Context: an optimization exercise on an open-source flow, tuned for small area. The choices shown serve that exercise and are no tape-out recipe. In this exercise RTL edits were held to simulation tests only and were not proved equivalent to the original. Some runs may be left out. An edit can pass the tests and still lose a function that they never use.

run_1/port_nets.png
The bar under the picture is 100 um long.
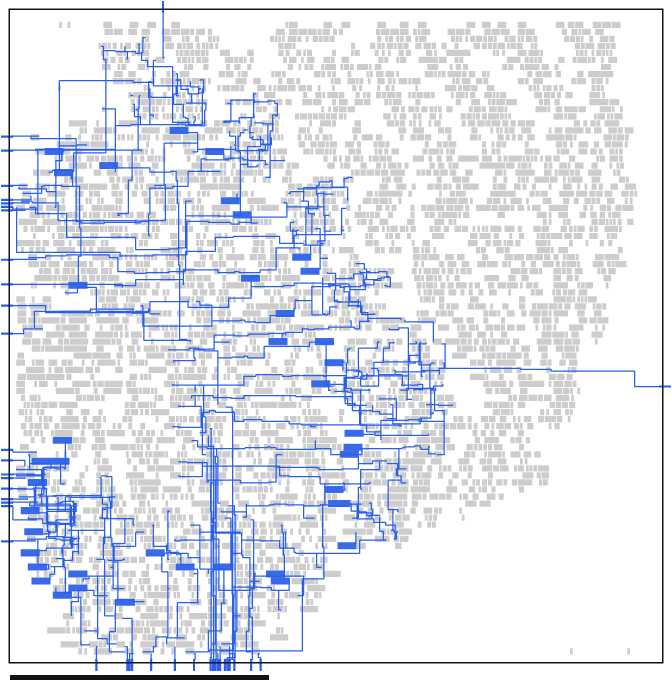
run_1/registers.png
Other sequential cells in the stronger grey, the rest of the logic in the fainter grey.
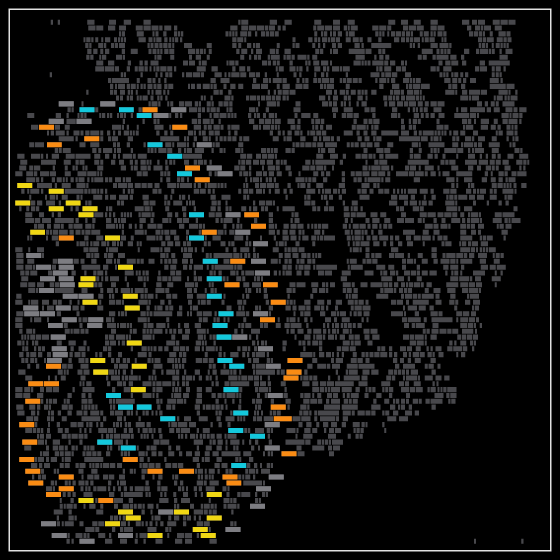
run_1/drive_strength.png
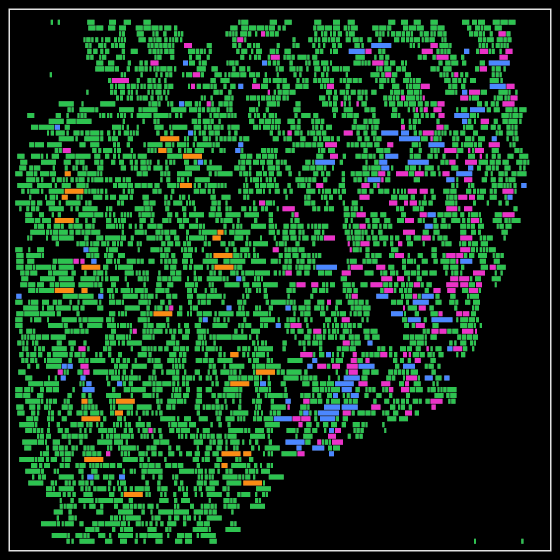
run_1/met3.png
The bar under the picture is 100 um long.
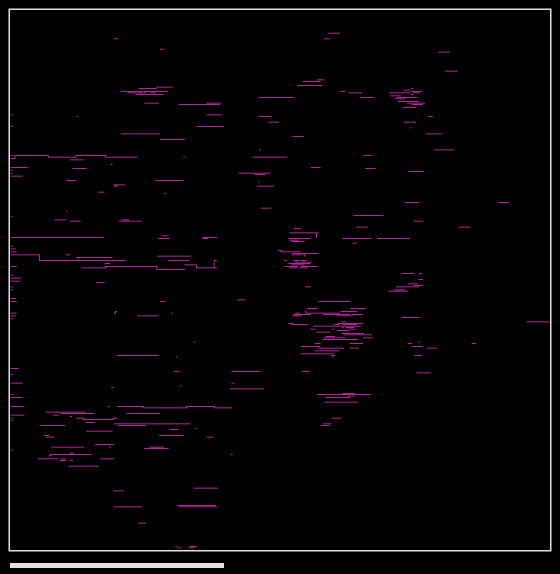
[flow/run.sh]
#!/bin/bash
# synth_recipe.tcl (not shown) runs the flow's synth.tcl, then flattens the netlist and writes it again
# the make line also repeats each setting of config.mk as NAME=value (left out here)
make -C /OpenROAD-flow-scripts/flow DESIGN_CONFIG=/design/flow/config.mk WORK_HOME=/design/flow/orfs CLKGATE_MAP_FILE= SYNTH_SCRIPT=/design/flow/synth_recipe.tcl finish
[flow/config.mk]
export PLATFORM = sky130hd
export DESIGN_NAME = money_clicker
export DESIGN_NICKNAME = money_clicker
export VERILOG_FILES = /design/flow/design.v
export SDC_FILE = /design/flow/constraint.sdc
export NUM_CORES = 4
export LEC_CHECK = 0
export CAP_MARGIN = 20
export CORE_MARGIN = 2
export CORE_UTILIZATION = 40
export SLEW_MARGIN = 20
[flow/constraint.sdc]
create_clock -name core_clock -period 25.0 [get_ports {clk}]
set_input_delay 5.0000 -clock core_clock [delete_from_list [all_inputs] [get_ports {clk}]]
set_output_delay 5.0000 -clock core_clock [all_outputs]
set_load 0.01 [all_outputs]
[flow/design.v]
`timescale 1ns / 1ns
module hexDecoder(input [3:0]binIn, output [6:0]HEX);
	wire [0:3]c = binIn;
	assign HEX[0] = ((~c[0] & ~c[1] & ~c[2] & c[3]) | (~c[0] & c[1] & ~c[2] & ~c[3]) | (c[0] & ~c[1] & c[2] & c[3]) | (c[0] & c[1] & ~c[2] & c[3]));
	assign HEX[1] = ((~c[0] & c[1] & ~c[2] & c[3]) | (~c[0] & c[1] & c[2] & ~c[3]) | (c[0] & ~c[1] & c[2] & c[3]) | (c[0] & c[1] & ~c[2] & ~c[3])| (c[0] & c[1] & c[2] & ~c[3]) | (c[0] & c[1] & c[2] & c[3]));
	assign HEX[2] = ((~c[0] & ~c[1] & c[2] & ~c[3]) | (c[0] & c[1] & ~c[2] & ~c[3]) | (c[0] & c[1] & c[2] & ~c[3]) | (c[0] & c[1] & c[2] & c[3]));
	assign HEX[3] = ((~c[0] & ~c[1] & ~c[2] & c[3]) | (~c[0] & c[1] & ~c[2] & ~c[3]) | (~c[0] & c[1] & c[2] & c[3]) | (c[0] & ~c[1] & ~c[2] & c[3])| (c[0] & ~c[1] & c[2] & ~c[3]) | (c[0] & c[1] & c[2] & c[3]));
	assign HEX[4] = ((~c[0] & ~c[1] & ~c[2] & c[3]) | (~c[0] & ~c[1] & c[2] & c[3]) | (~c[0] & c[1] & ~c[2] & ~c[3]) | (~c[0] & c[1] & ~c[2] & c[3])| (~c[0] & c[1] & c[2] & c[3]) | (c[0] & ~c[1] & ~c[2] & c[3]));
	assign HEX[5] = ((~c[0] & ~c[1] & ~c[2] & c[3]) | (~c[0] & ~c[1] & c[2] & ~c[3]) | (~c[0] & ~c[1] & c[2] & c[3]) | (~c[0] & c[1] & c[2] & c[3])| (c[0] & c[1] & ~c[2] & c[3]));
	assign HEX[6] = ((~c[0] & ~c[1] & ~c[2] & ~c[3]) | (~c[0] & ~c[1] & ~c[2] & c[3]) | (~c[0] & c[1] & c[2] & c[3]) | (c[0] & c[1] & ~c[2] & ~c[3]));
endmodule
module binaryToBCD(
    binaryIn,
	Millions,
	HundredThousands,
	TenThousands,
	Thousands,
	Hundreds,
	Tens,
	Ones
    );
    input [39:0] binaryIn;
    output reg[3:0] Ones;
	output reg[3:0] Tens;
	output reg[3:0] Hundreds;
	output reg[3:0] Thousands;
	output reg[3:0] TenThousands;
	output reg[3:0] HundredThousands;
	output reg[3:0] Millions;
    integer i;   
     always @(binaryIn)
        begin
			Millions= 4'd0;
			HundredThousands= 4'd0;
			TenThousands= 4'd0;
			Thousands= 4'd0;
			Hundreds= 4'd0;
			Tens= 4'd0;
			Ones= 4'd0;
            for (i = 21; i >=0; i = i-1)  
            begin
				if(Millions>=5)
					Millions = Millions +3;
				if(HundredThousands>=5)
					HundredThousands = HundredThousands +3;
				if(TenThousands>=5)
					TenThousands = TenThousands +3;
				if(Thousands>=5)
					Thousands = Thousands +3;
				if(Hundreds>=5)
					Hundreds = Hundreds +3;
				if(Tens>=5)
					Tens = Tens +3;
				if(Ones>=5)
					Ones = Ones +3;
				Millions = Millions<<1;
				Millions[0] = HundredThousands[3];
				HundredThousands = HundredThousands<<1;
				HundredThousands[0] = TenThousands[3];
				TenThousands = TenThousands<<1;
				TenThousands[0] = Thousands[3];
				Thousands = Thousands<<1;
				Thousands[0] = Hundreds[3];
				Hundreds = Hundreds<<1;
				Hundreds[0] = Tens[3];
				Tens = Tens<<1;
				Tens[0] = Ones[3];
				Ones = Ones<<1;
				Ones[0] = binaryIn[i];
            end
        end     
endmodule
`timescale 1ns / 1ns
module prevData(clock, reset, received_data_en, received_data, prev_data);
	input clock, reset, received_data_en;
	input [7:0]received_data;
	output reg [7:0] prev_data;
	reg [7:0] current_data;
	always@(posedge clock)begin
		if(reset)begin
			prev_data <= 0;
			current_data <= 0;
		end
		else if(received_data_en)begin
			prev_data <= current_data;
			current_data <= received_data;
		end
		else
			prev_data <= 0;
	end
endmodule
`timescale 1ns / 1ns
module logicController(clock, reset, received_data, received_data_en, click, buy, one, two, three, four, five, six, seven, eight, selection, upgradeClick);
	input clock, reset, received_data_en;
	input [7:0]received_data;
	output reg click, buy, one, two, three, four, five, six, seven, eight, selection, upgradeClick;
	localparam IDLE = 0, CLICK = 1, BUY = 2, ONE = 3, TWO = 4, THREE = 5, FOUR = 6, FIVE = 7, SIX = 8, SEVEN = 9, EIGHT = 10, UPGRADECLICK = 11;
	reg [4:0] currentState;
	reg [4:0] nextState;
	always@(*)begin
		case(currentState)
			IDLE:	begin
						if(received_data_en)begin
							if(received_data == 'h29)
								nextState = CLICK;
							else if(received_data == 'h5A)
								nextState = BUY;
							else if(received_data == 'h16)
								nextState = ONE;
							else if(received_data == 'h1E)
								nextState = TWO;
							else if(received_data == 'h26)
								nextState = THREE;
							else if(received_data == 'h25)
								nextState = FOUR;
							else if(received_data == 'h2E)
								nextState = FIVE;
							else if(received_data == 'h36)
								nextState = SIX;
							else if(received_data == 'h3D)
								nextState = SEVEN;
							else if(received_data == 'h3E)
								nextState = EIGHT;
							else if(received_data == 'h21)
								nextState = UPGRADECLICK;
							else
								nextState = IDLE;
						end
						else
							nextState = IDLE;
					end		
			CLICK: nextState = IDLE;
			BUY: nextState = IDLE;
			ONE: nextState = IDLE;
			TWO: nextState = IDLE;
			THREE: nextState = IDLE;
			FOUR: nextState = IDLE;
			FIVE: nextState = IDLE;
			SIX: nextState = IDLE;
			SEVEN: nextState = IDLE;
			EIGHT: nextState = IDLE;
			UPGRADECLICK: nextState = IDLE;
			default: nextState = IDLE;
		endcase
	end
	always@(*)begin
		click = 0;
		buy = 0; 
		one = 0; 
		two = 0; 
		three = 0; 
		four = 0; 
		five = 0; 
		six = 0; 
		seven = 0; 
		eight = 0;
		selection = 0;
		upgradeClick = 0;
		case(currentState)
			CLICK: click = 1;
			BUY: buy = 1;
			ONE:	begin
						one = 1;
						selection = 1;
					end
			TWO:	begin
						two = 1;
						selection = 1;
					end
			THREE:begin
						three = 1;
						selection = 1;
					end
			FOUR:	begin
						four = 1;
						selection = 1;
					end
			FIVE: begin
						five = 1;
						selection = 1;
					end
			SIX:	begin
						six = 1;
						selection = 1;
					end
			SEVEN:begin 
						seven = 1;
						selection = 1;
					end
			EIGHT:begin 
						eight = 1;
						selection = 1;
					end
			UPGRADECLICK: upgradeClick = 1;
			default: begin
				click = 0;
				buy = 0; 
				one = 0; 
				two = 0; 
				three = 0; 
				four = 0; 
				five = 0; 
				six = 0; 
				seven = 0; 
				eight = 0;
				selection = 0;
				upgradeClick = 0;
			end
		endcase
	end
	always@(posedge clock)begin
		if(reset)
			currentState <= IDLE;
		else
			currentState <= nextState;
	end
endmodule
`timescale 1ns / 1ns
module logicDatapath(clock, reset, pulse, money, prev_data, selectedAsset, click, buy, upgradeClick, one, two, three, four, five, six, seven, eight);
	input clock, reset, pulse, click, buy, upgradeClick, one, two, three, four, five, six, seven, eight;
	input[7:0] prev_data;
	output reg [39:0] money;
	localparam ONE = 0, TWO = 1, THREE = 2, FOUR = 3, FIVE = 4, SIX = 5, SEVEN = 6, EIGHT = 7, BREAK = 'hF0;
	output reg [7:0] selectedAsset;
	reg[29:0] rate; 
	reg[29:0] clickRate;
	reg[29:0] clickRateCost;
	reg[23:0] assetCost[7:0];
	reg[23:0] assetRates[7:0];
	wire enoughMoney = (money>= assetCost[selectedAsset]);
	wire enoughMoneyClick = (money >= clickRateCost);
	always@(*)begin
			assetCost[ONE] = 10;
			assetCost[TWO] = 40;
			assetCost[THREE] = 250;
			assetCost[FOUR] = 2000;
			assetCost[FIVE] = 10000;
			assetCost[SIX] = 100000;
			assetCost[SEVEN] = 1000000;
			assetCost[EIGHT] = 10000000;
			assetRates[ONE] = 1;
			assetRates[TWO] = 5;
			assetRates[THREE] = 15;
			assetRates[FOUR] = 60;
			assetRates[FIVE] = 800;
			assetRates[SIX] = 10000;
			assetRates[SEVEN] = 50000;
			assetRates[EIGHT] = 500000;
	end
	always@(posedge clock)begin
		if(reset)
			selectedAsset <= ONE;
		else if(prev_data == BREAK)
			selectedAsset <= selectedAsset;
		else if(one)
			selectedAsset <= ONE;
		else if(two)
			selectedAsset <= TWO;
		else if(three)
			selectedAsset <= THREE;
		else if(four)
			selectedAsset <= FOUR;
		else if(five)
			selectedAsset <= FIVE;
		else if(six)
			selectedAsset <= SIX;
		else if(seven)
			selectedAsset <= SEVEN;
		else if(eight)
			selectedAsset <= EIGHT;
		else 
			selectedAsset <= selectedAsset;
	end
	always@(posedge clock)begin
		if(reset)
			money <= 10;
		else if(prev_data == BREAK)
			money <= money;
		else if(click)
			money <= money + clickRate;
		else if(buy && enoughMoney)
			money <= money - assetCost[selectedAsset];
		else if(upgradeClick && enoughMoneyClick)
			money <= money - clickRateCost;
		else if(pulse)
			money <= money + rate;
		else
			money <= money;
	end
	always@(posedge clock)begin
		if(reset)
			rate <= 0;
		else if(prev_data == BREAK)
			rate <= rate;
		else if(buy && enoughMoney)
			rate <= rate + assetRates[selectedAsset];
		else
			rate <= rate;
	end
	always@(posedge clock)begin
		if(reset)begin
			clickRate <= 1;
			clickRateCost <= 10;
		end
		else if(prev_data == BREAK)begin
			clickRate <= clickRate;
			clickRateCost <= clickRateCost;
		end
		else if(upgradeClick && enoughMoneyClick)begin
			clickRate <= clickRate * 2;
			clickRateCost <= clickRateCost * 2;
		end
		else begin 
			clickRate <= clickRate;
			clickRateCost <= clickRateCost;
		end
	end
endmodule
`timescale 1ns / 1ns
module money_clicker(clk, rst, key_data, key_valid, tick, money, asset, HEX0, HEX1, HEX2, HEX3, HEX4, HEX5);
	input clk;
	input rst;
	input [7:0] key_data;
	input key_valid;
	input tick;
	output [39:0] money;
	output [7:0] asset;
	output [6:0] HEX0, HEX1, HEX2, HEX3, HEX4, HEX5;
	wire [3:0] Millions;
	wire [3:0] HundredThousands;
	wire [3:0] TenThousands;
	wire [3:0] Thousands;
	wire [3:0] Hundreds;
	wire [3:0] Tens;
	wire [3:0] Ones;
	wire click, buy, upgradeClick, one, two, three, four, five, six, seven, eight;
	wire [7:0] prev_data;
	wire selection;
	binaryToBCD convert (money[39:0], Millions[3:0], HundredThousands[3:0], TenThousands[3:0], Thousands[3:0], Hundreds[3:0], Tens[3:0], Ones[3:0]);
	hexDecoder H0(Ones[3:0], HEX0);
	hexDecoder H1(Tens[3:0], HEX1);
	hexDecoder H2(Hundreds[3:0], HEX2);
	hexDecoder H3(Thousands[3:0], HEX3);
	hexDecoder H4(TenThousands[3:0], HEX4);
	hexDecoder H5(HundredThousands[3:0], HEX5);
	prevData prev(clk, rst, key_valid, key_data, prev_data);
	logicController control(clk, rst, key_data, key_valid, click, buy, one, two, three, four, five, six, seven, eight, selection, upgradeClick);
	logicDatapath datapath(clk, rst, tick, money, prev_data, asset, click, buy, upgradeClick, one, two, three, four, five, six, seven, eight);
endmodule
==> run_results.csv, run 1 <==
group,metric,value,unit
sta,timing_worst_slew_pin_value,1029,ps
clocking,cts-resized-gates,6,
logic_synthesis,synth_cells,3572,
route,number_of_vias_per_cell_after_detailed_routing,5.898,
cells_and_area,sequential_cells,150,
die,design.core.area,60580,um^2
global_routing,overflow,0,
cells_and_area,multi_input_comb_cells,3015,
logic_synthesis,synth-compound-area-share,37.20,%
worst_setup_path,setup.reg_to_reg.worst_slack,16250,ps
cells_and_area,antenna-diode-count,0,
job,drv_cap,0,
min_path,hold_crit_class,"flop to flop",
cells_and_area,registers.top_by_ff_count,"datapath.money",
min_path,worst_hold_startpoint,"datapath.clickRateCost[29]",
worst_setup_path,timing.critical_path.to_type,"output port",
global_routing,gr-max-usage-layer,"met2",
worst_setup_path,worst-path-stages,89,
logic_synthesis,syn_area,24570,um^2
cells_and_area,finish.net_count,3764,
logic_synthesis,yosys.area.top_type_share,12.22,%
logic_synthesis,yosys.cell_count.top_type,"nand2_1",
logic_synthesis,synth_top_family_by_area,"compound AO/OA/AOI/OAI gates",
cells_and_area,clock_buffer_count,17,
worst_setup_path,cpPeakStageDelay,570,ps
worst_setup_path,slowest_stage,"clkdlybuf4s50_1",
worst_setup_path,worst_setup_path_endpoint,"HEX5[4]",
worst_setup_path,worst-path-buf-inv,10,
route,wirelength_met1,33260,um
sta,finalMaxSlewViolations,0,
sta,finalSetupTns,0,ps
die,fp.dieArea,63430,um^2
clocking,clk_path_buf_depth,2,
route,drtAntennaViolNets,0,
worst_setup_path,crit_arrival,18630,ps
die,tap_cells,782,
status,run_status,"complete, no violations",
min_path,min_to,"datapath.clickRateCost[29]",
sta,fmax,42.33,MHz
logic_synthesis,synth.area.top_cells,"dfxtp_1 12%, ha_1 9.1%, a21oi_1 6.4%",
sta,worst_clock_skew,14.18,ps
place,dp_hpwl,50120,um
clocking,cts.hold.buffers_added,0,
worst_setup_path,r2r-end,"datapath.money[34]",
die,die_w,251.9,um
worst_setup_path,timing.rr.start,"datapath.money[2]",
worst_setup_path,critical_path_peak_fanout,11,
die,die_h,251.9,um
sta,hold_ws,458.6,ps
global_routing,antenna_found_initial,0,
place,detailed_place.area,26070,um^2
sta,setup_viol_count_final,0,
sta,period_utilization,94.50,%
clocking,clkSinkCount,150,
cells_and_area,largest_reg_flops,40,
route,route.met2.wl,31470,um
global_routing,grt_first_pass_wirelength,112400,um
sta,final_hold_viol_count,0,
cells_and_area,stdcell_count,4364,
route,detailroute.wirelength.met3,1929,um
min_path,hold-path-cell-count,2,
sta,slew_headroom,31.08,%
place,dp_worst_setup_slack,250.4,ps
worst_setup_path,worstSetupPathType,"flop to output port",
route,drt_first_iter_violations,2024,
die,row_count,90,
global_routing,grt_max_degree,73,
route,post-route-drc-count,0,
logic_synthesis,netlist-cell-type-count,140,
route,detail_route.wl_per_cell,15.54,um
cells_and_area,layout_commonest_cell,"nand2_1",
sta,timing.final.crit_period,23630,ps
clocking,cts_inserted_buffers,17,
die,starting_utilization_of_the_core_area,40.56,%
logic_synthesis,yosys-mux-area-fraction,3.615,%
cells_and_area,multiInputGateArea,20210,um^2
logic_synthesis,postSynth.topFlopCell,"dfxtp_1",
worst_setup_path,cpMostUsedCell,"ha_1",
cells_and_area,inv_count,247,
cells_and_area,non_clock_buffer_area_share,4.722,%
worst_setup_path,required,20000,ps
route,detailedRoute.firstPassIterationCount,5,
logic_synthesis,synthAdderAreaFrac,9.567,%
cells_and_area,most-common-layout-cells,"372 x nand2_1, 353 x nor2_1, 308 x a21oi_1",
global_routing,met2_usage,34.56,%
cells_and_area,biggestCellCategory,"multi-input gates",
-- port_nets.png (at the start) --
| port | colour | direction | edge | end cells | buffers | wire |
|---|---|---|---|---|---|---|
| `money` | blue | output | 20 west, 18 south, 1 east, 1 north | 40 | 49 | 7,200 um |
PortBufs: 96
number of placed I/O pins: 102

-- registers.png (at the start) --
| netlist name | colour | placed flops |
|---|---|---|
| `datapath.clickRateCost` | cyan | 27 |
| `datapath.rate` | yellow | 30 |
| `datapath.money` | orange | 40 |
fraction of the core area covered by cells at the end of the flow: 44.52%
sequential cell area: 3007 um^2
share of cell area taken by flip-flops and latches: 11.15%

-- drive_strength.png (at the start) --
| size | colour | cells | share |
|---|---|---|---|
| drive 1 or less | green | 3,281 | 92% |
| drive 3 to 4 | blue | 89 | 2.5% |
| drive 6 and up | orange | 29 | 0.81% |
| drive 2 | magenta | 183 | 5.1% |
area of all placed cells without fillers: 26,970 um^2
Area growth, synth to finish: 9.766%
count of plain and timing-repair buffers: 138
crit path setup slack, layout: 1374 ps

-- met3.png (at the start) --
wire length on this layer: 1,930 um
main direction: horizontal
share of all routed wire: 2.8%
nets with wire on the layer: 204
M3 GR Usage: 1.382%
total via count after detailed routing: 25,739
overall routed net length: 67,820 um

run_1/cts_layout.png
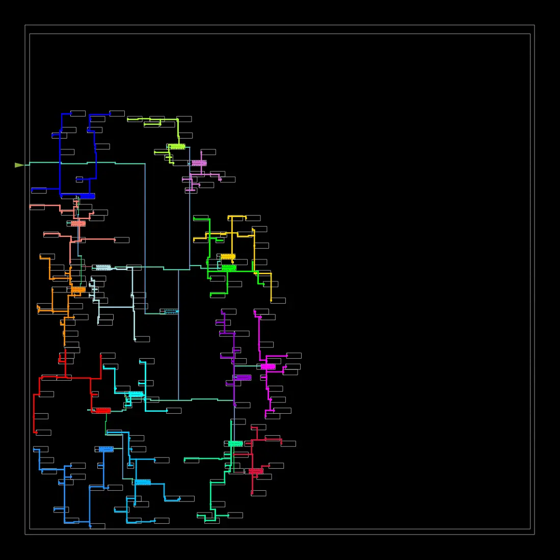

==> run 2: a larger rewrite; changed files in full <==
==> flow/design.v <==
`timescale 1ns / 1ns
module hexDecoder(input [3:0] binIn, output reg [6:0] HEX);
	always @(*) begin
		case (binIn)
			4'd0: HEX = 7'b1000000;
			4'd1: HEX = 7'b1111001;
			4'd2: HEX = 7'b0100100;
			4'd3: HEX = 7'b0110000;
			4'd4: HEX = 7'b0011001;
			4'd5: HEX = 7'b0010010;
			4'd6: HEX = 7'b0000010;
			4'd7: HEX = 7'b1111000;
			4'd8: HEX = 7'b0000000;
			default: HEX = 7'b0011000;
		endcase
	end
endmodule
`timescale 1ns / 1ns
module add3(input [3:0] i, output [3:0] o);
	wire a = i[3], b = i[2], c = i[1], d = i[0];
	assign o[3] = a | (b & (c | d));
	assign o[2] = (b & ~c & ~d) | (a & d);
	assign o[1] = (~b & c) | (c & d) | (a & ~d);
	assign o[0] = (~a & ~b & d) | (b & c & ~d) | (a & ~d);
endmodule
module binaryToBCD(binaryIn, bcd);
	input [21:0] binaryIn;
	output [23:0] bcd;
	wire [23:0] st [0:22];
	assign st[0] = 24'd0;
	genvar s, dg;
	generate for (s = 0; s < 22; s = s + 1) begin : stg
		wire [23:0] adj;
		for (dg = 0; dg < 6; dg = dg + 1) begin : dig
			if (s >= 3 + 3*dg) begin : a
				add3 u(st[s][4*dg+3:4*dg], adj[4*dg+3:4*dg]);
			end else begin : n
				assign adj[4*dg+3:4*dg] = st[s][4*dg+3:4*dg];
			end
		end
		assign st[s+1] = {adj[22:0], binaryIn[21-s]};
	end endgenerate
	assign bcd = st[22];
endmodule
`timescale 1ns / 1ns
module prevData(clock, reset, received_data_en, received_data, hold);
	input clock, reset, received_data_en;
	input [7:0] received_data;
	output reg hold;
	reg curBreak;
	always @(posedge clock) begin
		if (reset) begin
			hold <= 1'b0;
			curBreak <= 1'b0;
		end
		else begin
			hold <= received_data_en & curBreak;
			if (received_data_en)
				curBreak <= (received_data == 8'hF0);
		end
	end
endmodule
`timescale 1ns / 1ns
module logicController(clock, reset, received_data, received_data_en, click, buy, upgradeClick, selection, selIndex);
	input clock, reset, received_data_en;
	input [7:0] received_data;
	output click, buy, upgradeClick, selection;
	output [2:0] selIndex;
	reg [3:0] state;
	reg [3:0] decoded;
	always @(*) begin
		case (received_data)
			8'h29: decoded = 4'b0001;
			8'h5A: decoded = 4'b0010;
			8'h21: decoded = 4'b0011;
			8'h16: decoded = 4'b1000;
			8'h1E: decoded = 4'b1001;
			8'h26: decoded = 4'b1010;
			8'h25: decoded = 4'b1011;
			8'h2E: decoded = 4'b1100;
			8'h36: decoded = 4'b1101;
			8'h3D: decoded = 4'b1110;
			8'h3E: decoded = 4'b1111;
			default: decoded = 4'b0000;
		endcase
	end
	wire idle = ~state[3] & ~state[1] & ~state[0];
	always @(posedge clock) begin
		if (reset)
			state <= 4'b0000;
		else if (idle & received_data_en)
			state <= decoded;
		else
			state <= 4'b0000;
	end
	assign selection = state[3];
	assign selIndex = state[2:0];
	assign click = ~state[3] & ~state[1] & state[0];
	assign buy = ~state[3] & state[1] & ~state[0];
	assign upgradeClick = ~state[3] & state[1] & state[0];
endmodule
`timescale 1ns / 1ns
module logicDatapath(clock, reset, pulse, hold, click, buy, upgradeClick, selection, selIndex, money, selectedAsset);
	input clock, reset, pulse, hold, click, buy, upgradeClick, selection;
	input [2:0] selIndex;
	output reg [39:0] money;
	output reg [2:0] selectedAsset;
	reg [29:0] rate;
	reg [4:0] level;
	reg [23:0] assetCost;
	reg [18:0] assetRate;
	always @(*) begin
		case (selectedAsset)
			3'd0: begin assetCost = 24'd10;       assetRate = 19'd1;      end
			3'd1: begin assetCost = 24'd40;       assetRate = 19'd5;      end
			3'd2: begin assetCost = 24'd250;      assetRate = 19'd15;     end
			3'd3: begin assetCost = 24'd2000;     assetRate = 19'd60;     end
			3'd4: begin assetCost = 24'd10000;    assetRate = 19'd800;    end
			3'd5: begin assetCost = 24'd100000;   assetRate = 19'd10000;  end
			3'd6: begin assetCost = 24'd1000000;  assetRate = 19'd50000;  end
			default: begin assetCost = 24'd10000000; assetRate = 19'd500000; end
		endcase
	end
	wire [29:0] clickRate;
	wire [29:0] clickCost;
	genvar i;
	generate for (i = 0; i < 30; i = i + 1) begin : oh
		assign clickRate[i] = (level == i);
	end endgenerate
	assign clickCost = {clickRate[28:0], 1'b0} | {clickRate[26:0], 3'b000};
	wire [40:0] above;    
	assign above[40] = 1'b0;
	generate for (i = 39; i >= 0; i = i - 1) begin : sfx
		assign above[i] = above[i+1] | money[i];
	end endgenerate
	reg enoughClick;
	integer j;
	always @(*) begin
		enoughClick = 1'b0;
		for (j = 0; j <= 26; j = j + 1)
			if (level == j)
				enoughClick = above[j+4] | (money[j+3] & (money[j+2] | money[j+1]));
		if (level == 27) enoughClick = above[28];
		if (level == 28) enoughClick = above[29];
		if (level >= 29) enoughClick = 1'b1;
	end
	wire enoughMoney = above[24] | (money[23:0] >= assetCost);
	wire doClick = ~hold & click;
	wire doBuy = ~hold & buy & enoughMoney;
	wire doUpgrade = ~hold & upgradeClick & enoughClick;
	wire doTick = ~hold & pulse & ~click & ~(buy & enoughMoney) & ~(upgradeClick & enoughClick);
	wire subtract = doBuy | doUpgrade;
	wire [29:0] addLow = ({30{doClick}} & clickRate) | ({30{doBuy}} & ~{6'b0, assetCost}) |
	                     ({30{doUpgrade}} & ~clickCost) | ({30{doTick}} & rate);
	wire [39:0] addend = {{10{subtract}}, addLow};
	wire [40:0] sum = {money, 1'b1} + {addend, subtract};
	always @(posedge clock) begin
		if (reset) begin
			money <= 40'd10;
			rate <= 30'd0;
			level <= 5'd0;
			selectedAsset <= 3'd0;
		end
		else begin
			money <= sum[40:1];
			rate <= rate + ({19{doBuy}} & assetRate);
			if (doUpgrade & ~&level)
				level <= level + 5'd1;
			if (~hold & selection)
				selectedAsset <= selIndex;
		end
	end
endmodule
`timescale 1ns / 1ns
module money_clicker(clk, rst, key_data, key_valid, tick, money, asset, HEX0, HEX1, HEX2, HEX3, HEX4, HEX5);
	input clk;
	input rst;
	input [7:0] key_data;
	input key_valid;
	input tick;
	output [39:0] money;
	output [7:0] asset;
	output [6:0] HEX0, HEX1, HEX2, HEX3, HEX4, HEX5;
	wire [23:0] bcd;
	wire hold;
	wire click, buy, upgradeClick, selection;
	wire [2:0] selIndex;
	wire [2:0] selectedAsset;
	binaryToBCD convert(money[21:0], bcd);
	hexDecoder H0(bcd[3:0], HEX0);
	hexDecoder H1(bcd[7:4], HEX1);
	hexDecoder H2(bcd[11:8], HEX2);
	hexDecoder H3(bcd[15:12], HEX3);
	hexDecoder H4(bcd[19:16], HEX4);
	hexDecoder H5(bcd[23:20], HEX5);
	prevData prev(clk, rst, key_valid, key_data, hold);
	logicController control(clk, rst, key_data, key_valid, click, buy, upgradeClick, selection, selIndex);
	logicDatapath datapath(clk, rst, tick, hold, click, buy, upgradeClick, selection, selIndex, money, selectedAsset);
	assign asset = {5'b00000, selectedAsset};
endmodule
run_2/cts_layout.png
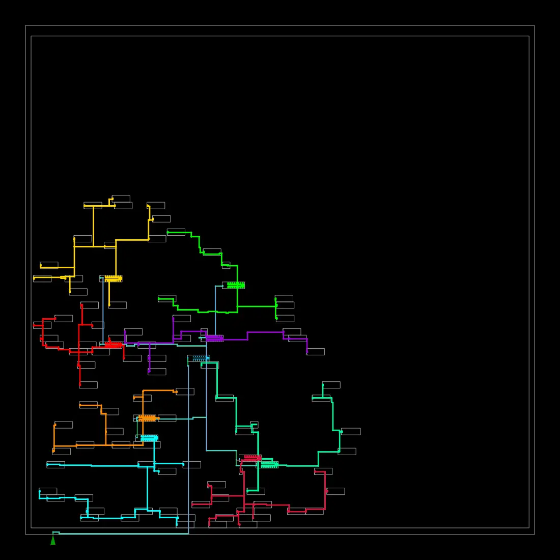
Clk Tree Root Cell: clkbuf_16
CTS sink count: 84

run_2/port_nets.png
The bar under the picture is 50 um long.
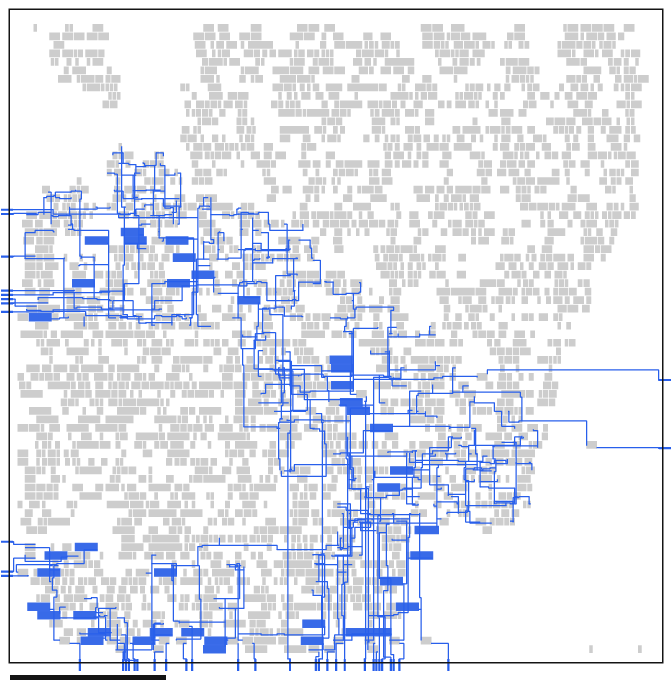
| port | colour | direction | edge | end cells | buffers | wire |
|---|---|---|---|---|---|---|
| `money` | blue | output | 27 south, 11 west, 2 east | 40 | 41 | 5,240 um |

==> run_results.csv, run 2 <==
group,metric,value,unit
logic_synthesis,yosys-mux-area-fraction,3.567,%
global_routing,grt_max_degree,81,
die,tap_cells,532,
route,post-route-drc-count,0,
cells_and_area,stdcell_count,2925,
cells_and_area,seqAreaFraction,9.268,%
logic_synthesis,netlist-cell-type-count,133,
cells_and_area,non_clock_buffer_area_share,6.174,%
job,drv_cap,0,
logic_synthesis,synth_top_family_by_area,"compound AO/OA/AOI/OAI gates",
clocking,cts_inserted_buffers,9,
min_path,min_to,"prev.hold",
cells_and_area,largest_reg_flops,40,
logic_synthesis,yosys.cell_count.top_type,"nor2_1",
cells_and_area,finish.net_count,2506,
worst_setup_path,worst-path-stages,33,
die,die_w,208.3,um
worst_setup_path,crit_arrival,11170,ps
cells_and_area,inv_count,94,
global_routing,grt_first_pass_wirelength,83520,um
logic_synthesis,synth_warnings,5,
sta,finalMaxSlewViolations,0,
cells_and_area,most-common-layout-cells,"272 x nor2_1, 218 x nand2_1, 163 x a21oi_1",
min_path,worst_hold_startpoint,"prev.curBreak",
sta,slew_headroom,30.60,%
cells_and_area,sequential_cells,84,
worst_setup_path,cpPeakStageDelay,980,ps
cells_and_area,multi_input_comb_cells,2081,
worst_setup_path,r2r-end,"datapath.money[39]",
route,drt_first_iter_violations,1542,
place,detailed_place.area,17830,um^2
sta,worst_clock_skew,10.70,ps
logic_synthesis,synth_cells,2403,
die,row_count,74,
cells_and_area,clock_buffer_count,12,
global_routing,overflow,0,
logic_synthesis,synthAdderAreaFrac,8.864,%
die,die_h,208.3,um
worst_setup_path,worstSetupPathType,"flop to output port",
logic_synthesis,synth-compound-area-share,39.61,%
route,detailroute.wirelength.met3,2238,um
global_routing,gr-max-usage-layer,"met2",
sta,setup_viol_count_final,0,
global_routing,grtUsageTotal,22.10,%
cells_and_area,finalInstanceArea,18160,um^2
logic_synthesis,syn_area,16700,um^2
logic_synthesis,postSynth.topFlopCell,"dfxtp_1",
route,route.met2.wl,22790,um
place,dp_worst_setup_slack,9256,ps
worst_setup_path,timing.rr.start,"datapath.money[33]",
die,fp.dieArea,43400,um^2
worst_setup_path,worst_setup_path_endpoint,"HEX4[3]",
cells_and_area,registers.top_by_ff_count,"datapath.money",
place,dp_hpwl,37400,um
logic_synthesis,synth.area.top_cells,"dfxtp_1 10%, ha_1 7.8%, nor2_1 6.1%",
cells_and_area,final-seq-area,1683,um^2
sta,fmax,61.84,MHz
place,io_buffers,96,
sta,final_hold_viol_count,0,
worst_setup_path,required,20000,ps
route,drtAntennaViolNets,0,
worst_setup_path,critical_path_peak_fanout,27,
cells_and_area,multiInputGateArea,14020,um^2
sta,period_utilization,64.68,%
worst_setup_path,timing.critical_path.to_type,"output port",
logic_synthesis,yosys.area.top_type_share,10.07,%
cells_and_area,buffers,118,
route,detail_route.wl_per_cell,17.16,um
min_path,hold_crit_class,"flop to flop",
global_routing,met2_usage,35.83,%
worst_setup_path,setup.reg_to_reg.worst_slack,13430,ps
die,starting_utilization_of_the_core_area,40.71,%
sta,hold_ws,431.8,ps
sta,finalSetupTns,0,ps
cells_and_area,synthToLayoutAreaGrowth,8.744,%
cells_and_area,antenna-diode-count,0,
sta,timing.final.crit_period,16170,ps
worst_setup_path,slowest_stage,"dfxtp_1",
sta,timing.final.ws_setup,8829,ps
route,detailedRoute.firstPassIterationCount,6,
cells_and_area,biggestCellCategory,"multi-input gates",
cells_and_area,layout.core_utilization,44.27,%
die,design.core.area,41020,um^2
clocking,cts-resized-gates,0,
logic_synthesis,postSynthAreaPerCell,6.949,um^2
clocking,cts.hold.buffers_added,0,
cells_and_area,layout_commonest_cell,"nor2_1",
global_routing,antenna_found_initial,0,
status,run_status,"complete, no violations",
sta,timing_worst_slew_pin_value,1032,ps
die,floorplan.io_pins,102,
min_path,hold-path-cell-count,2,
worst_setup_path,worst-path-buf-inv,1,
clocking,clk_path_buf_depth,2,
run_2/met3.png
The bar under the picture is 50 um long.
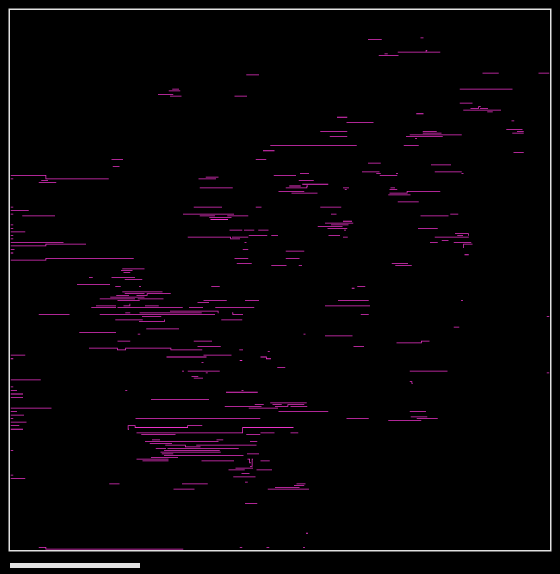
nets with wire on the layer: 216
wire length on this layer: 2,240 um
share of all routed wire: 4.5%
main direction: horizontal
longest straight run: 52.9 um
total via count after detailed routing: 18,431
overall routed net length: 50,210 um
M3 GR Usage: 1.736%

run_2/registers.png
Other sequential cells in the stronger grey, the rest of the logic in the fainter grey.
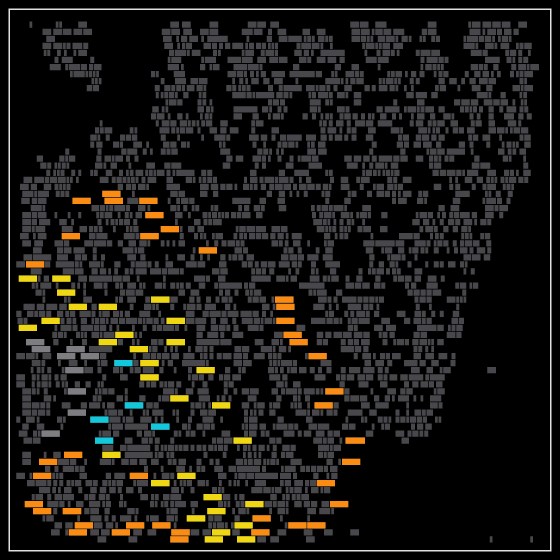

## Run 3: files that changed since run 2, shown whole
==> flow/design.v <==
`timescale 1ns / 1ns
module hexDecoder(input [2:0] c, input e, output [6:0] h);
	assign h[0] = (~e & ~c[0] & c[2]) | (e & ~c[0] & ~c[2]);
	assign h[1] = (~e & c[0] & ~c[1] & c[2]) | (e & ~c[0] & c[2]);
	assign h[2] = (~e & c[0] & ~c[2]);
	assign h[3] = (~e & ~c[0] & c[2]) | (e & ~c[0] & ~c[2]) | (e & c[0] & c[2]);
	assign h[4] = (e) | (~c[0] & c[2]);
	assign h[5] = (e & c[0] & ~c[1]) | (e & ~c[2]) | (c[0] & ~c[2]);
	assign h[6] = (e & c[0] & ~c[1] & c[2]) | (~c[0] & ~c[2]);
endmodule
`timescale 1ns / 1ns
module dcell(input [2:0] c, input e, output [2:0] q, output co);
	assign q[0] = (~e & c[2]) | (e & ~c[2]) | (c[1]);
	assign q[1] = (~e & ~c[0] & c[2]) | (e & c[1]);
	assign q[2] = (~e & ~c[0] & c[2]) | (e & c[0]) | (c[0] & ~c[2]) | (c[1]);
	assign co = (e & c[2]) | (c[0] & c[2]);
endmodule
module binaryToBCD(input [21:0] bin, output [41:0] hex);
	wire [17:0] q0 = {6{3'd0}};
	wire [5:0] e0 = 6'd0;
	wire [17:0] q1; wire [5:0] e1, co0;
	dcell c0_0(q0[2:0], e0[0], q1[2:0], co0[0]);
	dcell c0_1(q0[5:3], e0[1], q1[5:3], co0[1]);
	dcell c0_2(q0[8:6], e0[2], q1[8:6], co0[2]);
	dcell c0_3(q0[11:9], e0[3], q1[11:9], co0[3]);
	dcell c0_4(q0[14:12], e0[4], q1[14:12], co0[4]);
	dcell c0_5(q0[17:15], e0[5], q1[17:15], co0[5]);
	assign e1 = {co0[4:0], bin[21]};
	wire [17:0] q2; wire [5:0] e2, co1;
	dcell c1_0(q1[2:0], e1[0], q2[2:0], co1[0]);
	dcell c1_1(q1[5:3], e1[1], q2[5:3], co1[1]);
	dcell c1_2(q1[8:6], e1[2], q2[8:6], co1[2]);
	dcell c1_3(q1[11:9], e1[3], q2[11:9], co1[3]);
	dcell c1_4(q1[14:12], e1[4], q2[14:12], co1[4]);
	dcell c1_5(q1[17:15], e1[5], q2[17:15], co1[5]);
	assign e2 = {co1[4:0], bin[20]};
	wire [17:0] q3; wire [5:0] e3, co2;
	dcell c2_0(q2[2:0], e2[0], q3[2:0], co2[0]);
	dcell c2_1(q2[5:3], e2[1], q3[5:3], co2[1]);
	dcell c2_2(q2[8:6], e2[2], q3[8:6], co2[2]);
	dcell c2_3(q2[11:9], e2[3], q3[11:9], co2[3]);
	dcell c2_4(q2[14:12], e2[4], q3[14:12], co2[4]);
	dcell c2_5(q2[17:15], e2[5], q3[17:15], co2[5]);
	assign e3 = {co2[4:0], bin[19]};
	wire [17:0] q4; wire [5:0] e4, co3;
	dcell c3_0(q3[2:0], e3[0], q4[2:0], co3[0]);
	dcell c3_1(q3[5:3], e3[1], q4[5:3], co3[1]);
	dcell c3_2(q3[8:6], e3[2], q4[8:6], co3[2]);
	dcell c3_3(q3[11:9], e3[3], q4[11:9], co3[3]);
	dcell c3_4(q3[14:12], e3[4], q4[14:12], co3[4]);
	dcell c3_5(q3[17:15], e3[5], q4[17:15], co3[5]);
	assign e4 = {co3[4:0], bin[18]};
	wire [17:0] q5; wire [5:0] e5, co4;
	dcell c4_0(q4[2:0], e4[0], q5[2:0], co4[0]);
	dcell c4_1(q4[5:3], e4[1], q5[5:3], co4[1]);
	dcell c4_2(q4[8:6], e4[2], q5[8:6], co4[2]);
	dcell c4_3(q4[11:9], e4[3], q5[11:9], co4[3]);
	dcell c4_4(q4[14:12], e4[4], q5[14:12], co4[4]);
	dcell c4_5(q4[17:15], e4[5], q5[17:15], co4[5]);
	assign e5 = {co4[4:0], bin[17]};
	wire [17:0] q6; wire [5:0] e6, co5;
	dcell c5_0(q5[2:0], e5[0], q6[2:0], co5[0]);
	dcell c5_1(q5[5:3], e5[1], q6[5:3], co5[1]);
	dcell c5_2(q5[8:6], e5[2], q6[8:6], co5[2]);
	dcell c5_3(q5[11:9], e5[3], q6[11:9], co5[3]);
	dcell c5_4(q5[14:12], e5[4], q6[14:12], co5[4]);
	dcell c5_5(q5[17:15], e5[5], q6[17:15], co5[5]);
	assign e6 = {co5[4:0], bin[16]};
	wire [17:0] q7; wire [5:0] e7, co6;
	dcell c6_0(q6[2:0], e6[0], q7[2:0], co6[0]);
	dcell c6_1(q6[5:3], e6[1], q7[5:3], co6[1]);
	dcell c6_2(q6[8:6], e6[2], q7[8:6], co6[2]);
	dcell c6_3(q6[11:9], e6[3], q7[11:9], co6[3]);
	dcell c6_4(q6[14:12], e6[4], q7[14:12], co6[4]);
	dcell c6_5(q6[17:15], e6[5], q7[17:15], co6[5]);
	assign e7 = {co6[4:0], bin[15]};
	wire [17:0] q8; wire [5:0] e8, co7;
	dcell c7_0(q7[2:0], e7[0], q8[2:0], co7[0]);
	dcell c7_1(q7[5:3], e7[1], q8[5:3], co7[1]);
	dcell c7_2(q7[8:6], e7[2], q8[8:6], co7[2]);
	dcell c7_3(q7[11:9], e7[3], q8[11:9], co7[3]);
	dcell c7_4(q7[14:12], e7[4], q8[14:12], co7[4]);
	dcell c7_5(q7[17:15], e7[5], q8[17:15], co7[5]);
	assign e8 = {co7[4:0], bin[14]};
	wire [17:0] q9; wire [5:0] e9, co8;
	dcell c8_0(q8[2:0], e8[0], q9[2:0], co8[0]);
	dcell c8_1(q8[5:3], e8[1], q9[5:3], co8[1]);
	dcell c8_2(q8[8:6], e8[2], q9[8:6], co8[2]);
	dcell c8_3(q8[11:9], e8[3], q9[11:9], co8[3]);
	dcell c8_4(q8[14:12], e8[4], q9[14:12], co8[4]);
	dcell c8_5(q8[17:15], e8[5], q9[17:15], co8[5]);
	assign e9 = {co8[4:0], bin[13]};
	wire [17:0] q10; wire [5:0] e10, co9;
	dcell c9_0(q9[2:0], e9[0], q10[2:0], co9[0]);
	dcell c9_1(q9[5:3], e9[1], q10[5:3], co9[1]);
	dcell c9_2(q9[8:6], e9[2], q10[8:6], co9[2]);
	dcell c9_3(q9[11:9], e9[3], q10[11:9], co9[3]);
	dcell c9_4(q9[14:12], e9[4], q10[14:12], co9[4]);
	dcell c9_5(q9[17:15], e9[5], q10[17:15], co9[5]);
	assign e10 = {co9[4:0], bin[12]};
	wire [17:0] q11; wire [5:0] e11, co10;
	dcell c10_0(q10[2:0], e10[0], q11[2:0], co10[0]);
	dcell c10_1(q10[5:3], e10[1], q11[5:3], co10[1]);
	dcell c10_2(q10[8:6], e10[2], q11[8:6], co10[2]);
	dcell c10_3(q10[11:9], e10[3], q11[11:9], co10[3]);
	dcell c10_4(q10[14:12], e10[4], q11[14:12], co10[4]);
	dcell c10_5(q10[17:15], e10[5], q11[17:15], co10[5]);
	assign e11 = {co10[4:0], bin[11]};
	wire [17:0] q12; wire [5:0] e12, co11;
	dcell c11_0(q11[2:0], e11[0], q12[2:0], co11[0]);
	dcell c11_1(q11[5:3], e11[1], q12[5:3], co11[1]);
	dcell c11_2(q11[8:6], e11[2], q12[8:6], co11[2]);
	dcell c11_3(q11[11:9], e11[3], q12[11:9], co11[3]);
	dcell c11_4(q11[14:12], e11[4], q12[14:12], co11[4]);
	dcell c11_5(q11[17:15], e11[5], q12[17:15], co11[5]);
	assign e12 = {co11[4:0], bin[10]};
	wire [17:0] q13; wire [5:0] e13, co12;
	dcell c12_0(q12[2:0], e12[0], q13[2:0], co12[0]);
	dcell c12_1(q12[5:3], e12[1], q13[5:3], co12[1]);
	dcell c12_2(q12[8:6], e12[2], q13[8:6], co12[2]);
	dcell c12_3(q12[11:9], e12[3], q13[11:9], co12[3]);
	dcell c12_4(q12[14:12], e12[4], q13[14:12], co12[4]);
	dcell c12_5(q12[17:15], e12[5], q13[17:15], co12[5]);
	assign e13 = {co12[4:0], bin[9]};
	wire [17:0] q14; wire [5:0] e14, co13;
	dcell c13_0(q13[2:0], e13[0], q14[2:0], co13[0]);
	dcell c13_1(q13[5:3], e13[1], q14[5:3], co13[1]);
	dcell c13_2(q13[8:6], e13[2], q14[8:6], co13[2]);
	dcell c13_3(q13[11:9], e13[3], q14[11:9], co13[3]);
	dcell c13_4(q13[14:12], e13[4], q14[14:12], co13[4]);
	dcell c13_5(q13[17:15], e13[5], q14[17:15], co13[5]);
	assign e14 = {co13[4:0], bin[8]};
	wire [17:0] q15; wire [5:0] e15, co14;
	dcell c14_0(q14[2:0], e14[0], q15[2:0], co14[0]);
	dcell c14_1(q14[5:3], e14[1], q15[5:3], co14[1]);
	dcell c14_2(q14[8:6], e14[2], q15[8:6], co14[2]);
	dcell c14_3(q14[11:9], e14[3], q15[11:9], co14[3]);
	dcell c14_4(q14[14:12], e14[4], q15[14:12], co14[4]);
	dcell c14_5(q14[17:15], e14[5], q15[17:15], co14[5]);
	assign e15 = {co14[4:0], bin[7]};
	wire [17:0] q16; wire [5:0] e16, co15;
	dcell c15_0(q15[2:0], e15[0], q16[2:0], co15[0]);
	dcell c15_1(q15[5:3], e15[1], q16[5:3], co15[1]);
	dcell c15_2(q15[8:6], e15[2], q16[8:6], co15[2]);
	dcell c15_3(q15[11:9], e15[3], q16[11:9], co15[3]);
	dcell c15_4(q15[14:12], e15[4], q16[14:12], co15[4]);
	dcell c15_5(q15[17:15], e15[5], q16[17:15], co15[5]);
	assign e16 = {co15[4:0], bin[6]};
	wire [17:0] q17; wire [5:0] e17, co16;
	dcell c16_0(q16[2:0], e16[0], q17[2:0], co16[0]);
	dcell c16_1(q16[5:3], e16[1], q17[5:3], co16[1]);
	dcell c16_2(q16[8:6], e16[2], q17[8:6], co16[2]);
	dcell c16_3(q16[11:9], e16[3], q17[11:9], co16[3]);
	dcell c16_4(q16[14:12], e16[4], q17[14:12], co16[4]);
	dcell c16_5(q16[17:15], e16[5], q17[17:15], co16[5]);
	assign e17 = {co16[4:0], bin[5]};
	wire [17:0] q18; wire [5:0] e18, co17;
	dcell c17_0(q17[2:0], e17[0], q18[2:0], co17[0]);
	dcell c17_1(q17[5:3], e17[1], q18[5:3], co17[1]);
	dcell c17_2(q17[8:6], e17[2], q18[8:6], co17[2]);
	dcell c17_3(q17[11:9], e17[3], q18[11:9], co17[3]);
	dcell c17_4(q17[14:12], e17[4], q18[14:12], co17[4]);
	dcell c17_5(q17[17:15], e17[5], q18[17:15], co17[5]);
	assign e18 = {co17[4:0], bin[4]};
	wire [17:0] q19; wire [5:0] e19, co18;
	dcell c18_0(q18[2:0], e18[0], q19[2:0], co18[0]);
	dcell c18_1(q18[5:3], e18[1], q19[5:3], co18[1]);
	dcell c18_2(q18[8:6], e18[2], q19[8:6], co18[2]);
	dcell c18_3(q18[11:9], e18[3], q19[11:9], co18[3]);
	dcell c18_4(q18[14:12], e18[4], q19[14:12], co18[4]);
	dcell c18_5(q18[17:15], e18[5], q19[17:15], co18[5]);
	assign e19 = {co18[4:0], bin[3]};
	wire [17:0] q20; wire [5:0] e20, co19;
	dcell c19_0(q19[2:0], e19[0], q20[2:0], co19[0]);
	dcell c19_1(q19[5:3], e19[1], q20[5:3], co19[1]);
	dcell c19_2(q19[8:6], e19[2], q20[8:6], co19[2]);
	dcell c19_3(q19[11:9], e19[3], q20[11:9], co19[3]);
	dcell c19_4(q19[14:12], e19[4], q20[14:12], co19[4]);
	dcell c19_5(q19[17:15], e19[5], q20[17:15], co19[5]);
	assign e20 = {co19[4:0], bin[2]};
	wire [17:0] q21; wire [5:0] e21, co20;
	dcell c20_0(q20[2:0], e20[0], q21[2:0], co20[0]);
	dcell c20_1(q20[5:3], e20[1], q21[5:3], co20[1]);
	dcell c20_2(q20[8:6], e20[2], q21[8:6], co20[2]);
	dcell c20_3(q20[11:9], e20[3], q21[11:9], co20[3]);
	dcell c20_4(q20[14:12], e20[4], q21[14:12], co20[4]);
	dcell c20_5(q20[17:15], e20[5], q21[17:15], co20[5]);
	assign e21 = {co20[4:0], bin[1]};
	wire [17:0] q22; wire [5:0] e22, co21;
	dcell c21_0(q21[2:0], e21[0], q22[2:0], co21[0]);
	dcell c21_1(q21[5:3], e21[1], q22[5:3], co21[1]);
	dcell c21_2(q21[8:6], e21[2], q22[8:6], co21[2]);
	dcell c21_3(q21[11:9], e21[3], q22[11:9], co21[3]);
	dcell c21_4(q21[14:12], e21[4], q22[14:12], co21[4]);
	dcell c21_5(q21[17:15], e21[5], q22[17:15], co21[5]);
	assign e22 = {co21[4:0], bin[0]};
	hexDecoder s0(q22[2:0], e22[0], hex[6:0]);
	hexDecoder s1(q22[5:3], e22[1], hex[13:7]);
	hexDecoder s2(q22[8:6], e22[2], hex[20:14]);
	hexDecoder s3(q22[11:9], e22[3], hex[27:21]);
	hexDecoder s4(q22[14:12], e22[4], hex[34:28]);
	hexDecoder s5(q22[17:15], e22[5], hex[41:35]);
endmodule
`timescale 1ns / 1ns
module prevData(clock, reset, received_data_en, received_data, hold);
	input clock, reset, received_data_en;
	input [7:0] received_data;
	output reg hold;
	reg curBreak;
	always @(posedge clock) begin
		if (reset) begin
			hold <= 1'b0;
			curBreak <= 1'b0;
		end
		else begin
			hold <= received_data_en & curBreak;
			if (received_data_en)
				curBreak <= (received_data == 8'hF0);
		end
	end
endmodule
`timescale 1ns / 1ns
module logicController(clock, reset, received_data, received_data_en, click, buy, upgradeClick, selection, selIndex);
	input clock, reset, received_data_en;
	input [7:0] received_data;
	output click, buy, upgradeClick, selection;
	output [2:0] selIndex;
	reg [3:0] state;
	reg [3:0] decoded;
	always @(*) begin
		case (received_data)
			8'h29: decoded = 4'b0001;
			8'h5A: decoded = 4'b0010;
			8'h21: decoded = 4'b0011;
			8'h16: decoded = 4'b1000;
			8'h1E: decoded = 4'b1001;
			8'h26: decoded = 4'b1010;
			8'h25: decoded = 4'b1011;
			8'h2E: decoded = 4'b1100;
			8'h36: decoded = 4'b1101;
			8'h3D: decoded = 4'b1110;
			8'h3E: decoded = 4'b1111;
			default: decoded = 4'b0000;
		endcase
	end
	wire idle = ~state[3] & ~state[1] & ~state[0];
	always @(posedge clock) begin
		if (reset)
			state <= 4'b0000;
		else if (idle & received_data_en)
			state <= decoded;
		else
			state <= 4'b0000;
	end
	assign selection = state[3];
	assign selIndex = state[2:0];
	assign click = ~state[3] & ~state[1] & state[0];
	assign buy = ~state[3] & state[1] & ~state[0];
	assign upgradeClick = ~state[3] & state[1] & state[0];
endmodule
`timescale 1ns / 1ns
module logicDatapath(clock, reset, pulse, hold, click, buy, upgradeClick, selection, selIndex, money, selectedAsset);
	input clock, reset, pulse, hold, click, buy, upgradeClick, selection;
	input [2:0] selIndex;
	output reg [39:0] money;
	output reg [2:0] selectedAsset;
	reg [29:0] rate;
	reg [4:0] level;
	reg [23:0] assetCost;
	reg [18:0] assetRate;
	always @(*) begin
		case (selectedAsset)
			3'd0: begin assetCost = 24'd10;       assetRate = 19'd1;      end
			3'd1: begin assetCost = 24'd40;       assetRate = 19'd5;      end
			3'd2: begin assetCost = 24'd250;      assetRate = 19'd15;     end
			3'd3: begin assetCost = 24'd2000;     assetRate = 19'd60;     end
			3'd4: begin assetCost = 24'd10000;    assetRate = 19'd800;    end
			3'd5: begin assetCost = 24'd100000;   assetRate = 19'd10000;  end
			3'd6: begin assetCost = 24'd1000000;  assetRate = 19'd50000;  end
			default: begin assetCost = 24'd10000000; assetRate = 19'd500000; end
		endcase
	end
	wire [29:0] clickRate;
	wire [29:0] clickCost;
	genvar i;
	generate for (i = 0; i < 30; i = i + 1) begin : oh
		assign clickRate[i] = (level == i);
	end endgenerate
	assign clickCost = {clickRate[28:0], 1'b0} | {clickRate[26:0], 3'b000};
	wire [40:0] above;    
	assign above[40] = 1'b0;
	generate for (i = 39; i >= 0; i = i - 1) begin : sfx
		assign above[i] = above[i+1] | money[i];
	end endgenerate
	reg enoughClick;
	integer j;
	always @(*) begin
		enoughClick = 1'b0;
		for (j = 0; j <= 26; j = j + 1)
			if (level == j)
				enoughClick = above[j+4] | (money[j+3] & (money[j+2] | money[j+1]));
		if (level == 27) enoughClick = above[28];
		if (level == 28) enoughClick = above[29];
		if (level >= 29) enoughClick = 1'b1;
	end
	wire enoughMoney = above[24] | (money[23:0] >= assetCost);
	wire doClick = ~hold & click;
	wire doBuy = ~hold & buy & enoughMoney;
	wire doUpgrade = ~hold & upgradeClick & enoughClick;
	wire doTick = ~hold & pulse & ~click & ~(buy & enoughMoney) & ~(upgradeClick & enoughClick);
	wire subtract = doBuy | doUpgrade;
	wire [29:0] addLow = ({30{doClick}} & clickRate) | ({30{doBuy}} & ~{6'b0, assetCost}) |
	                     ({30{doUpgrade}} & ~clickCost) | ({30{doTick}} & rate);
	wire [39:0] addend = {{10{subtract}}, addLow};
	wire [40:0] sum = {money, 1'b1} + {addend, subtract};
	always @(posedge clock) begin
		if (reset) begin
			money <= 40'd10;
			rate <= 30'd0;
			level <= 5'd0;
			selectedAsset <= 3'd0;
		end
		else begin
			money <= sum[40:1];
			rate <= rate + ({19{doBuy}} & assetRate);
			if (doUpgrade & ~&level)
				level <= level + 5'd1;
			if (~hold & selection)
				selectedAsset <= selIndex;
		end
	end
endmodule
`timescale 1ns / 1ns
module money_clicker(clk, rst, key_data, key_valid, tick, money, asset, HEX0, HEX1, HEX2, HEX3, HEX4, HEX5);
	input clk;
	input rst;
	input [7:0] key_data;
	input key_valid;
	input tick;
	output [39:0] money;
	output [7:0] asset;
	output [6:0] HEX0, HEX1, HEX2, HEX3, HEX4, HEX5;
	wire [41:0] hex;
	wire hold;
	wire click, buy, upgradeClick, selection;
	wire [2:0] selIndex;
	wire [2:0] selectedAsset;
	binaryToBCD convert(money[21:0], hex);
	assign HEX0 = hex[6:0];
	assign HEX1 = hex[13:7];
	assign HEX2 = hex[20:14];
	assign HEX3 = hex[27:21];
	assign HEX4 = hex[34:28];
	assign HEX5 = hex[41:35];
	prevData prev(clk, rst, key_valid, key_data, hold);
	logicController control(clk, rst, key_data, key_valid, click, buy, upgradeClick, selection, selIndex);
	logicDatapath datapath(clk, rst, tick, hold, click, buy, upgradeClick, selection, selIndex, money, selectedAsset);
	assign asset = {5'b00000, selectedAsset};
endmodule
==> flow/config.mk <==
export PLATFORM = sky130hd
export DESIGN_NAME = money_clicker
export DESIGN_NICKNAME = money_clicker
export VERILOG_FILES = /design/flow/design.v
export SDC_FILE = /design/flow/constraint.sdc
export NUM_CORES = 4
export LEC_CHECK = 0
export ABC_AREA = 1
export CAP_MARGIN = 20
export CORE_MARGIN = 2
export CORE_UTILIZATION = 65
export SLEW_MARGIN = 20
run_3/registers.png
Other sequential cells in the stronger grey, the rest of the logic in the fainter grey.
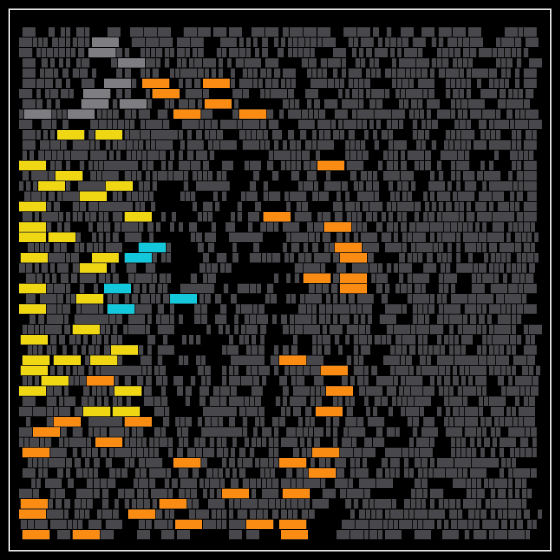
| netlist name | colour | placed flops |
|---|---|---|
| `datapath.rate` | yellow | 30 |
| `datapath.money` | orange | 40 |
| `datapath.level` | cyan | 5 |
not coloured: 9
sequential cell area: 1682 um^2
share of cell area taken by flip-flops and latches: 12.03%

run_3/cts_layout.png
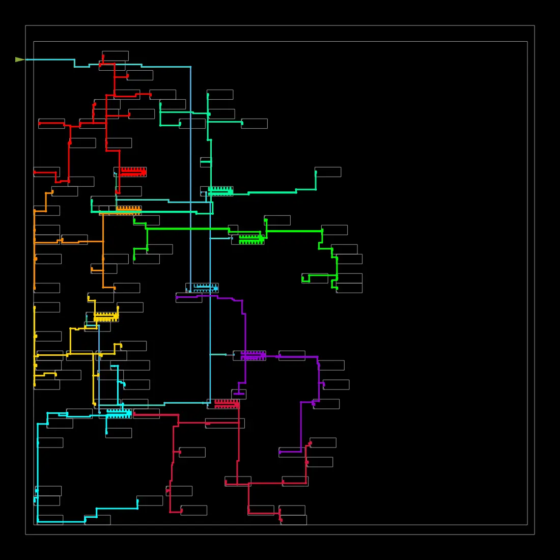
H-tree depth: 3
sequential cells: 84
TritonCTS buffer count: 9

==> run_results.csv, run 3 <==
group,metric,value,unit
route,detailedRoute.firstPassIterationCount,6,
logic_synthesis,synth_top_family_by_area,"simple AND/OR/NAND/NOR gates",
cells_and_area,non_clock_buffer_area_share,7.142,%
route,drtAntennaViolNets,0,
place,io_buffers,96,
cells_and_area,finish.net_count,2372,
die,die_h,143.2,um
min_path,hold_crit_class,"flop to flop",
place,dp_hpwl,28730,um
sta,worst_clock_skew,9.636,ps
logic_synthesis,yosys.cell_count.top_type,"nand2_1",
route,drt-total-wl,35270,um
cells_and_area,layout.core_utilization,73.99,%
die,design.core.area,18890,um^2
place,dp_worst_setup_slack,10910,ps
logic_synthesis,postSynth.topFlopCell,"dfxtp_1",
min_path,worst_hold_startpoint,"prev.curBreak",
global_routing,grtUsageTotal,33.94,%
global_routing,overflow,0,
die,fp.dieArea,20510,um^2
sta,timing.final.ws_setup,10470,ps
clocking,cts.hold.buffers_added,0,
worst_setup_path,timing.rr.start,"datapath.money[30]",
sta,timing_worst_slew_pin_value,851.8,ps
logic_synthesis,synthAdderAreaFrac,14.72,%
die,row_count,50,
clocking,cts-resized-gates,0,
cells_and_area,multi_input_comb_cells,1632,
worst_setup_path,cpPeakStageDelay,560,ps
global_routing,antenna_found_initial,0,
sta,finalSetupTns,0,ps
cells_and_area,multiInputGateArea,9205,um^2
place,detailed_place.area,13660,um^2
worst_setup_path,slowest_stage,"clkdlybuf4s50_1",
logic_synthesis,yosys-mux-area-fraction,0,%
global_routing,grt_max_degree,51,
cells_and_area,clock_buffer_count,10,
sta,period_utilization,58.14,%
sta,finalMaxSlewViolations,0,
sta,setup_viol_count_final,0,
worst_setup_path,worstSetupPathType,"flop to output port",
worst_setup_path,cpMostUsedCell,"ha_1",
logic_synthesis,synth.area.top_cells,"nand2_1 15%, ha_1 14%, dfxtp_1 13%",
die,die_w,143.2,um
die,starting_utilization_of_the_core_area,66.68,%
die,floorplan.io_pins,102,
logic_synthesis,netlist-cell-type-count,60,
die,tap_cells,260,
cells_and_area,registers.top_by_ff_count,"datapath.money",
worst_setup_path,required,20000,ps
status,run_status,"complete, no violations",
logic_synthesis,synth_cells,2145,
worst_setup_path,worst_setup_path_endpoint,"HEX4[1]",
cells_and_area,buffers,101,
job,drv_cap,0,
route,drt_first_iter_violations,1016,
cells_and_area,biggestCellCategory,"multi-input gates",
sta,fmax,68.80,MHz
cells_and_area,finalInstanceArea,13980,um^2
logic_synthesis,synth-compound-area-share,20.40,%
cells_and_area,layout_commonest_cell,"nand2_1",
logic_synthesis,syn_area,12600,um^2
worst_setup_path,worst-path-buf-inv,9,
global_routing,gr-max-usage-layer,"met2",
logic_synthesis,synth_warnings,3,
route,wirelength_met1,15030,um
cells_and_area,antenna-diode-count,0,
clocking,ctsRootBufferMaster,"clkbuf_16",
logic_synthesis,yosys.area.top_type_share,14.93,%
sta,slew_headroom,42.61,%
logic_synthesis,postSynthAreaPerCell,5.873,um^2
cells_and_area,inv_count,385,
cells_and_area,stdcell_count,2478,
global_routing,use_met3,3.622,%
sta,timing.final.crit_period,14530,ps
sta,hold_ws,428.5,ps
worst_setup_path,setup.reg_to_reg.worst_slack,13590,ps
route,route.met2.wl,16800,um
min_path,min_to,"prev.hold",
sta,final_hold_viol_count,0,
route,detailroute.wirelength.met3,2406,um
cells_and_area,synthToLayoutAreaGrowth,10.96,%
global_routing,met2_usage,61.75,%
cells_and_area,largest_reg_flops,40,
route,number_of_vias_per_cell_after_detailed_routing,5.767,
global_routing,grt_first_pass_wirelength,57770,um
run_3/port_nets.png
The bar under the picture is 50 um long.
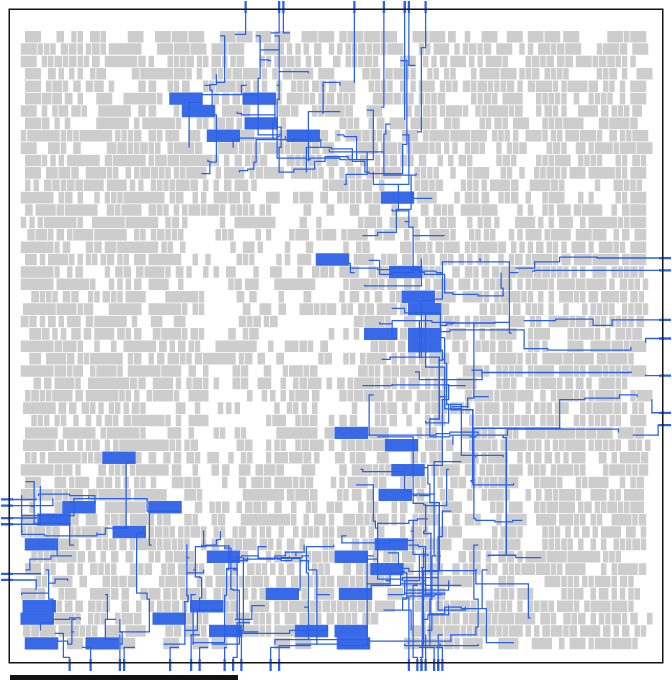
| port | colour | direction | edge | end cells | buffers | wire |
|---|---|---|---|---|---|---|
| `money` | blue | output | 19 south, 8 north, 7 east, 6 west | 40 | 40 | 2,900 um |

run_3/drive_strength.png
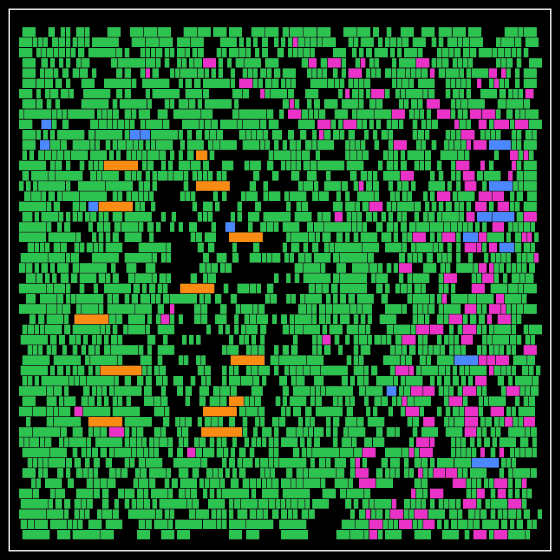

==> inputs of run 4 (changes only) <==
--- a/flow/design.v
+++ b/flow/design.v
@@ -312,7 +312,10 @@
 	wire [29:0] addLow = ({30{doClick}} & clickRate) | ({30{doBuy}} & ~{6'b0, assetCost}) |
 	                     ({30{doUpgrade}} & ~clickCost) | ({30{doTick}} & rate);
 	wire [39:0] addend = {{10{subtract}}, addLow};
-	wire [40:0] sum = {money, 1'b1} + {addend, subtract};
+	wire [39:0] sum;
+	rippleAdder #(40) moneyAdder(money, addend, subtract, sum);
+	wire [29:0] rateSum;
+	rippleAdder #(30) rateAdder(rate, {11'b0, {19{doBuy}} & assetRate}, 1'b0, rateSum);
 	always @(posedge clock) begin
 		if (reset) begin
 			money <= 40'd10;
@@ -321,8 +324,8 @@
 			selectedAsset <= 3'd0;
 		end
 		else begin
-			money <= sum[40:1];
-			rate <= rate + ({19{doBuy}} & assetRate);
+			money <= sum;
+			rate <= rateSum;
 			if (doUpgrade & ~&level)
 				level <= level + 5'd1;
 			if (~hold & selection)
@@ -330,6 +333,15 @@
 		end
 	end
 endmodule
+module rippleAdder #(parameter W = 8) (input [W-1:0] a, input [W-1:0] b, input cin, output [W-1:0] s);
+	wire [W:0] c;
+	assign c[0] = cin;
+	genvar i;
+	generate for (i = 0; i < W; i = i + 1) begin : fa
+		assign s[i] = a[i] ^ b[i] ^ c[i];
+		assign c[i+1] = (a[i] & b[i]) | (c[i] & (a[i] ^ b[i]));
+	end endgenerate
+endmodule
 `timescale 1ns / 1ns
 module money_clicker(clk, rst, key_data, key_valid, tick, money, asset, HEX0, HEX1, HEX2, HEX3, HEX4, HEX5);
 	input clk;
==> flow/flow/run.sh (new file) <==
#!/bin/bash
# Standard synthesis, then the combinational logic re-mapped for area with a
# stronger ABC script (flip-flops untouched), then the standard layout.
set -euo pipefail
W=$PWD
R=$W/orfs/results/$FLOW_PLATFORM/money_clicker/base
bash standard.sh synth > $W/1_standard_synth.log 2>&1
cp $R/1_2_yosys.v $W/standard_netlist.v
export REOPT_LIB=$FLOW_HOME/platforms/$FLOW_PLATFORM/lib/sky130_fd_sc_hd__tt_025C_1v80.lib
export REOPT_DONT_USE="sky130_fd_sc_hd__probe_p_8 sky130_fd_sc_hd__probec_p_8 sky130_fd_sc_hd__lpflow_*"
export REOPT_IN=$W/standard_netlist.v
export REOPT_OUT=$W/reopt_netlist.v
export REOPT_TOP=$FLOW_TOP
export REOPT_SCRIPT=$W/flow/reopt.abc
export REOPT_STAT=$W/reopt_stat.txt
yosys -c $W/flow/reopt.tcl > $W/2_reopt_yosys.log 2>&1
if grep -q "lpflow\|probe" $REOPT_OUT; then echo "reopt used a dont-use cell" >&2; exit 1; fi
cp $REOPT_OUT $R/1_2_yosys.v
rm -f $R/1_synth.odb $R/1_synth.sdc
bash standard.sh > $W/3_standard_layout.log 2>&1
==> flow/flow/reopt.abc (new file) <==
&get -n
&st
&deepsyn -T 60
&dch -f
&nf -a -R 1000 -E 100
&put
==> flow/flow/reopt.tcl (new file) <==
# Re-map the combinational logic of the standard synthesis netlist for area.
# The flip-flops are kept as they are (same instances, names and cells).
yosys -import
set lib $::env(REOPT_LIB)
set dont_use {}
foreach c $::env(REOPT_DONT_USE) { lappend dont_use -dont_use $c }
# every cell as its logic function, except the sequential ones, which stay black boxes
read_liberty -ignore_miss_func $lib
delete sky130_fd_sc_hd__df* sky130_fd_sc_hd__ed* sky130_fd_sc_hd__sdf* sky130_fd_sc_hd__dl* sky130_fd_sc_hd__sdl* sky130_fd_sc_hd__sed*
read_liberty -lib -ignore_redef $lib
read_verilog $::env(REOPT_IN)
hierarchy -top $::env(REOPT_TOP)
flatten
opt_clean -purge
abc -script $::env(REOPT_SCRIPT) -liberty $lib {*}$dont_use
# the cells abc placed, as black boxes again (flatten dropped their modules)
read_liberty -lib -ignore_redef $lib
opt_clean -purge
splitnets
opt_clean -purge
hilomap -singleton -hicell sky130_fd_sc_hd__conb_1 HI -locell sky130_fd_sc_hd__conb_1 LO
insbuf -buf sky130_fd_sc_hd__buf_4 A X
check -assert -mapped
tee -o $::env(REOPT_STAT) stat -liberty $lib
write_verilog -noattr -nohex -nodec $::env(REOPT_OUT)
==> flow/standard.sh (new file) <==
#!/bin/bash
# synth_recipe.tcl (not shown) runs the flow's synth.tcl, then flattens the netlist and writes it again
# the make line also repeats each setting of config.mk as NAME=value (left out here)
make -C /OpenROAD-flow-scripts/flow DESIGN_CONFIG=/design/flow/config.mk WORK_HOME=/design/flow/orfs CLKGATE_MAP_FILE= SYNTH_SCRIPT=/design/flow/synth_recipe.tcl "${@:-finish}"
removed: flow/run.sh
run_4/drive_strength.png
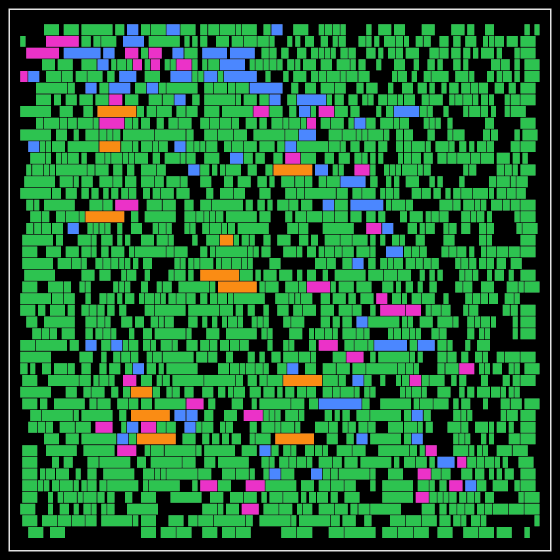
crit path setup slack, layout: 981.0 ps
area of all placed cells without fillers: 11,050 um^2

run_4/met3.png
The bar under the picture is 50 um long.
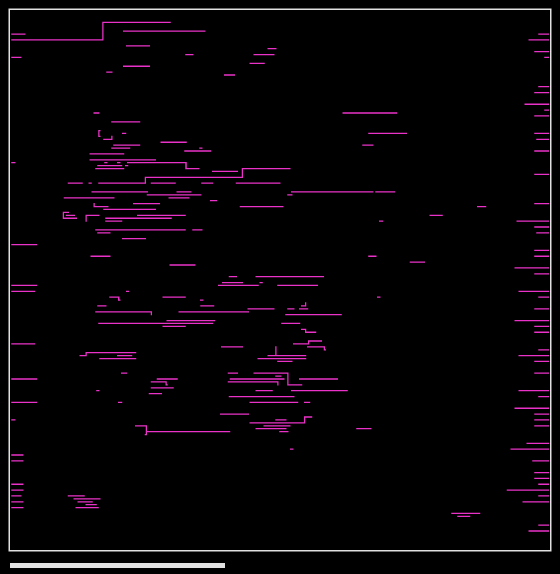
nets with wire on the layer: 157
main direction: horizontal
longest straight run: 26.4 um
total via count after detailed routing: 10,319
overall routed net length: 24,480 um
M3 GR Usage: 2.889%

run_4/port_nets.png
The bar under the picture is 50 um long.
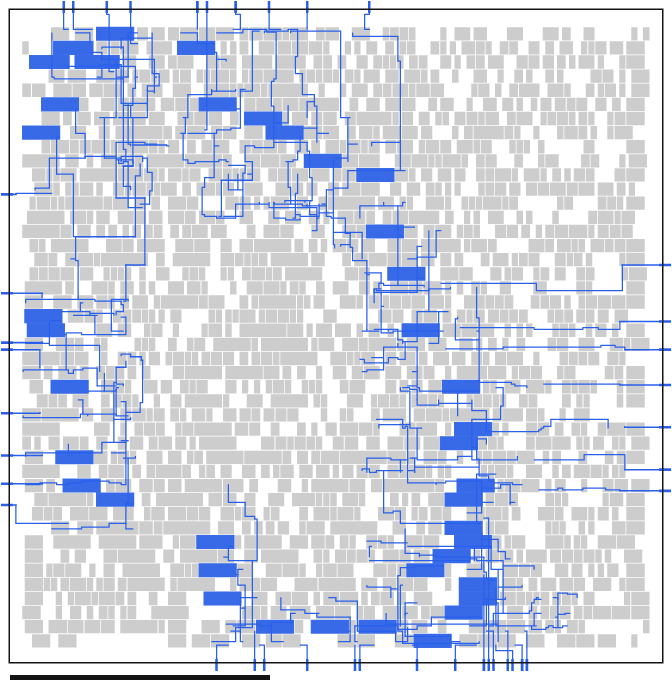

==> run_results.csv, run 4 <==
group,metric,value,unit
status,run_status,"complete, no violations",
cells_and_area,layout.core_utilization,76.32,%
sta,period_utilization,96.08,%
worst_setup_path,setup.reg_to_reg.worst_slack,980,ps
sta,finalMaxSlewViolations,0,
logic_synthesis,synth_warnings,3,
worst_setup_path,worst-path-buf-inv,0,
cells_and_area,seqAreaFraction,15.27,%
sta,slew_headroom,47.03,%
worst_setup_path,worstSetupPathType,"flop to flop",
logic_synthesis,postSynthAreaPerCell,6.705,um^2
cells_and_area,clock_buffer_count,12,
sta,worst_clock_skew,8.055,ps
route,wirelength_met1,10790,um
route,detailroute.wirelength.met3,1144,um
route,post-route-drc-count,0,
cells_and_area,final-seq-area,1688,um^2
cells_and_area,buffers,132,
cells_and_area,layout_commonest_cell,"nor2_1",
route,number_of_vias_per_cell_after_detailed_routing,6.142,
cells_and_area,multi_input_comb_cells,1223,
worst_setup_path,cpMostUsedCell,"o21a_1",
place,io_buffers,96,
worst_setup_path,worst_setup_path_endpoint,"datapath.money[39]",
die,die_h,125.6,um
min_path,min_to,"datapath.selectedAsset[2]",
worst_setup_path,timing.rr.start,"datapath.money[21]",
sta,hold_ws,461.9,ps
sta,fmax,41.63,MHz
job,drv_cap,0,
cells_and_area,registers.top_by_ff_count,"datapath.money",
min_path,worst_hold_startpoint,"control.state[2]",
die,row_count,44,
clocking,htreeDepth,3,
clocking,cts.hold.buffers_added,0,
sta,finalSetupTns,0,ps
clocking,clk_path_buf_depth,2,
cells_and_area,synthToLayoutAreaGrowth,14.93,%
cells_and_area,inv_count,41,
global_routing,met2_usage,50.52,%
worst_setup_path,worst-path-stages,123,
global_routing,gr-max-usage-layer,"met2",
sta,timing.final.crit_period,24020,ps
clocking,clkSinkCount,84,
die,tap_cells,184,
worst_setup_path,r2r-end,"datapath.money[39]",
place,dp_worst_setup_slack,-1006,ps
worst_setup_path,critical_path_peak_fanout,6,
clocking,cts-resized-gates,19,
place,detailed_place.area,10250,um^2
route,detail_route.wl_per_cell,14.57,um
global_routing,grt_first_pass_wirelength,39790,um
global_routing,overflow,0,
place,dp_hpwl,17380,um
die,starting_utilization_of_the_core_area,66.41,%
cells_and_area,most-common-layout-cells,"196 x nor2_1, 151 x nand2_1, 99 x a21oi_1",
logic_synthesis,synth_cells,1434,
route,drt_first_iter_violations,687,
worst_setup_path,slowest_stage,"a2111oi_1",
worst_setup_path,crit_arrival,24260,ps
logic_synthesis,syn_area,9615,um^2
global_routing,grtUsageTotal,28.94,%
die,floorplan.io_pins,102,
min_path,hold_crit_class,"flop to flop",
cells_and_area,largest_reg_flops,40,
cells_and_area,biggestCellCategory,"multi-input gates",
sta,final_hold_viol_count,0,
route,route.met2.wl,11970,um
cells_and_area,antenna-diode-count,0,
worst_setup_path,required,25240,ps
clocking,cts_inserted_buffers,9,
die,design.core.area,14480,um^2
sta,setup_viol_count_final,0,
worst_setup_path,cpPeakStageDelay,410,ps
route,detailedRoute.firstPassIterationCount,6,
clocking,ctsRootBufferMaster,"clkbuf_16",
min_path,hold-path-cell-count,2,
cells_and_area,sequential_cells,84,
run_4/cts_layout.png
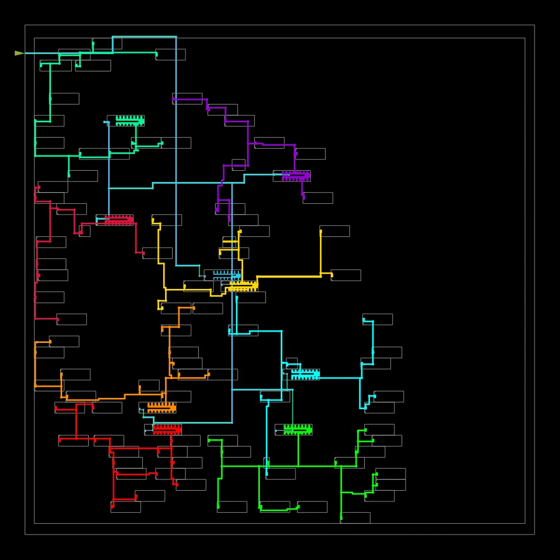

==> inputs of run 5 (changes only) <==
--- a/flow/design.v
+++ b/flow/design.v
@@ -287,30 +287,23 @@
 		assign clickRate[i] = (level == i);
 	end endgenerate
 	assign clickCost = {clickRate[28:0], 1'b0} | {clickRate[26:0], 3'b000};
-	wire [40:0] above;    
-	assign above[40] = 1'b0;
-	generate for (i = 39; i >= 0; i = i - 1) begin : sfx
-		assign above[i] = above[i+1] | money[i];
+	wire [29:0] cost = upgradeClick ? clickCost : {6'b0, assetCost};
+	wire [40:0] geChain;
+	assign geChain[0] = 1'b1;
+	generate for (i = 0; i < 40; i = i + 1) begin : ge
+		if (i < 30) begin : lo
+			assign geChain[i+1] = (money[i] & ~cost[i]) | ((money[i] | ~cost[i]) & geChain[i]);
+		end else begin : hi
+			assign geChain[i+1] = money[i] | geChain[i];
+		end
 	end endgenerate
-	reg enoughClick;
-	integer j;
-	always @(*) begin
-		enoughClick = 1'b0;
-		for (j = 0; j <= 26; j = j + 1)
-			if (level == j)
-				enoughClick = above[j+4] | (money[j+3] & (money[j+2] | money[j+1]));
-		if (level == 27) enoughClick = above[28];
-		if (level == 28) enoughClick = above[29];
-		if (level >= 29) enoughClick = 1'b1;
-	end
-	wire enoughMoney = above[24] | (money[23:0] >= assetCost);
+	wire enough = geChain[40];
 	wire doClick = ~hold & click;
-	wire doBuy = ~hold & buy & enoughMoney;
-	wire doUpgrade = ~hold & upgradeClick & enoughClick;
-	wire doTick = ~hold & pulse & ~click & ~(buy & enoughMoney) & ~(upgradeClick & enoughClick);
-	wire subtract = doBuy | doUpgrade;
-	wire [29:0] addLow = ({30{doClick}} & clickRate) | ({30{doBuy}} & ~{6'b0, assetCost}) |
-	                     ({30{doUpgrade}} & ~clickCost) | ({30{doTick}} & rate);
+	wire doBuy = ~hold & buy & enough;
+	wire subtract = ~hold & (buy | upgradeClick) & enough;
+	wire doUpgrade = ~hold & upgradeClick & enough;
+	wire doTick = ~hold & pulse & ~click & ~subtract;
+	wire [29:0] addLow = ({30{doClick}} & clickRate) | ({30{subtract}} & ~cost) | ({30{doTick}} & rate);
 	wire [39:0] addend = {{10{subtract}}, addLow};
 	wire [39:0] sum;
 	rippleAdder #(40) moneyAdder(money, addend, subtract, sum);
--- a/flow/flow/run.sh
+++ b/flow/flow/run.sh
@@ -17,4 +17,4 @@
 if grep -q "lpflow\|probe" $REOPT_OUT; then echo "reopt used a dont-use cell" >&2; exit 1; fi
 cp $REOPT_OUT $R/1_2_yosys.v
 rm -f $R/1_synth.odb $R/1_synth.sdc
-bash standard.sh > $W/3_standard_layout.log 2>&1
+bash standard.sh "BUFFER_PORTS_ARGS=-buffer_cell sky130_fd_sc_hd__buf_1" finish > $W/3_standard_layout.log 2>&1
--- a/flow/config.mk
+++ b/flow/config.mk
@@ -9,4 +9,5 @@
 export CAP_MARGIN = 20
 export CORE_MARGIN = 2
 export CORE_UTILIZATION = 65
+export CTS_BUF_LIST = sky130_fd_sc_hd__clkbuf_8
 export SLEW_MARGIN = 20
run_5/cts_layout.png
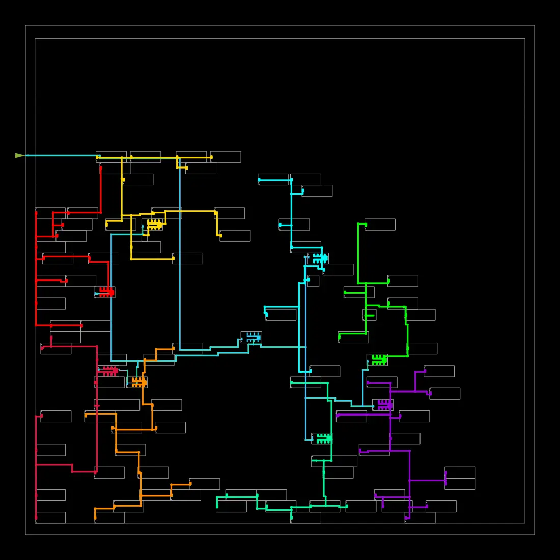
Clk Tree Root Cell: clkbuf_8

run_5/port_nets.png
The bar under the picture is 20 um long.
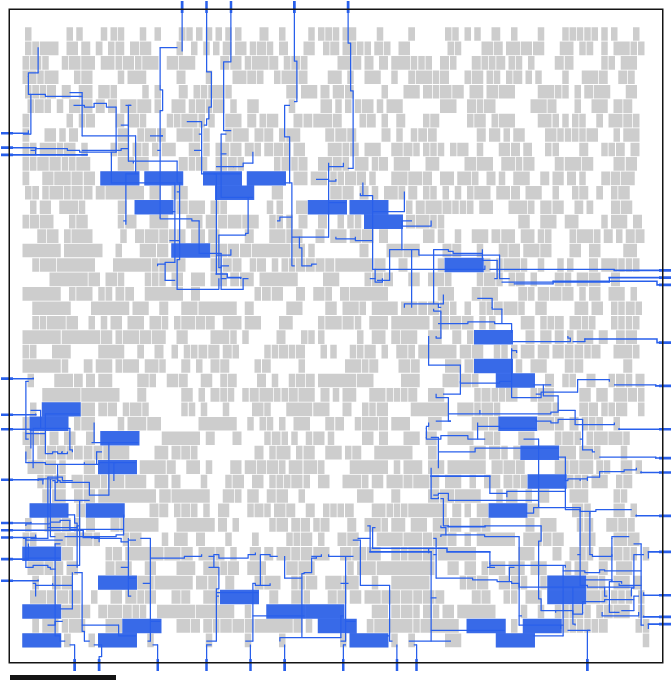
| port | colour | direction | edge | end cells | buffers | wire |
|---|---|---|---|---|---|---|
| `money` | blue | output | 13 east, 12 west, 10 south, 5 north | 40 | 40 | 2,380 um |

==> run_results.csv, run 5 <==
group,metric,value,unit
die,fp.dieArea,15090,um^2
clocking,htreeDepth,3,
sta,hold_ws,473.4,ps
die,design.core.area,13830,um^2
route,detailroute.wirelength.met3,1196,um
worst_setup_path,timing.rr.start,"datapath.level[0]",
route,wirelength_met1,10390,um
cells_and_area,clock_buffer_count,9,
global_routing,met2_usage,48.17,%
place,dp_hpwl,16610,um
worst_setup_path,cpPeakStageDelay,560,ps
global_routing,grt_first_pass_wirelength,36390,um
sta,finalMaxSlewViolations,0,
worst_setup_path,r2r-end,"datapath.money[39]",
global_routing,use_met3,4.275,%
cells_and_area,most-common-layout-cells,"220 x nor2_1, 181 x nand2_1, 115 x a21oi_1",
sta,finalSetupTns,0,ps
worst_setup_path,cpMostUsedCell,"nor2_1",
die,tap_cells,180,
min_path,worst_hold_startpoint,"prev.curBreak",
place,detailed_place.area,9136,um^2
worst_setup_path,slowest_stage,"dfxtp_1",
global_routing,overflow,0,
cells_and_area,seqAreaFraction,18.00,%
die,row_count,43,
min_path,hold-path-cell-count,2,
worst_setup_path,worst-path-stages,60,
cells_and_area,biggestCellCategory,"multi-input gates",
cells_and_area,layout.core_utilization,67.55,%
cells_and_area,final-seq-area,1682,um^2
sta,timing.final.crit_period,17290,ps
sta,timing_worst_slew_pin_value,866.5,ps
die,starting_utilization_of_the_core_area,66.39,%
logic_synthesis,postSynthAreaPerCell,6.497,um^2
cells_and_area,largest_reg_flops,40,
cells_and_area,multi_input_comb_cells,1196,
sta,setup_viol_count_final,0,
route,number_of_vias_per_cell_after_detailed_routing,5.847,
worst_setup_path,worstSetupPathType,"flop to output port",
worst_setup_path,required,20000,ps
worst_setup_path,worst_setup_path_endpoint,"HEX1[4]",
min_path,min_to,"prev.curBreak",
route,drtAntennaViolNets,0,
die,die_w,122.8,um
route,detail_route.wl_per_cell,13.33,um
cells_and_area,inv_count,47,
route,route.met2.wl,9706,um
cells_and_area,multiInputGateArea,6669,um^2
cells_and_area,stdcell_count,1620,
worst_setup_path,worst-path-buf-inv,3,
route,drt-total-wl,21600,um
cells_and_area,layout_commonest_cell,"nor2_1",
cells_and_area,sequential_cells,84,
clocking,cts-resized-gates,0,
clocking,clkSinkCount,84,
clocking,clk_path_buf_depth,2,
sta,period_utilization,69.15,%
route,vias,9472,
worst_setup_path,critical_path_peak_fanout,10,
cells_and_area,antenna-diode-count,0,
route,post-route-drc-count,0,
worst_setup_path,crit_arrival,12290,ps
global_routing,antenna_found_initial,0,
place,dp_worst_setup_slack,8332,ps
sta,final_hold_viol_count,0,
sta,slew_headroom,41.70,%
clocking,cts_inserted_buffers,9,
die,die_h,122.8,um
sta,fmax,57.84,MHz
job,drv_cap,0,
worst_setup_path,timing.critical_path.to_type,"output port",
global_routing,grtUsageTotal,28.65,%
place,io_buffers,96,
logic_synthesis,syn_area,9180,um^2
cells_and_area,registers.top_by_ff_count,"datapath.money",
clocking,cts.hold.buffers_added,0,
cells_and_area,finish.net_count,1449,
status,run_status,"complete, no violations",
run_5/drive_strength.png
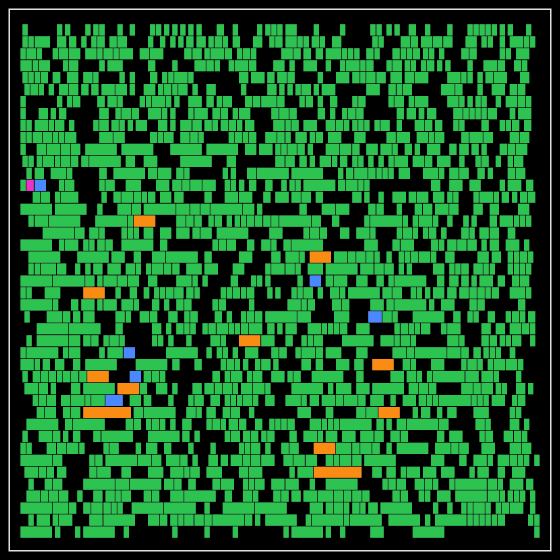
| size | colour | cells | share |
|---|---|---|---|
| drive 1 or less | green | 1,422 | 99% |
| drive 6 and up | orange | 11 | 0.76% |
| drive 3 to 4 | blue | 6 | 0.42% |
| drive 2 | magenta | 1 | 0.069% |
area of all placed cells without fillers: 9340 um^2
count of plain and timing-repair buffers: 99
Area growth, synth to finish: 1.745%

run_5/met3.png
The bar under the picture is 20 um long.
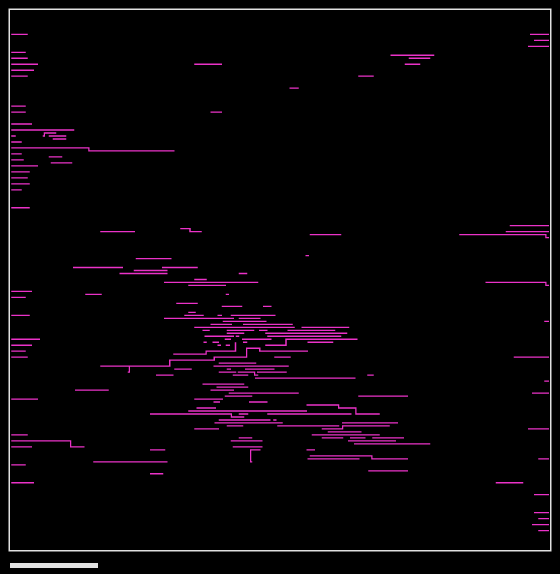

==> inputs of run 6 (changes only) <==
--- a/flow/config.mk
+++ b/flow/config.mk
@@ -10,4 +10,5 @@
 export CORE_MARGIN = 2
 export CORE_UTILIZATION = 65
 export CTS_BUF_LIST = sky130_fd_sc_hd__clkbuf_8
+export GPL_TIMING_DRIVEN = 0
 export SLEW_MARGIN = 20
run_6/met3.png
The bar under the picture is 20 um long.
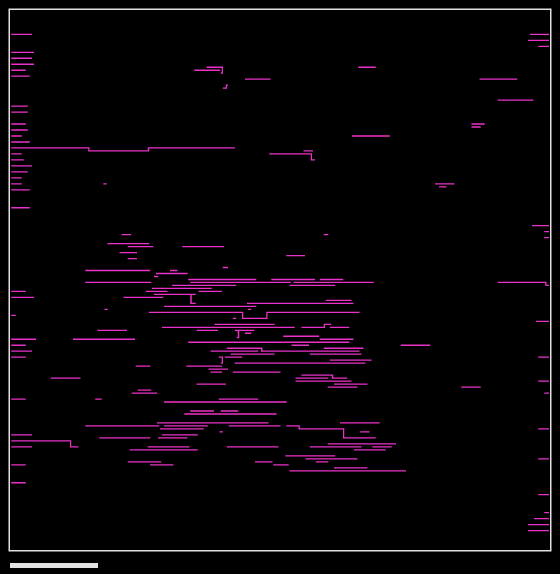
M3 GR Usage: 3.625%
overall routed net length: 22,290 um

run_6/cts_layout.png
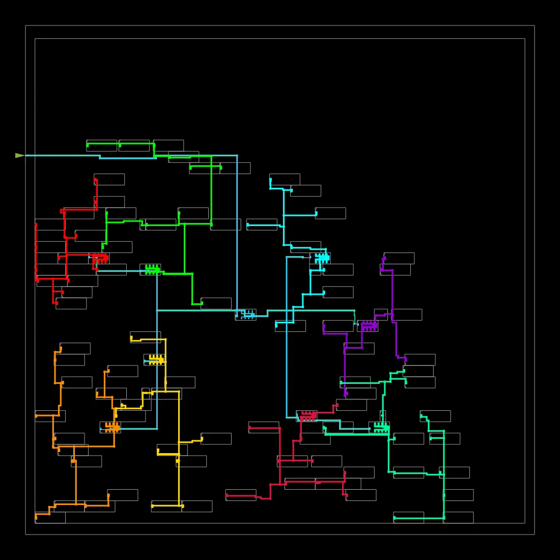

run_6/registers.png
Other sequential cells in the stronger grey, the rest of the logic in the fainter grey.
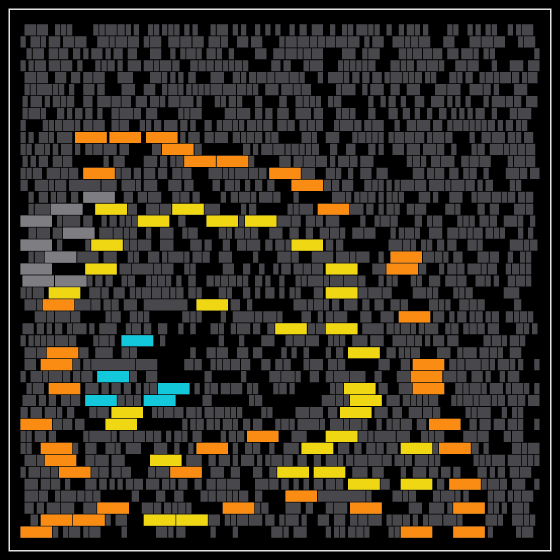
| netlist name | colour | placed flops |
|---|---|---|
| `datapath.level` | cyan | 5 |
| `datapath.money` | orange | 40 |
| `datapath.rate` | yellow | 30 |
not coloured: 9
share of cell area taken by flip-flops and latches: 16.74%
fraction of the core area covered by cells at the end of the flow: 72.67%

==> run_results.csv, run 6 <==
group,metric,value,unit
status,run_status,"complete, no violations",
cells_and_area,multiInputGateArea,6670,um^2
die,row_count,43,
min_path,worst_hold_startpoint,"prev.curBreak",
clocking,htreeDepth,3,
cells_and_area,stdcell_count,1711,
logic_synthesis,synth_cells,1413,
worst_setup_path,crit_arrival,12240,ps
die,die_w,122.8,um
sta,final_hold_viol_count,0,
worst_setup_path,worstSetupPathType,"flop to output port",
route,post-route-drc-count,0,
route,detail_route.wl_per_cell,13.03,um
worst_setup_path,timing.critical_path.to_type,"output port",
place,dp_hpwl,17280,um
route,detailedRoute.firstPassIterationCount,5,
logic_synthesis,syn_area,9180,um^2
worst_setup_path,worst-path-stages,61,
worst_setup_path,timing.rr.start,"datapath.level[0]",
cells_and_area,antenna-diode-count,0,
worst_setup_path,critical_path_peak_fanout,10,
worst_setup_path,cpPeakStageDelay,550,ps
sta,setup_viol_count_final,0,
worst_setup_path,cpMostUsedCell,"nor2_1",
global_routing,grt_first_pass_wirelength,36860,um
sta,fmax,58.00,MHz
worst_setup_path,r2r-end,"datapath.money[39]",
die,floorplan.io_pins,102,
place,detailed_place.area,9866,um^2
cells_and_area,synthToLayoutAreaGrowth,9.459,%
route,drt_first_iter_violations,678,
sta,slew_headroom,33.55,%
cells_and_area,sequential_cells,84,
route,drtAntennaViolNets,0,
route,route.met2.wl,10400,um
logic_synthesis,postSynthAreaPerCell,6.497,um^2
clocking,cts.hold.buffers_added,0,
sta,timing.final.crit_period,17240,ps
min_path,min_to,"prev.curBreak",
die,design.core.area,13830,um^2
die,fp.dieArea,15090,um^2
cells_and_area,finish.net_count,1539,
route,number_of_vias_per_cell_after_detailed_routing,5.828,
cells_and_area,final-seq-area,1682,um^2
global_routing,grt_max_degree,44,
global_routing,antenna_found_initial,0,
worst_setup_path,worst-path-buf-inv,4,
sta,timing_worst_slew_pin_value,987.6,ps
cells_and_area,layout_commonest_cell,"nor2_1",
global_routing,grtUsageTotal,29.25,%
sta,finalSetupTns,0,ps
place,dp_worst_setup_slack,8280,ps
route,detailroute.wirelength.met3,1328,um
clocking,clk_path_buf_depth,2,
worst_setup_path,slowest_stage,"dfxtp_1",
clocking,cts_inserted_buffers,9,
cells_and_area,largest_reg_flops,40,
cells_and_area,buffers,189,
run_6/port_nets.png
The bar under the picture is 20 um long.
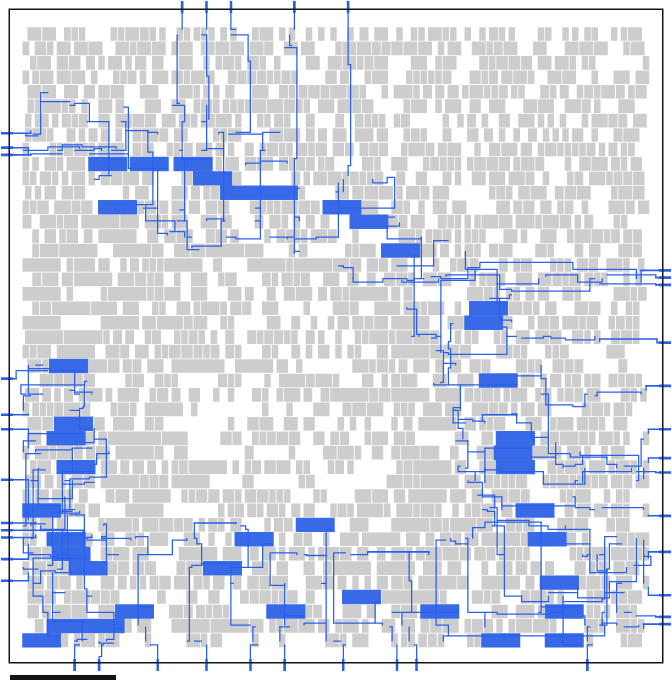

==> inputs of run 7 (changes only) <==
--- a/flow/design.v
+++ b/flow/design.v
@@ -1,19 +1,19 @@
 `timescale 1ns / 1ns
 module hexDecoder(input [2:0] c, input e, output [6:0] h);
-	assign h[0] = (~e & ~c[0] & c[2]) | (e & ~c[0] & ~c[2]);
-	assign h[1] = (~e & c[0] & ~c[1] & c[2]) | (e & ~c[0] & c[2]);
-	assign h[2] = (~e & c[0] & ~c[2]);
-	assign h[3] = (~e & ~c[0] & c[2]) | (e & ~c[0] & ~c[2]) | (e & c[0] & c[2]);
-	assign h[4] = (e) | (~c[0] & c[2]);
-	assign h[5] = (e & c[0] & ~c[1]) | (e & ~c[2]) | (c[0] & ~c[2]);
-	assign h[6] = (e & c[0] & ~c[1] & c[2]) | (~c[0] & ~c[2]);
+	assign h[0] = (~e & ~c[0] & c[1]) | (e & ~c[0] & ~c[1]);
+	assign h[1] = (~e & c[0] & c[1]) | (e & ~c[0] & c[1]);
+	assign h[2] = (~e & c[0] & ~c[1] & ~c[2]);
+	assign h[3] = (~e & ~c[0] & c[1]) | (e & ~c[0] & ~c[1]) | (e & c[0] & c[1]) | (e & c[2]);
+	assign h[4] = (e) | (~c[0] & c[1]);
+	assign h[5] = (e & ~c[0] & ~c[1]) | (e & c[0] & c[1]) | (c[0] & ~c[1] & ~c[2]);
+	assign h[6] = (e & c[0] & c[1]) | (~c[0] & ~c[1]);
 endmodule
 `timescale 1ns / 1ns
 module dcell(input [2:0] c, input e, output [2:0] q, output co);
-	assign q[0] = (~e & c[2]) | (e & ~c[2]) | (c[1]);
-	assign q[1] = (~e & ~c[0] & c[2]) | (e & c[1]);
-	assign q[2] = (~e & ~c[0] & c[2]) | (e & c[0]) | (c[0] & ~c[2]) | (c[1]);
-	assign co = (e & c[2]) | (c[0] & c[2]);
+	assign q[0] = (~e & c[1]) | (e & ~c[1]) | (c[2]);
+	assign q[1] = (~e & c[0] & ~c[1]) | (e & c[0] & ~c[2]);
+	assign q[2] = (~e & ~c[0] & c[1]) | (e & c[2]);
+	assign co = (e & c[1]) | (c[0] & c[1]) | (c[2]);
 endmodule
 module binaryToBCD(input [21:0] bin, output [41:0] hex);
 	wire [17:0] q0 = {6{3'd0}};
--- a/flow/flow/run.sh
+++ b/flow/flow/run.sh
@@ -17,4 +17,4 @@
 if grep -q "lpflow\|probe" $REOPT_OUT; then echo "reopt used a dont-use cell" >&2; exit 1; fi
 cp $REOPT_OUT $R/1_2_yosys.v
 rm -f $R/1_synth.odb $R/1_synth.sdc
-bash standard.sh "BUFFER_PORTS_ARGS=-buffer_cell sky130_fd_sc_hd__buf_1" finish > $W/3_standard_layout.log 2>&1
+bash standard.sh "BUFFER_PORTS_ARGS=-buffer_cell sky130_fd_sc_hd__buf_1" "CTS_ARGS=-sink_clustering_enable -repair_clock_nets -dont_use_dummy_load -buf_list sky130_fd_sc_hd__clkbuf_8" finish > $W/3_standard_layout.log 2>&1
--- a/flow/config.mk
+++ b/flow/config.mk
@@ -10,5 +10,4 @@
 export CORE_MARGIN = 2
 export CORE_UTILIZATION = 65
 export CTS_BUF_LIST = sky130_fd_sc_hd__clkbuf_8
-export GPL_TIMING_DRIVEN = 0
 export SLEW_MARGIN = 20
run_7/port_nets.png
The bar under the picture is 20 um long.
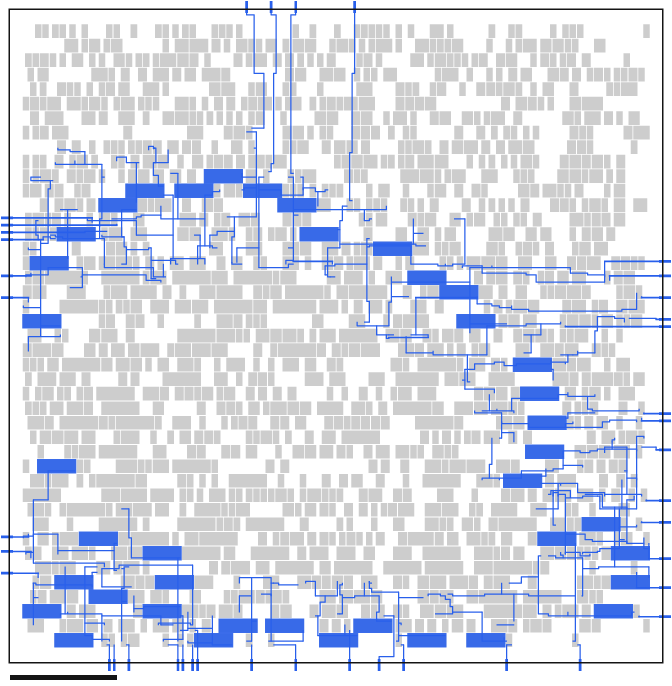
| port | colour | direction | edge | end cells | buffers | wire |
|---|---|---|---|---|---|---|
| `money` | blue | output | 14 south, 13 east, 9 west, 4 north | 40 | 40 | 2,180 um |

run_7/drive_strength.png
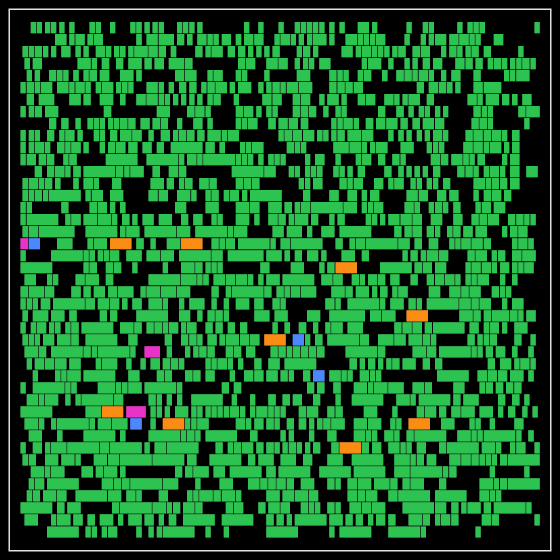
| size | colour | cells | share |
|---|---|---|---|
| drive 1 or less | green | 1,410 | 99% |
| drive 3 to 4 | blue | 4 | 0.28% |
| drive 6 and up | orange | 9 | 0.63% |
| drive 2 | magenta | 3 | 0.21% |
count of plain and timing-repair buffers: 100
Area growth, synth to finish: 0.9904%
crit path setup slack, layout: 8905 ps

run_7/met3.png
The bar under the picture is 20 um long.
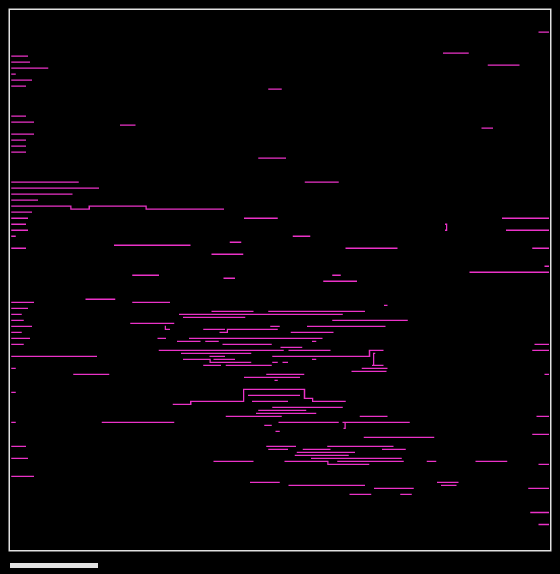
share of all routed wire: 5.6%
main direction: horizontal
longest straight run: 36.8 um
M3 GR Usage: 4.693%
total via count after detailed routing: 9,295
overall routed net length: 20,650 um

==> run_results.csv, run 7 <==
group,metric,value,unit
status,run_status,"complete, no violations",
cells_and_area,biggestCellCategory,"multi-input gates",
worst_setup_path,cpPeakStageDelay,500,ps
clocking,cts_inserted_buffers,9,
global_routing,met2_usage,43.68,%
global_routing,grt_max_degree,82,
place,detailed_place.area,9062,um^2
route,number_of_vias_per_cell_after_detailed_routing,5.788,
die,starting_utilization_of_the_core_area,66.04,%
global_routing,grt_first_pass_wirelength,34480,um
worst_setup_path,worst_setup_path_endpoint,"HEX5[1]",
route,drt_first_iter_violations,765,
route,drtAntennaViolNets,0,
clocking,ctsRootBufferMaster,"clkbuf_8",
global_routing,overflow,0,
route,route.met2.wl,8962,um
global_routing,gr-max-usage-layer,"met2",
job,drv_cap,0,
global_routing,antenna_found_initial,0,
worst_setup_path,slowest_stage,"dfxtp_1",
cells_and_area,multi_input_comb_cells,1176,
cells_and_area,stdcell_count,1606,
sta,timing.final.crit_period,16090,ps
cells_and_area,most-common-layout-cells,"217 x nor2_1, 185 x nand2_1, 99 x o21ai_0",
die,fp.dieArea,14960,um^2
cells_and_area,multiInputGateArea,6550,um^2
min_path,hold-path-cell-count,2,
logic_synthesis,syn_area,9096,um^2
sta,timing_worst_slew_pin_value,947.9,ps
cells_and_area,registers.top_by_ff_count,"datapath.money",
min_path,hold_crit_class,"flop to flop",
sta,fmax,62.13,MHz
worst_setup_path,timing.rr.start,"control.state[3]",
cells_and_area,finish.net_count,1440,
clocking,clk_path_buf_depth,2,
route,detail_route.wl_per_cell,12.86,um
cells_and_area,finalInstanceArea,9186,um^2
die,die_h,122.3,um
place,dp_hpwl,15760,um
cells_and_area,layout.core_utilization,66.70,%
logic_synthesis,synth_cells,1403,
die,tap_cells,180,
sta,worst_clock_skew,36.21,ps
place,dp_worst_setup_slack,9368,ps
worst_setup_path,setup.reg_to_reg.worst_slack,10070,ps
min_path,min_to,"datapath.selectedAsset[2]",
cells_and_area,clock_area_share,1.348,%
die,row_count,43,
sta,final_hold_viol_count,0,
worst_setup_path,r2r-end,"datapath.money[39]",
die,die_w,122.3,um
worst_setup_path,critical_path_peak_fanout,9,
worst_setup_path,worstSetupPathType,"flop to output port",
logic_synthesis,postSynthAreaPerCell,6.483,um^2
cells_and_area,non_clock_buffer_area_share,4.263,%
sta,finalMaxSlewViolations,0,
clocking,cts.hold.buffers_added,0,
cells_and_area,layout_commonest_cell,"nor2_1",
global_routing,grtUsageTotal,27.19,%
clocking,htreeDepth,3,
place,io_buffers,96,
die,design.core.area,13770,um^2
cells_and_area,final-seq-area,1682,um^2
cells_and_area,inv_count,57,
route,detailroute.wirelength.met3,1154,um
cells_and_area,seqAreaFraction,18.31,%
worst_setup_path,required,20000,ps
sta,slew_headroom,36.32,%
min_path,worst_hold_startpoint,"control.state[2]",
route,wirelength_met1,10390,um
sta,setup_viol_count_final,0,
cells_and_area,antenna-diode-count,0,
cells_and_area,clock_buffer_count,9,
sta,hold_ws,475.8,ps
clocking,cts-resized-gates,0,
worst_setup_path,crit_arrival,11090,ps
die,floorplan.io_pins,102,
cells_and_area,sequential_cells,84,
route,post-route-drc-count,0,
clocking,clkSinkCount,84,
worst_setup_path,worst-path-stages,54,
sta,finalSetupTns,0,ps
run_7/cts_layout.png
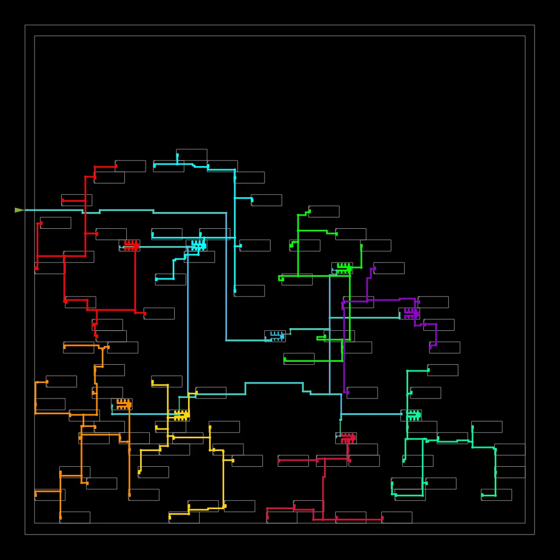

==> inputs of run 8 (changes only) <==
==> flow/flow/reopt.abc (replaced) <==
&get -n
&st
&deepsyn -T 60
&put
strash
dch
amap -F 20 -A 20
run_8/cts_layout.png
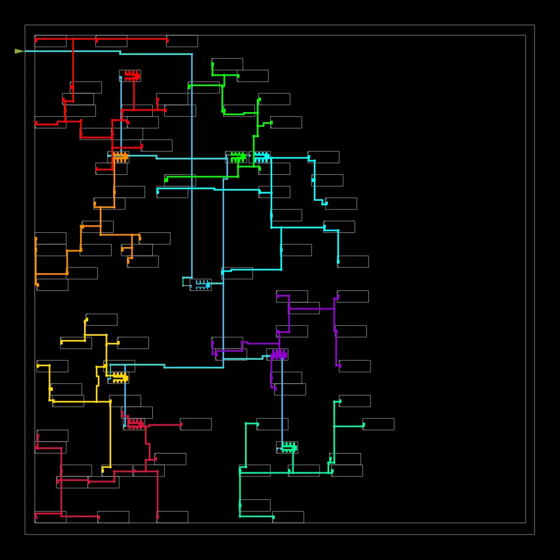

run_8/drive_strength.png
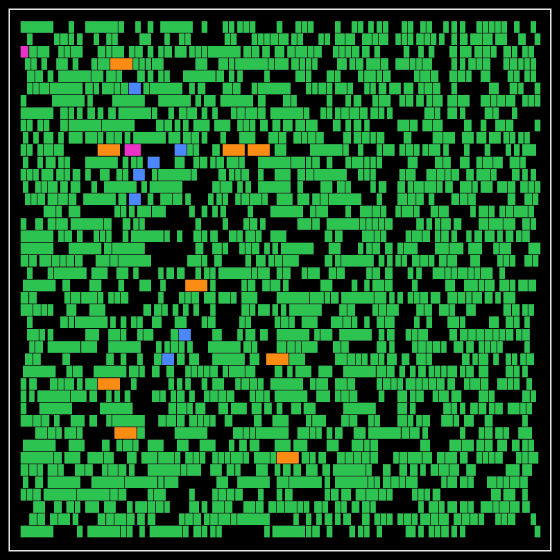
| size | colour | cells | share |
|---|---|---|---|
| drive 3 to 4 | blue | 7 | 0.48% |
| drive 2 | magenta | 2 | 0.14% |
| drive 6 and up | orange | 9 | 0.62% |
| drive 1 or less | green | 1,431 | 99% |
crit path setup slack, layout: 8181 ps
area of all placed cells without fillers: 8753 um^2

==> run_results.csv, run 8 <==
group,metric,value,unit
min_path,hold_crit_class,"flop to flop",
cells_and_area,registers.top_by_ff_count,"datapath.money",
worst_setup_path,cpMostUsedCell,"o21ai_0",
global_routing,use_met3,3.975,%
cells_and_area,largest_reg_flops,40,
worst_setup_path,cpPeakStageDelay,460,ps
sta,final_hold_viol_count,0,
min_path,worst_hold_startpoint,"prev.curBreak",
worst_setup_path,worstSetupPathType,"flop to output port",
place,dp_hpwl,16640,um
place,io_buffers,96,
cells_and_area,multi_input_comb_cells,1114,
cells_and_area,multiInputGateArea,5792,um^2
cells_and_area,antenna-diode-count,0,
cells_and_area,layout_commonest_cell,"nor2_1",
sta,setup_viol_count_final,0,
clocking,cts.hold.buffers_added,0,
place,dp_worst_setup_slack,8710,ps
cells_and_area,inv_count,139,
cells_and_area,biggestCellCategory,"multi-input gates",
route,drt-total-wl,21050,um
route,wirelength_met1,9616,um
cells_and_area,sequential_cells,84,
route,drtAntennaViolNets,0,
global_routing,grt_max_degree,50,
global_routing,grtUsageTotal,29.73,%
sta,timing_worst_slew_pin_value,1053,ps
status,run_status,"complete, no violations",
cells_and_area,final-seq-area,1682,um^2
global_routing,gr-max-usage-layer,"met2",
die,die_h,119.4,um
cells_and_area,synthToLayoutAreaGrowth,1.186,%
route,route.met2.wl,10110,um
sta,slew_headroom,29.78,%
global_routing,antenna_found_initial,0,
route,detail_route.wl_per_cell,12.96,um
logic_synthesis,syn_area,8651,um^2
worst_setup_path,critical_path_peak_fanout,7,
die,row_count,42,
route,detailroute.wirelength.met3,1012,um
global_routing,overflow,0,
route,detailedRoute.firstPassIterationCount,6,
worst_setup_path,worst-path-stages,63,
sta,period_utilization,67.28,%
clocking,clkSinkCount,84,
worst_setup_path,worst_setup_path_endpoint,"HEX4[6]",
global_routing,grt_first_pass_wirelength,36230,um
worst_setup_path,r2r-end,"datapath.money[39]",
die,design.core.area,13140,um^2
worst_setup_path,crit_arrival,11820,ps
worst_setup_path,slowest_stage,"dfxtp_1",
route,drt_first_iter_violations,674,
clocking,ctsRootBufferMaster,"clkbuf_8",
logic_synthesis,synth_cells,1423,
sta,worst_clock_skew,22.69,ps
worst_setup_path,timing.rr.start,"control.state[0]",
job,drv_cap,0,
sta,timing.final.crit_period,16820,ps
sta,finalSetupTns,0,ps
route,number_of_vias_per_cell_after_detailed_routing,5.890,
cells_and_area,non_clock_buffer_area_share,4.731,%
sta,fmax,59.46,MHz
place,detailed_place.area,8630,um^2
min_path,min_to,"prev.hold",
min_path,hold-path-cell-count,2,
worst_setup_path,timing.critical_path.to_type,"output port",
die,fp.dieArea,14250,um^2
die,die_w,119.4,um
run_8/registers.png
Other sequential cells in the stronger grey, the rest of the logic in the fainter grey.
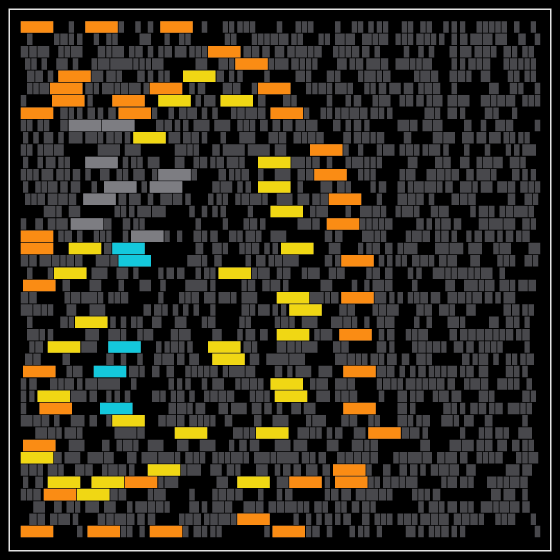
| netlist name | colour | placed flops |
|---|---|---|
| `datapath.level` | cyan | 5 |
| `datapath.money` | orange | 40 |
| `datapath.rate` | yellow | 30 |
fraction of the core area covered by cells at the end of the flow: 66.63%
share of cell area taken by flip-flops and latches: 19.21%

## what the ideal ports hide
How much do the figures lean on ideal ports? The routed layouts below were timed once more, with nothing changed but the port constraints.
Step 1, drivers: a clkbuf_16 drives clk and a buf_2 each remaining input, both assumed.
Step 2 moves the port delays by t, midway between the first and last clock arrival at a register: inputs arrive t later, outputs are due t later. That takes back most of the time a late clock gives input paths.
Slacks: ideal ports / drivers / drivers and shift; pairs: ideal ports / drivers.
run	t (ns)	setup WS [ns]	worst setup path at the end	worst slew at a driven data input, ns	cell pins on the clock port's net
run 1	0.504	1.374 / 1.323 / 1.827	register to output	0.03	1
run 2	0.388	8.829 / 8.789 / 9.177	register to output	0.04	1
run 3	0.387	10.465 / 10.420 / 10.807	register to output	0.03	1
run 4	0.387	0.981 / 0.981 / 0.981	register to register	0.03	1
run 5	0.397	7.711 / 7.674 / 8.071	register to output	0.03	1
run 6	0.398	7.758 / 7.724 / 8.003	register to register	0.03	1
run 7	0.399	8.905 / 8.870 / 9.269	register to output	0.03	1
run 8	0.394	8.181 / 8.146 / 8.540	register to output	0.03	1
After both steps every run listed still meets setup and hold.
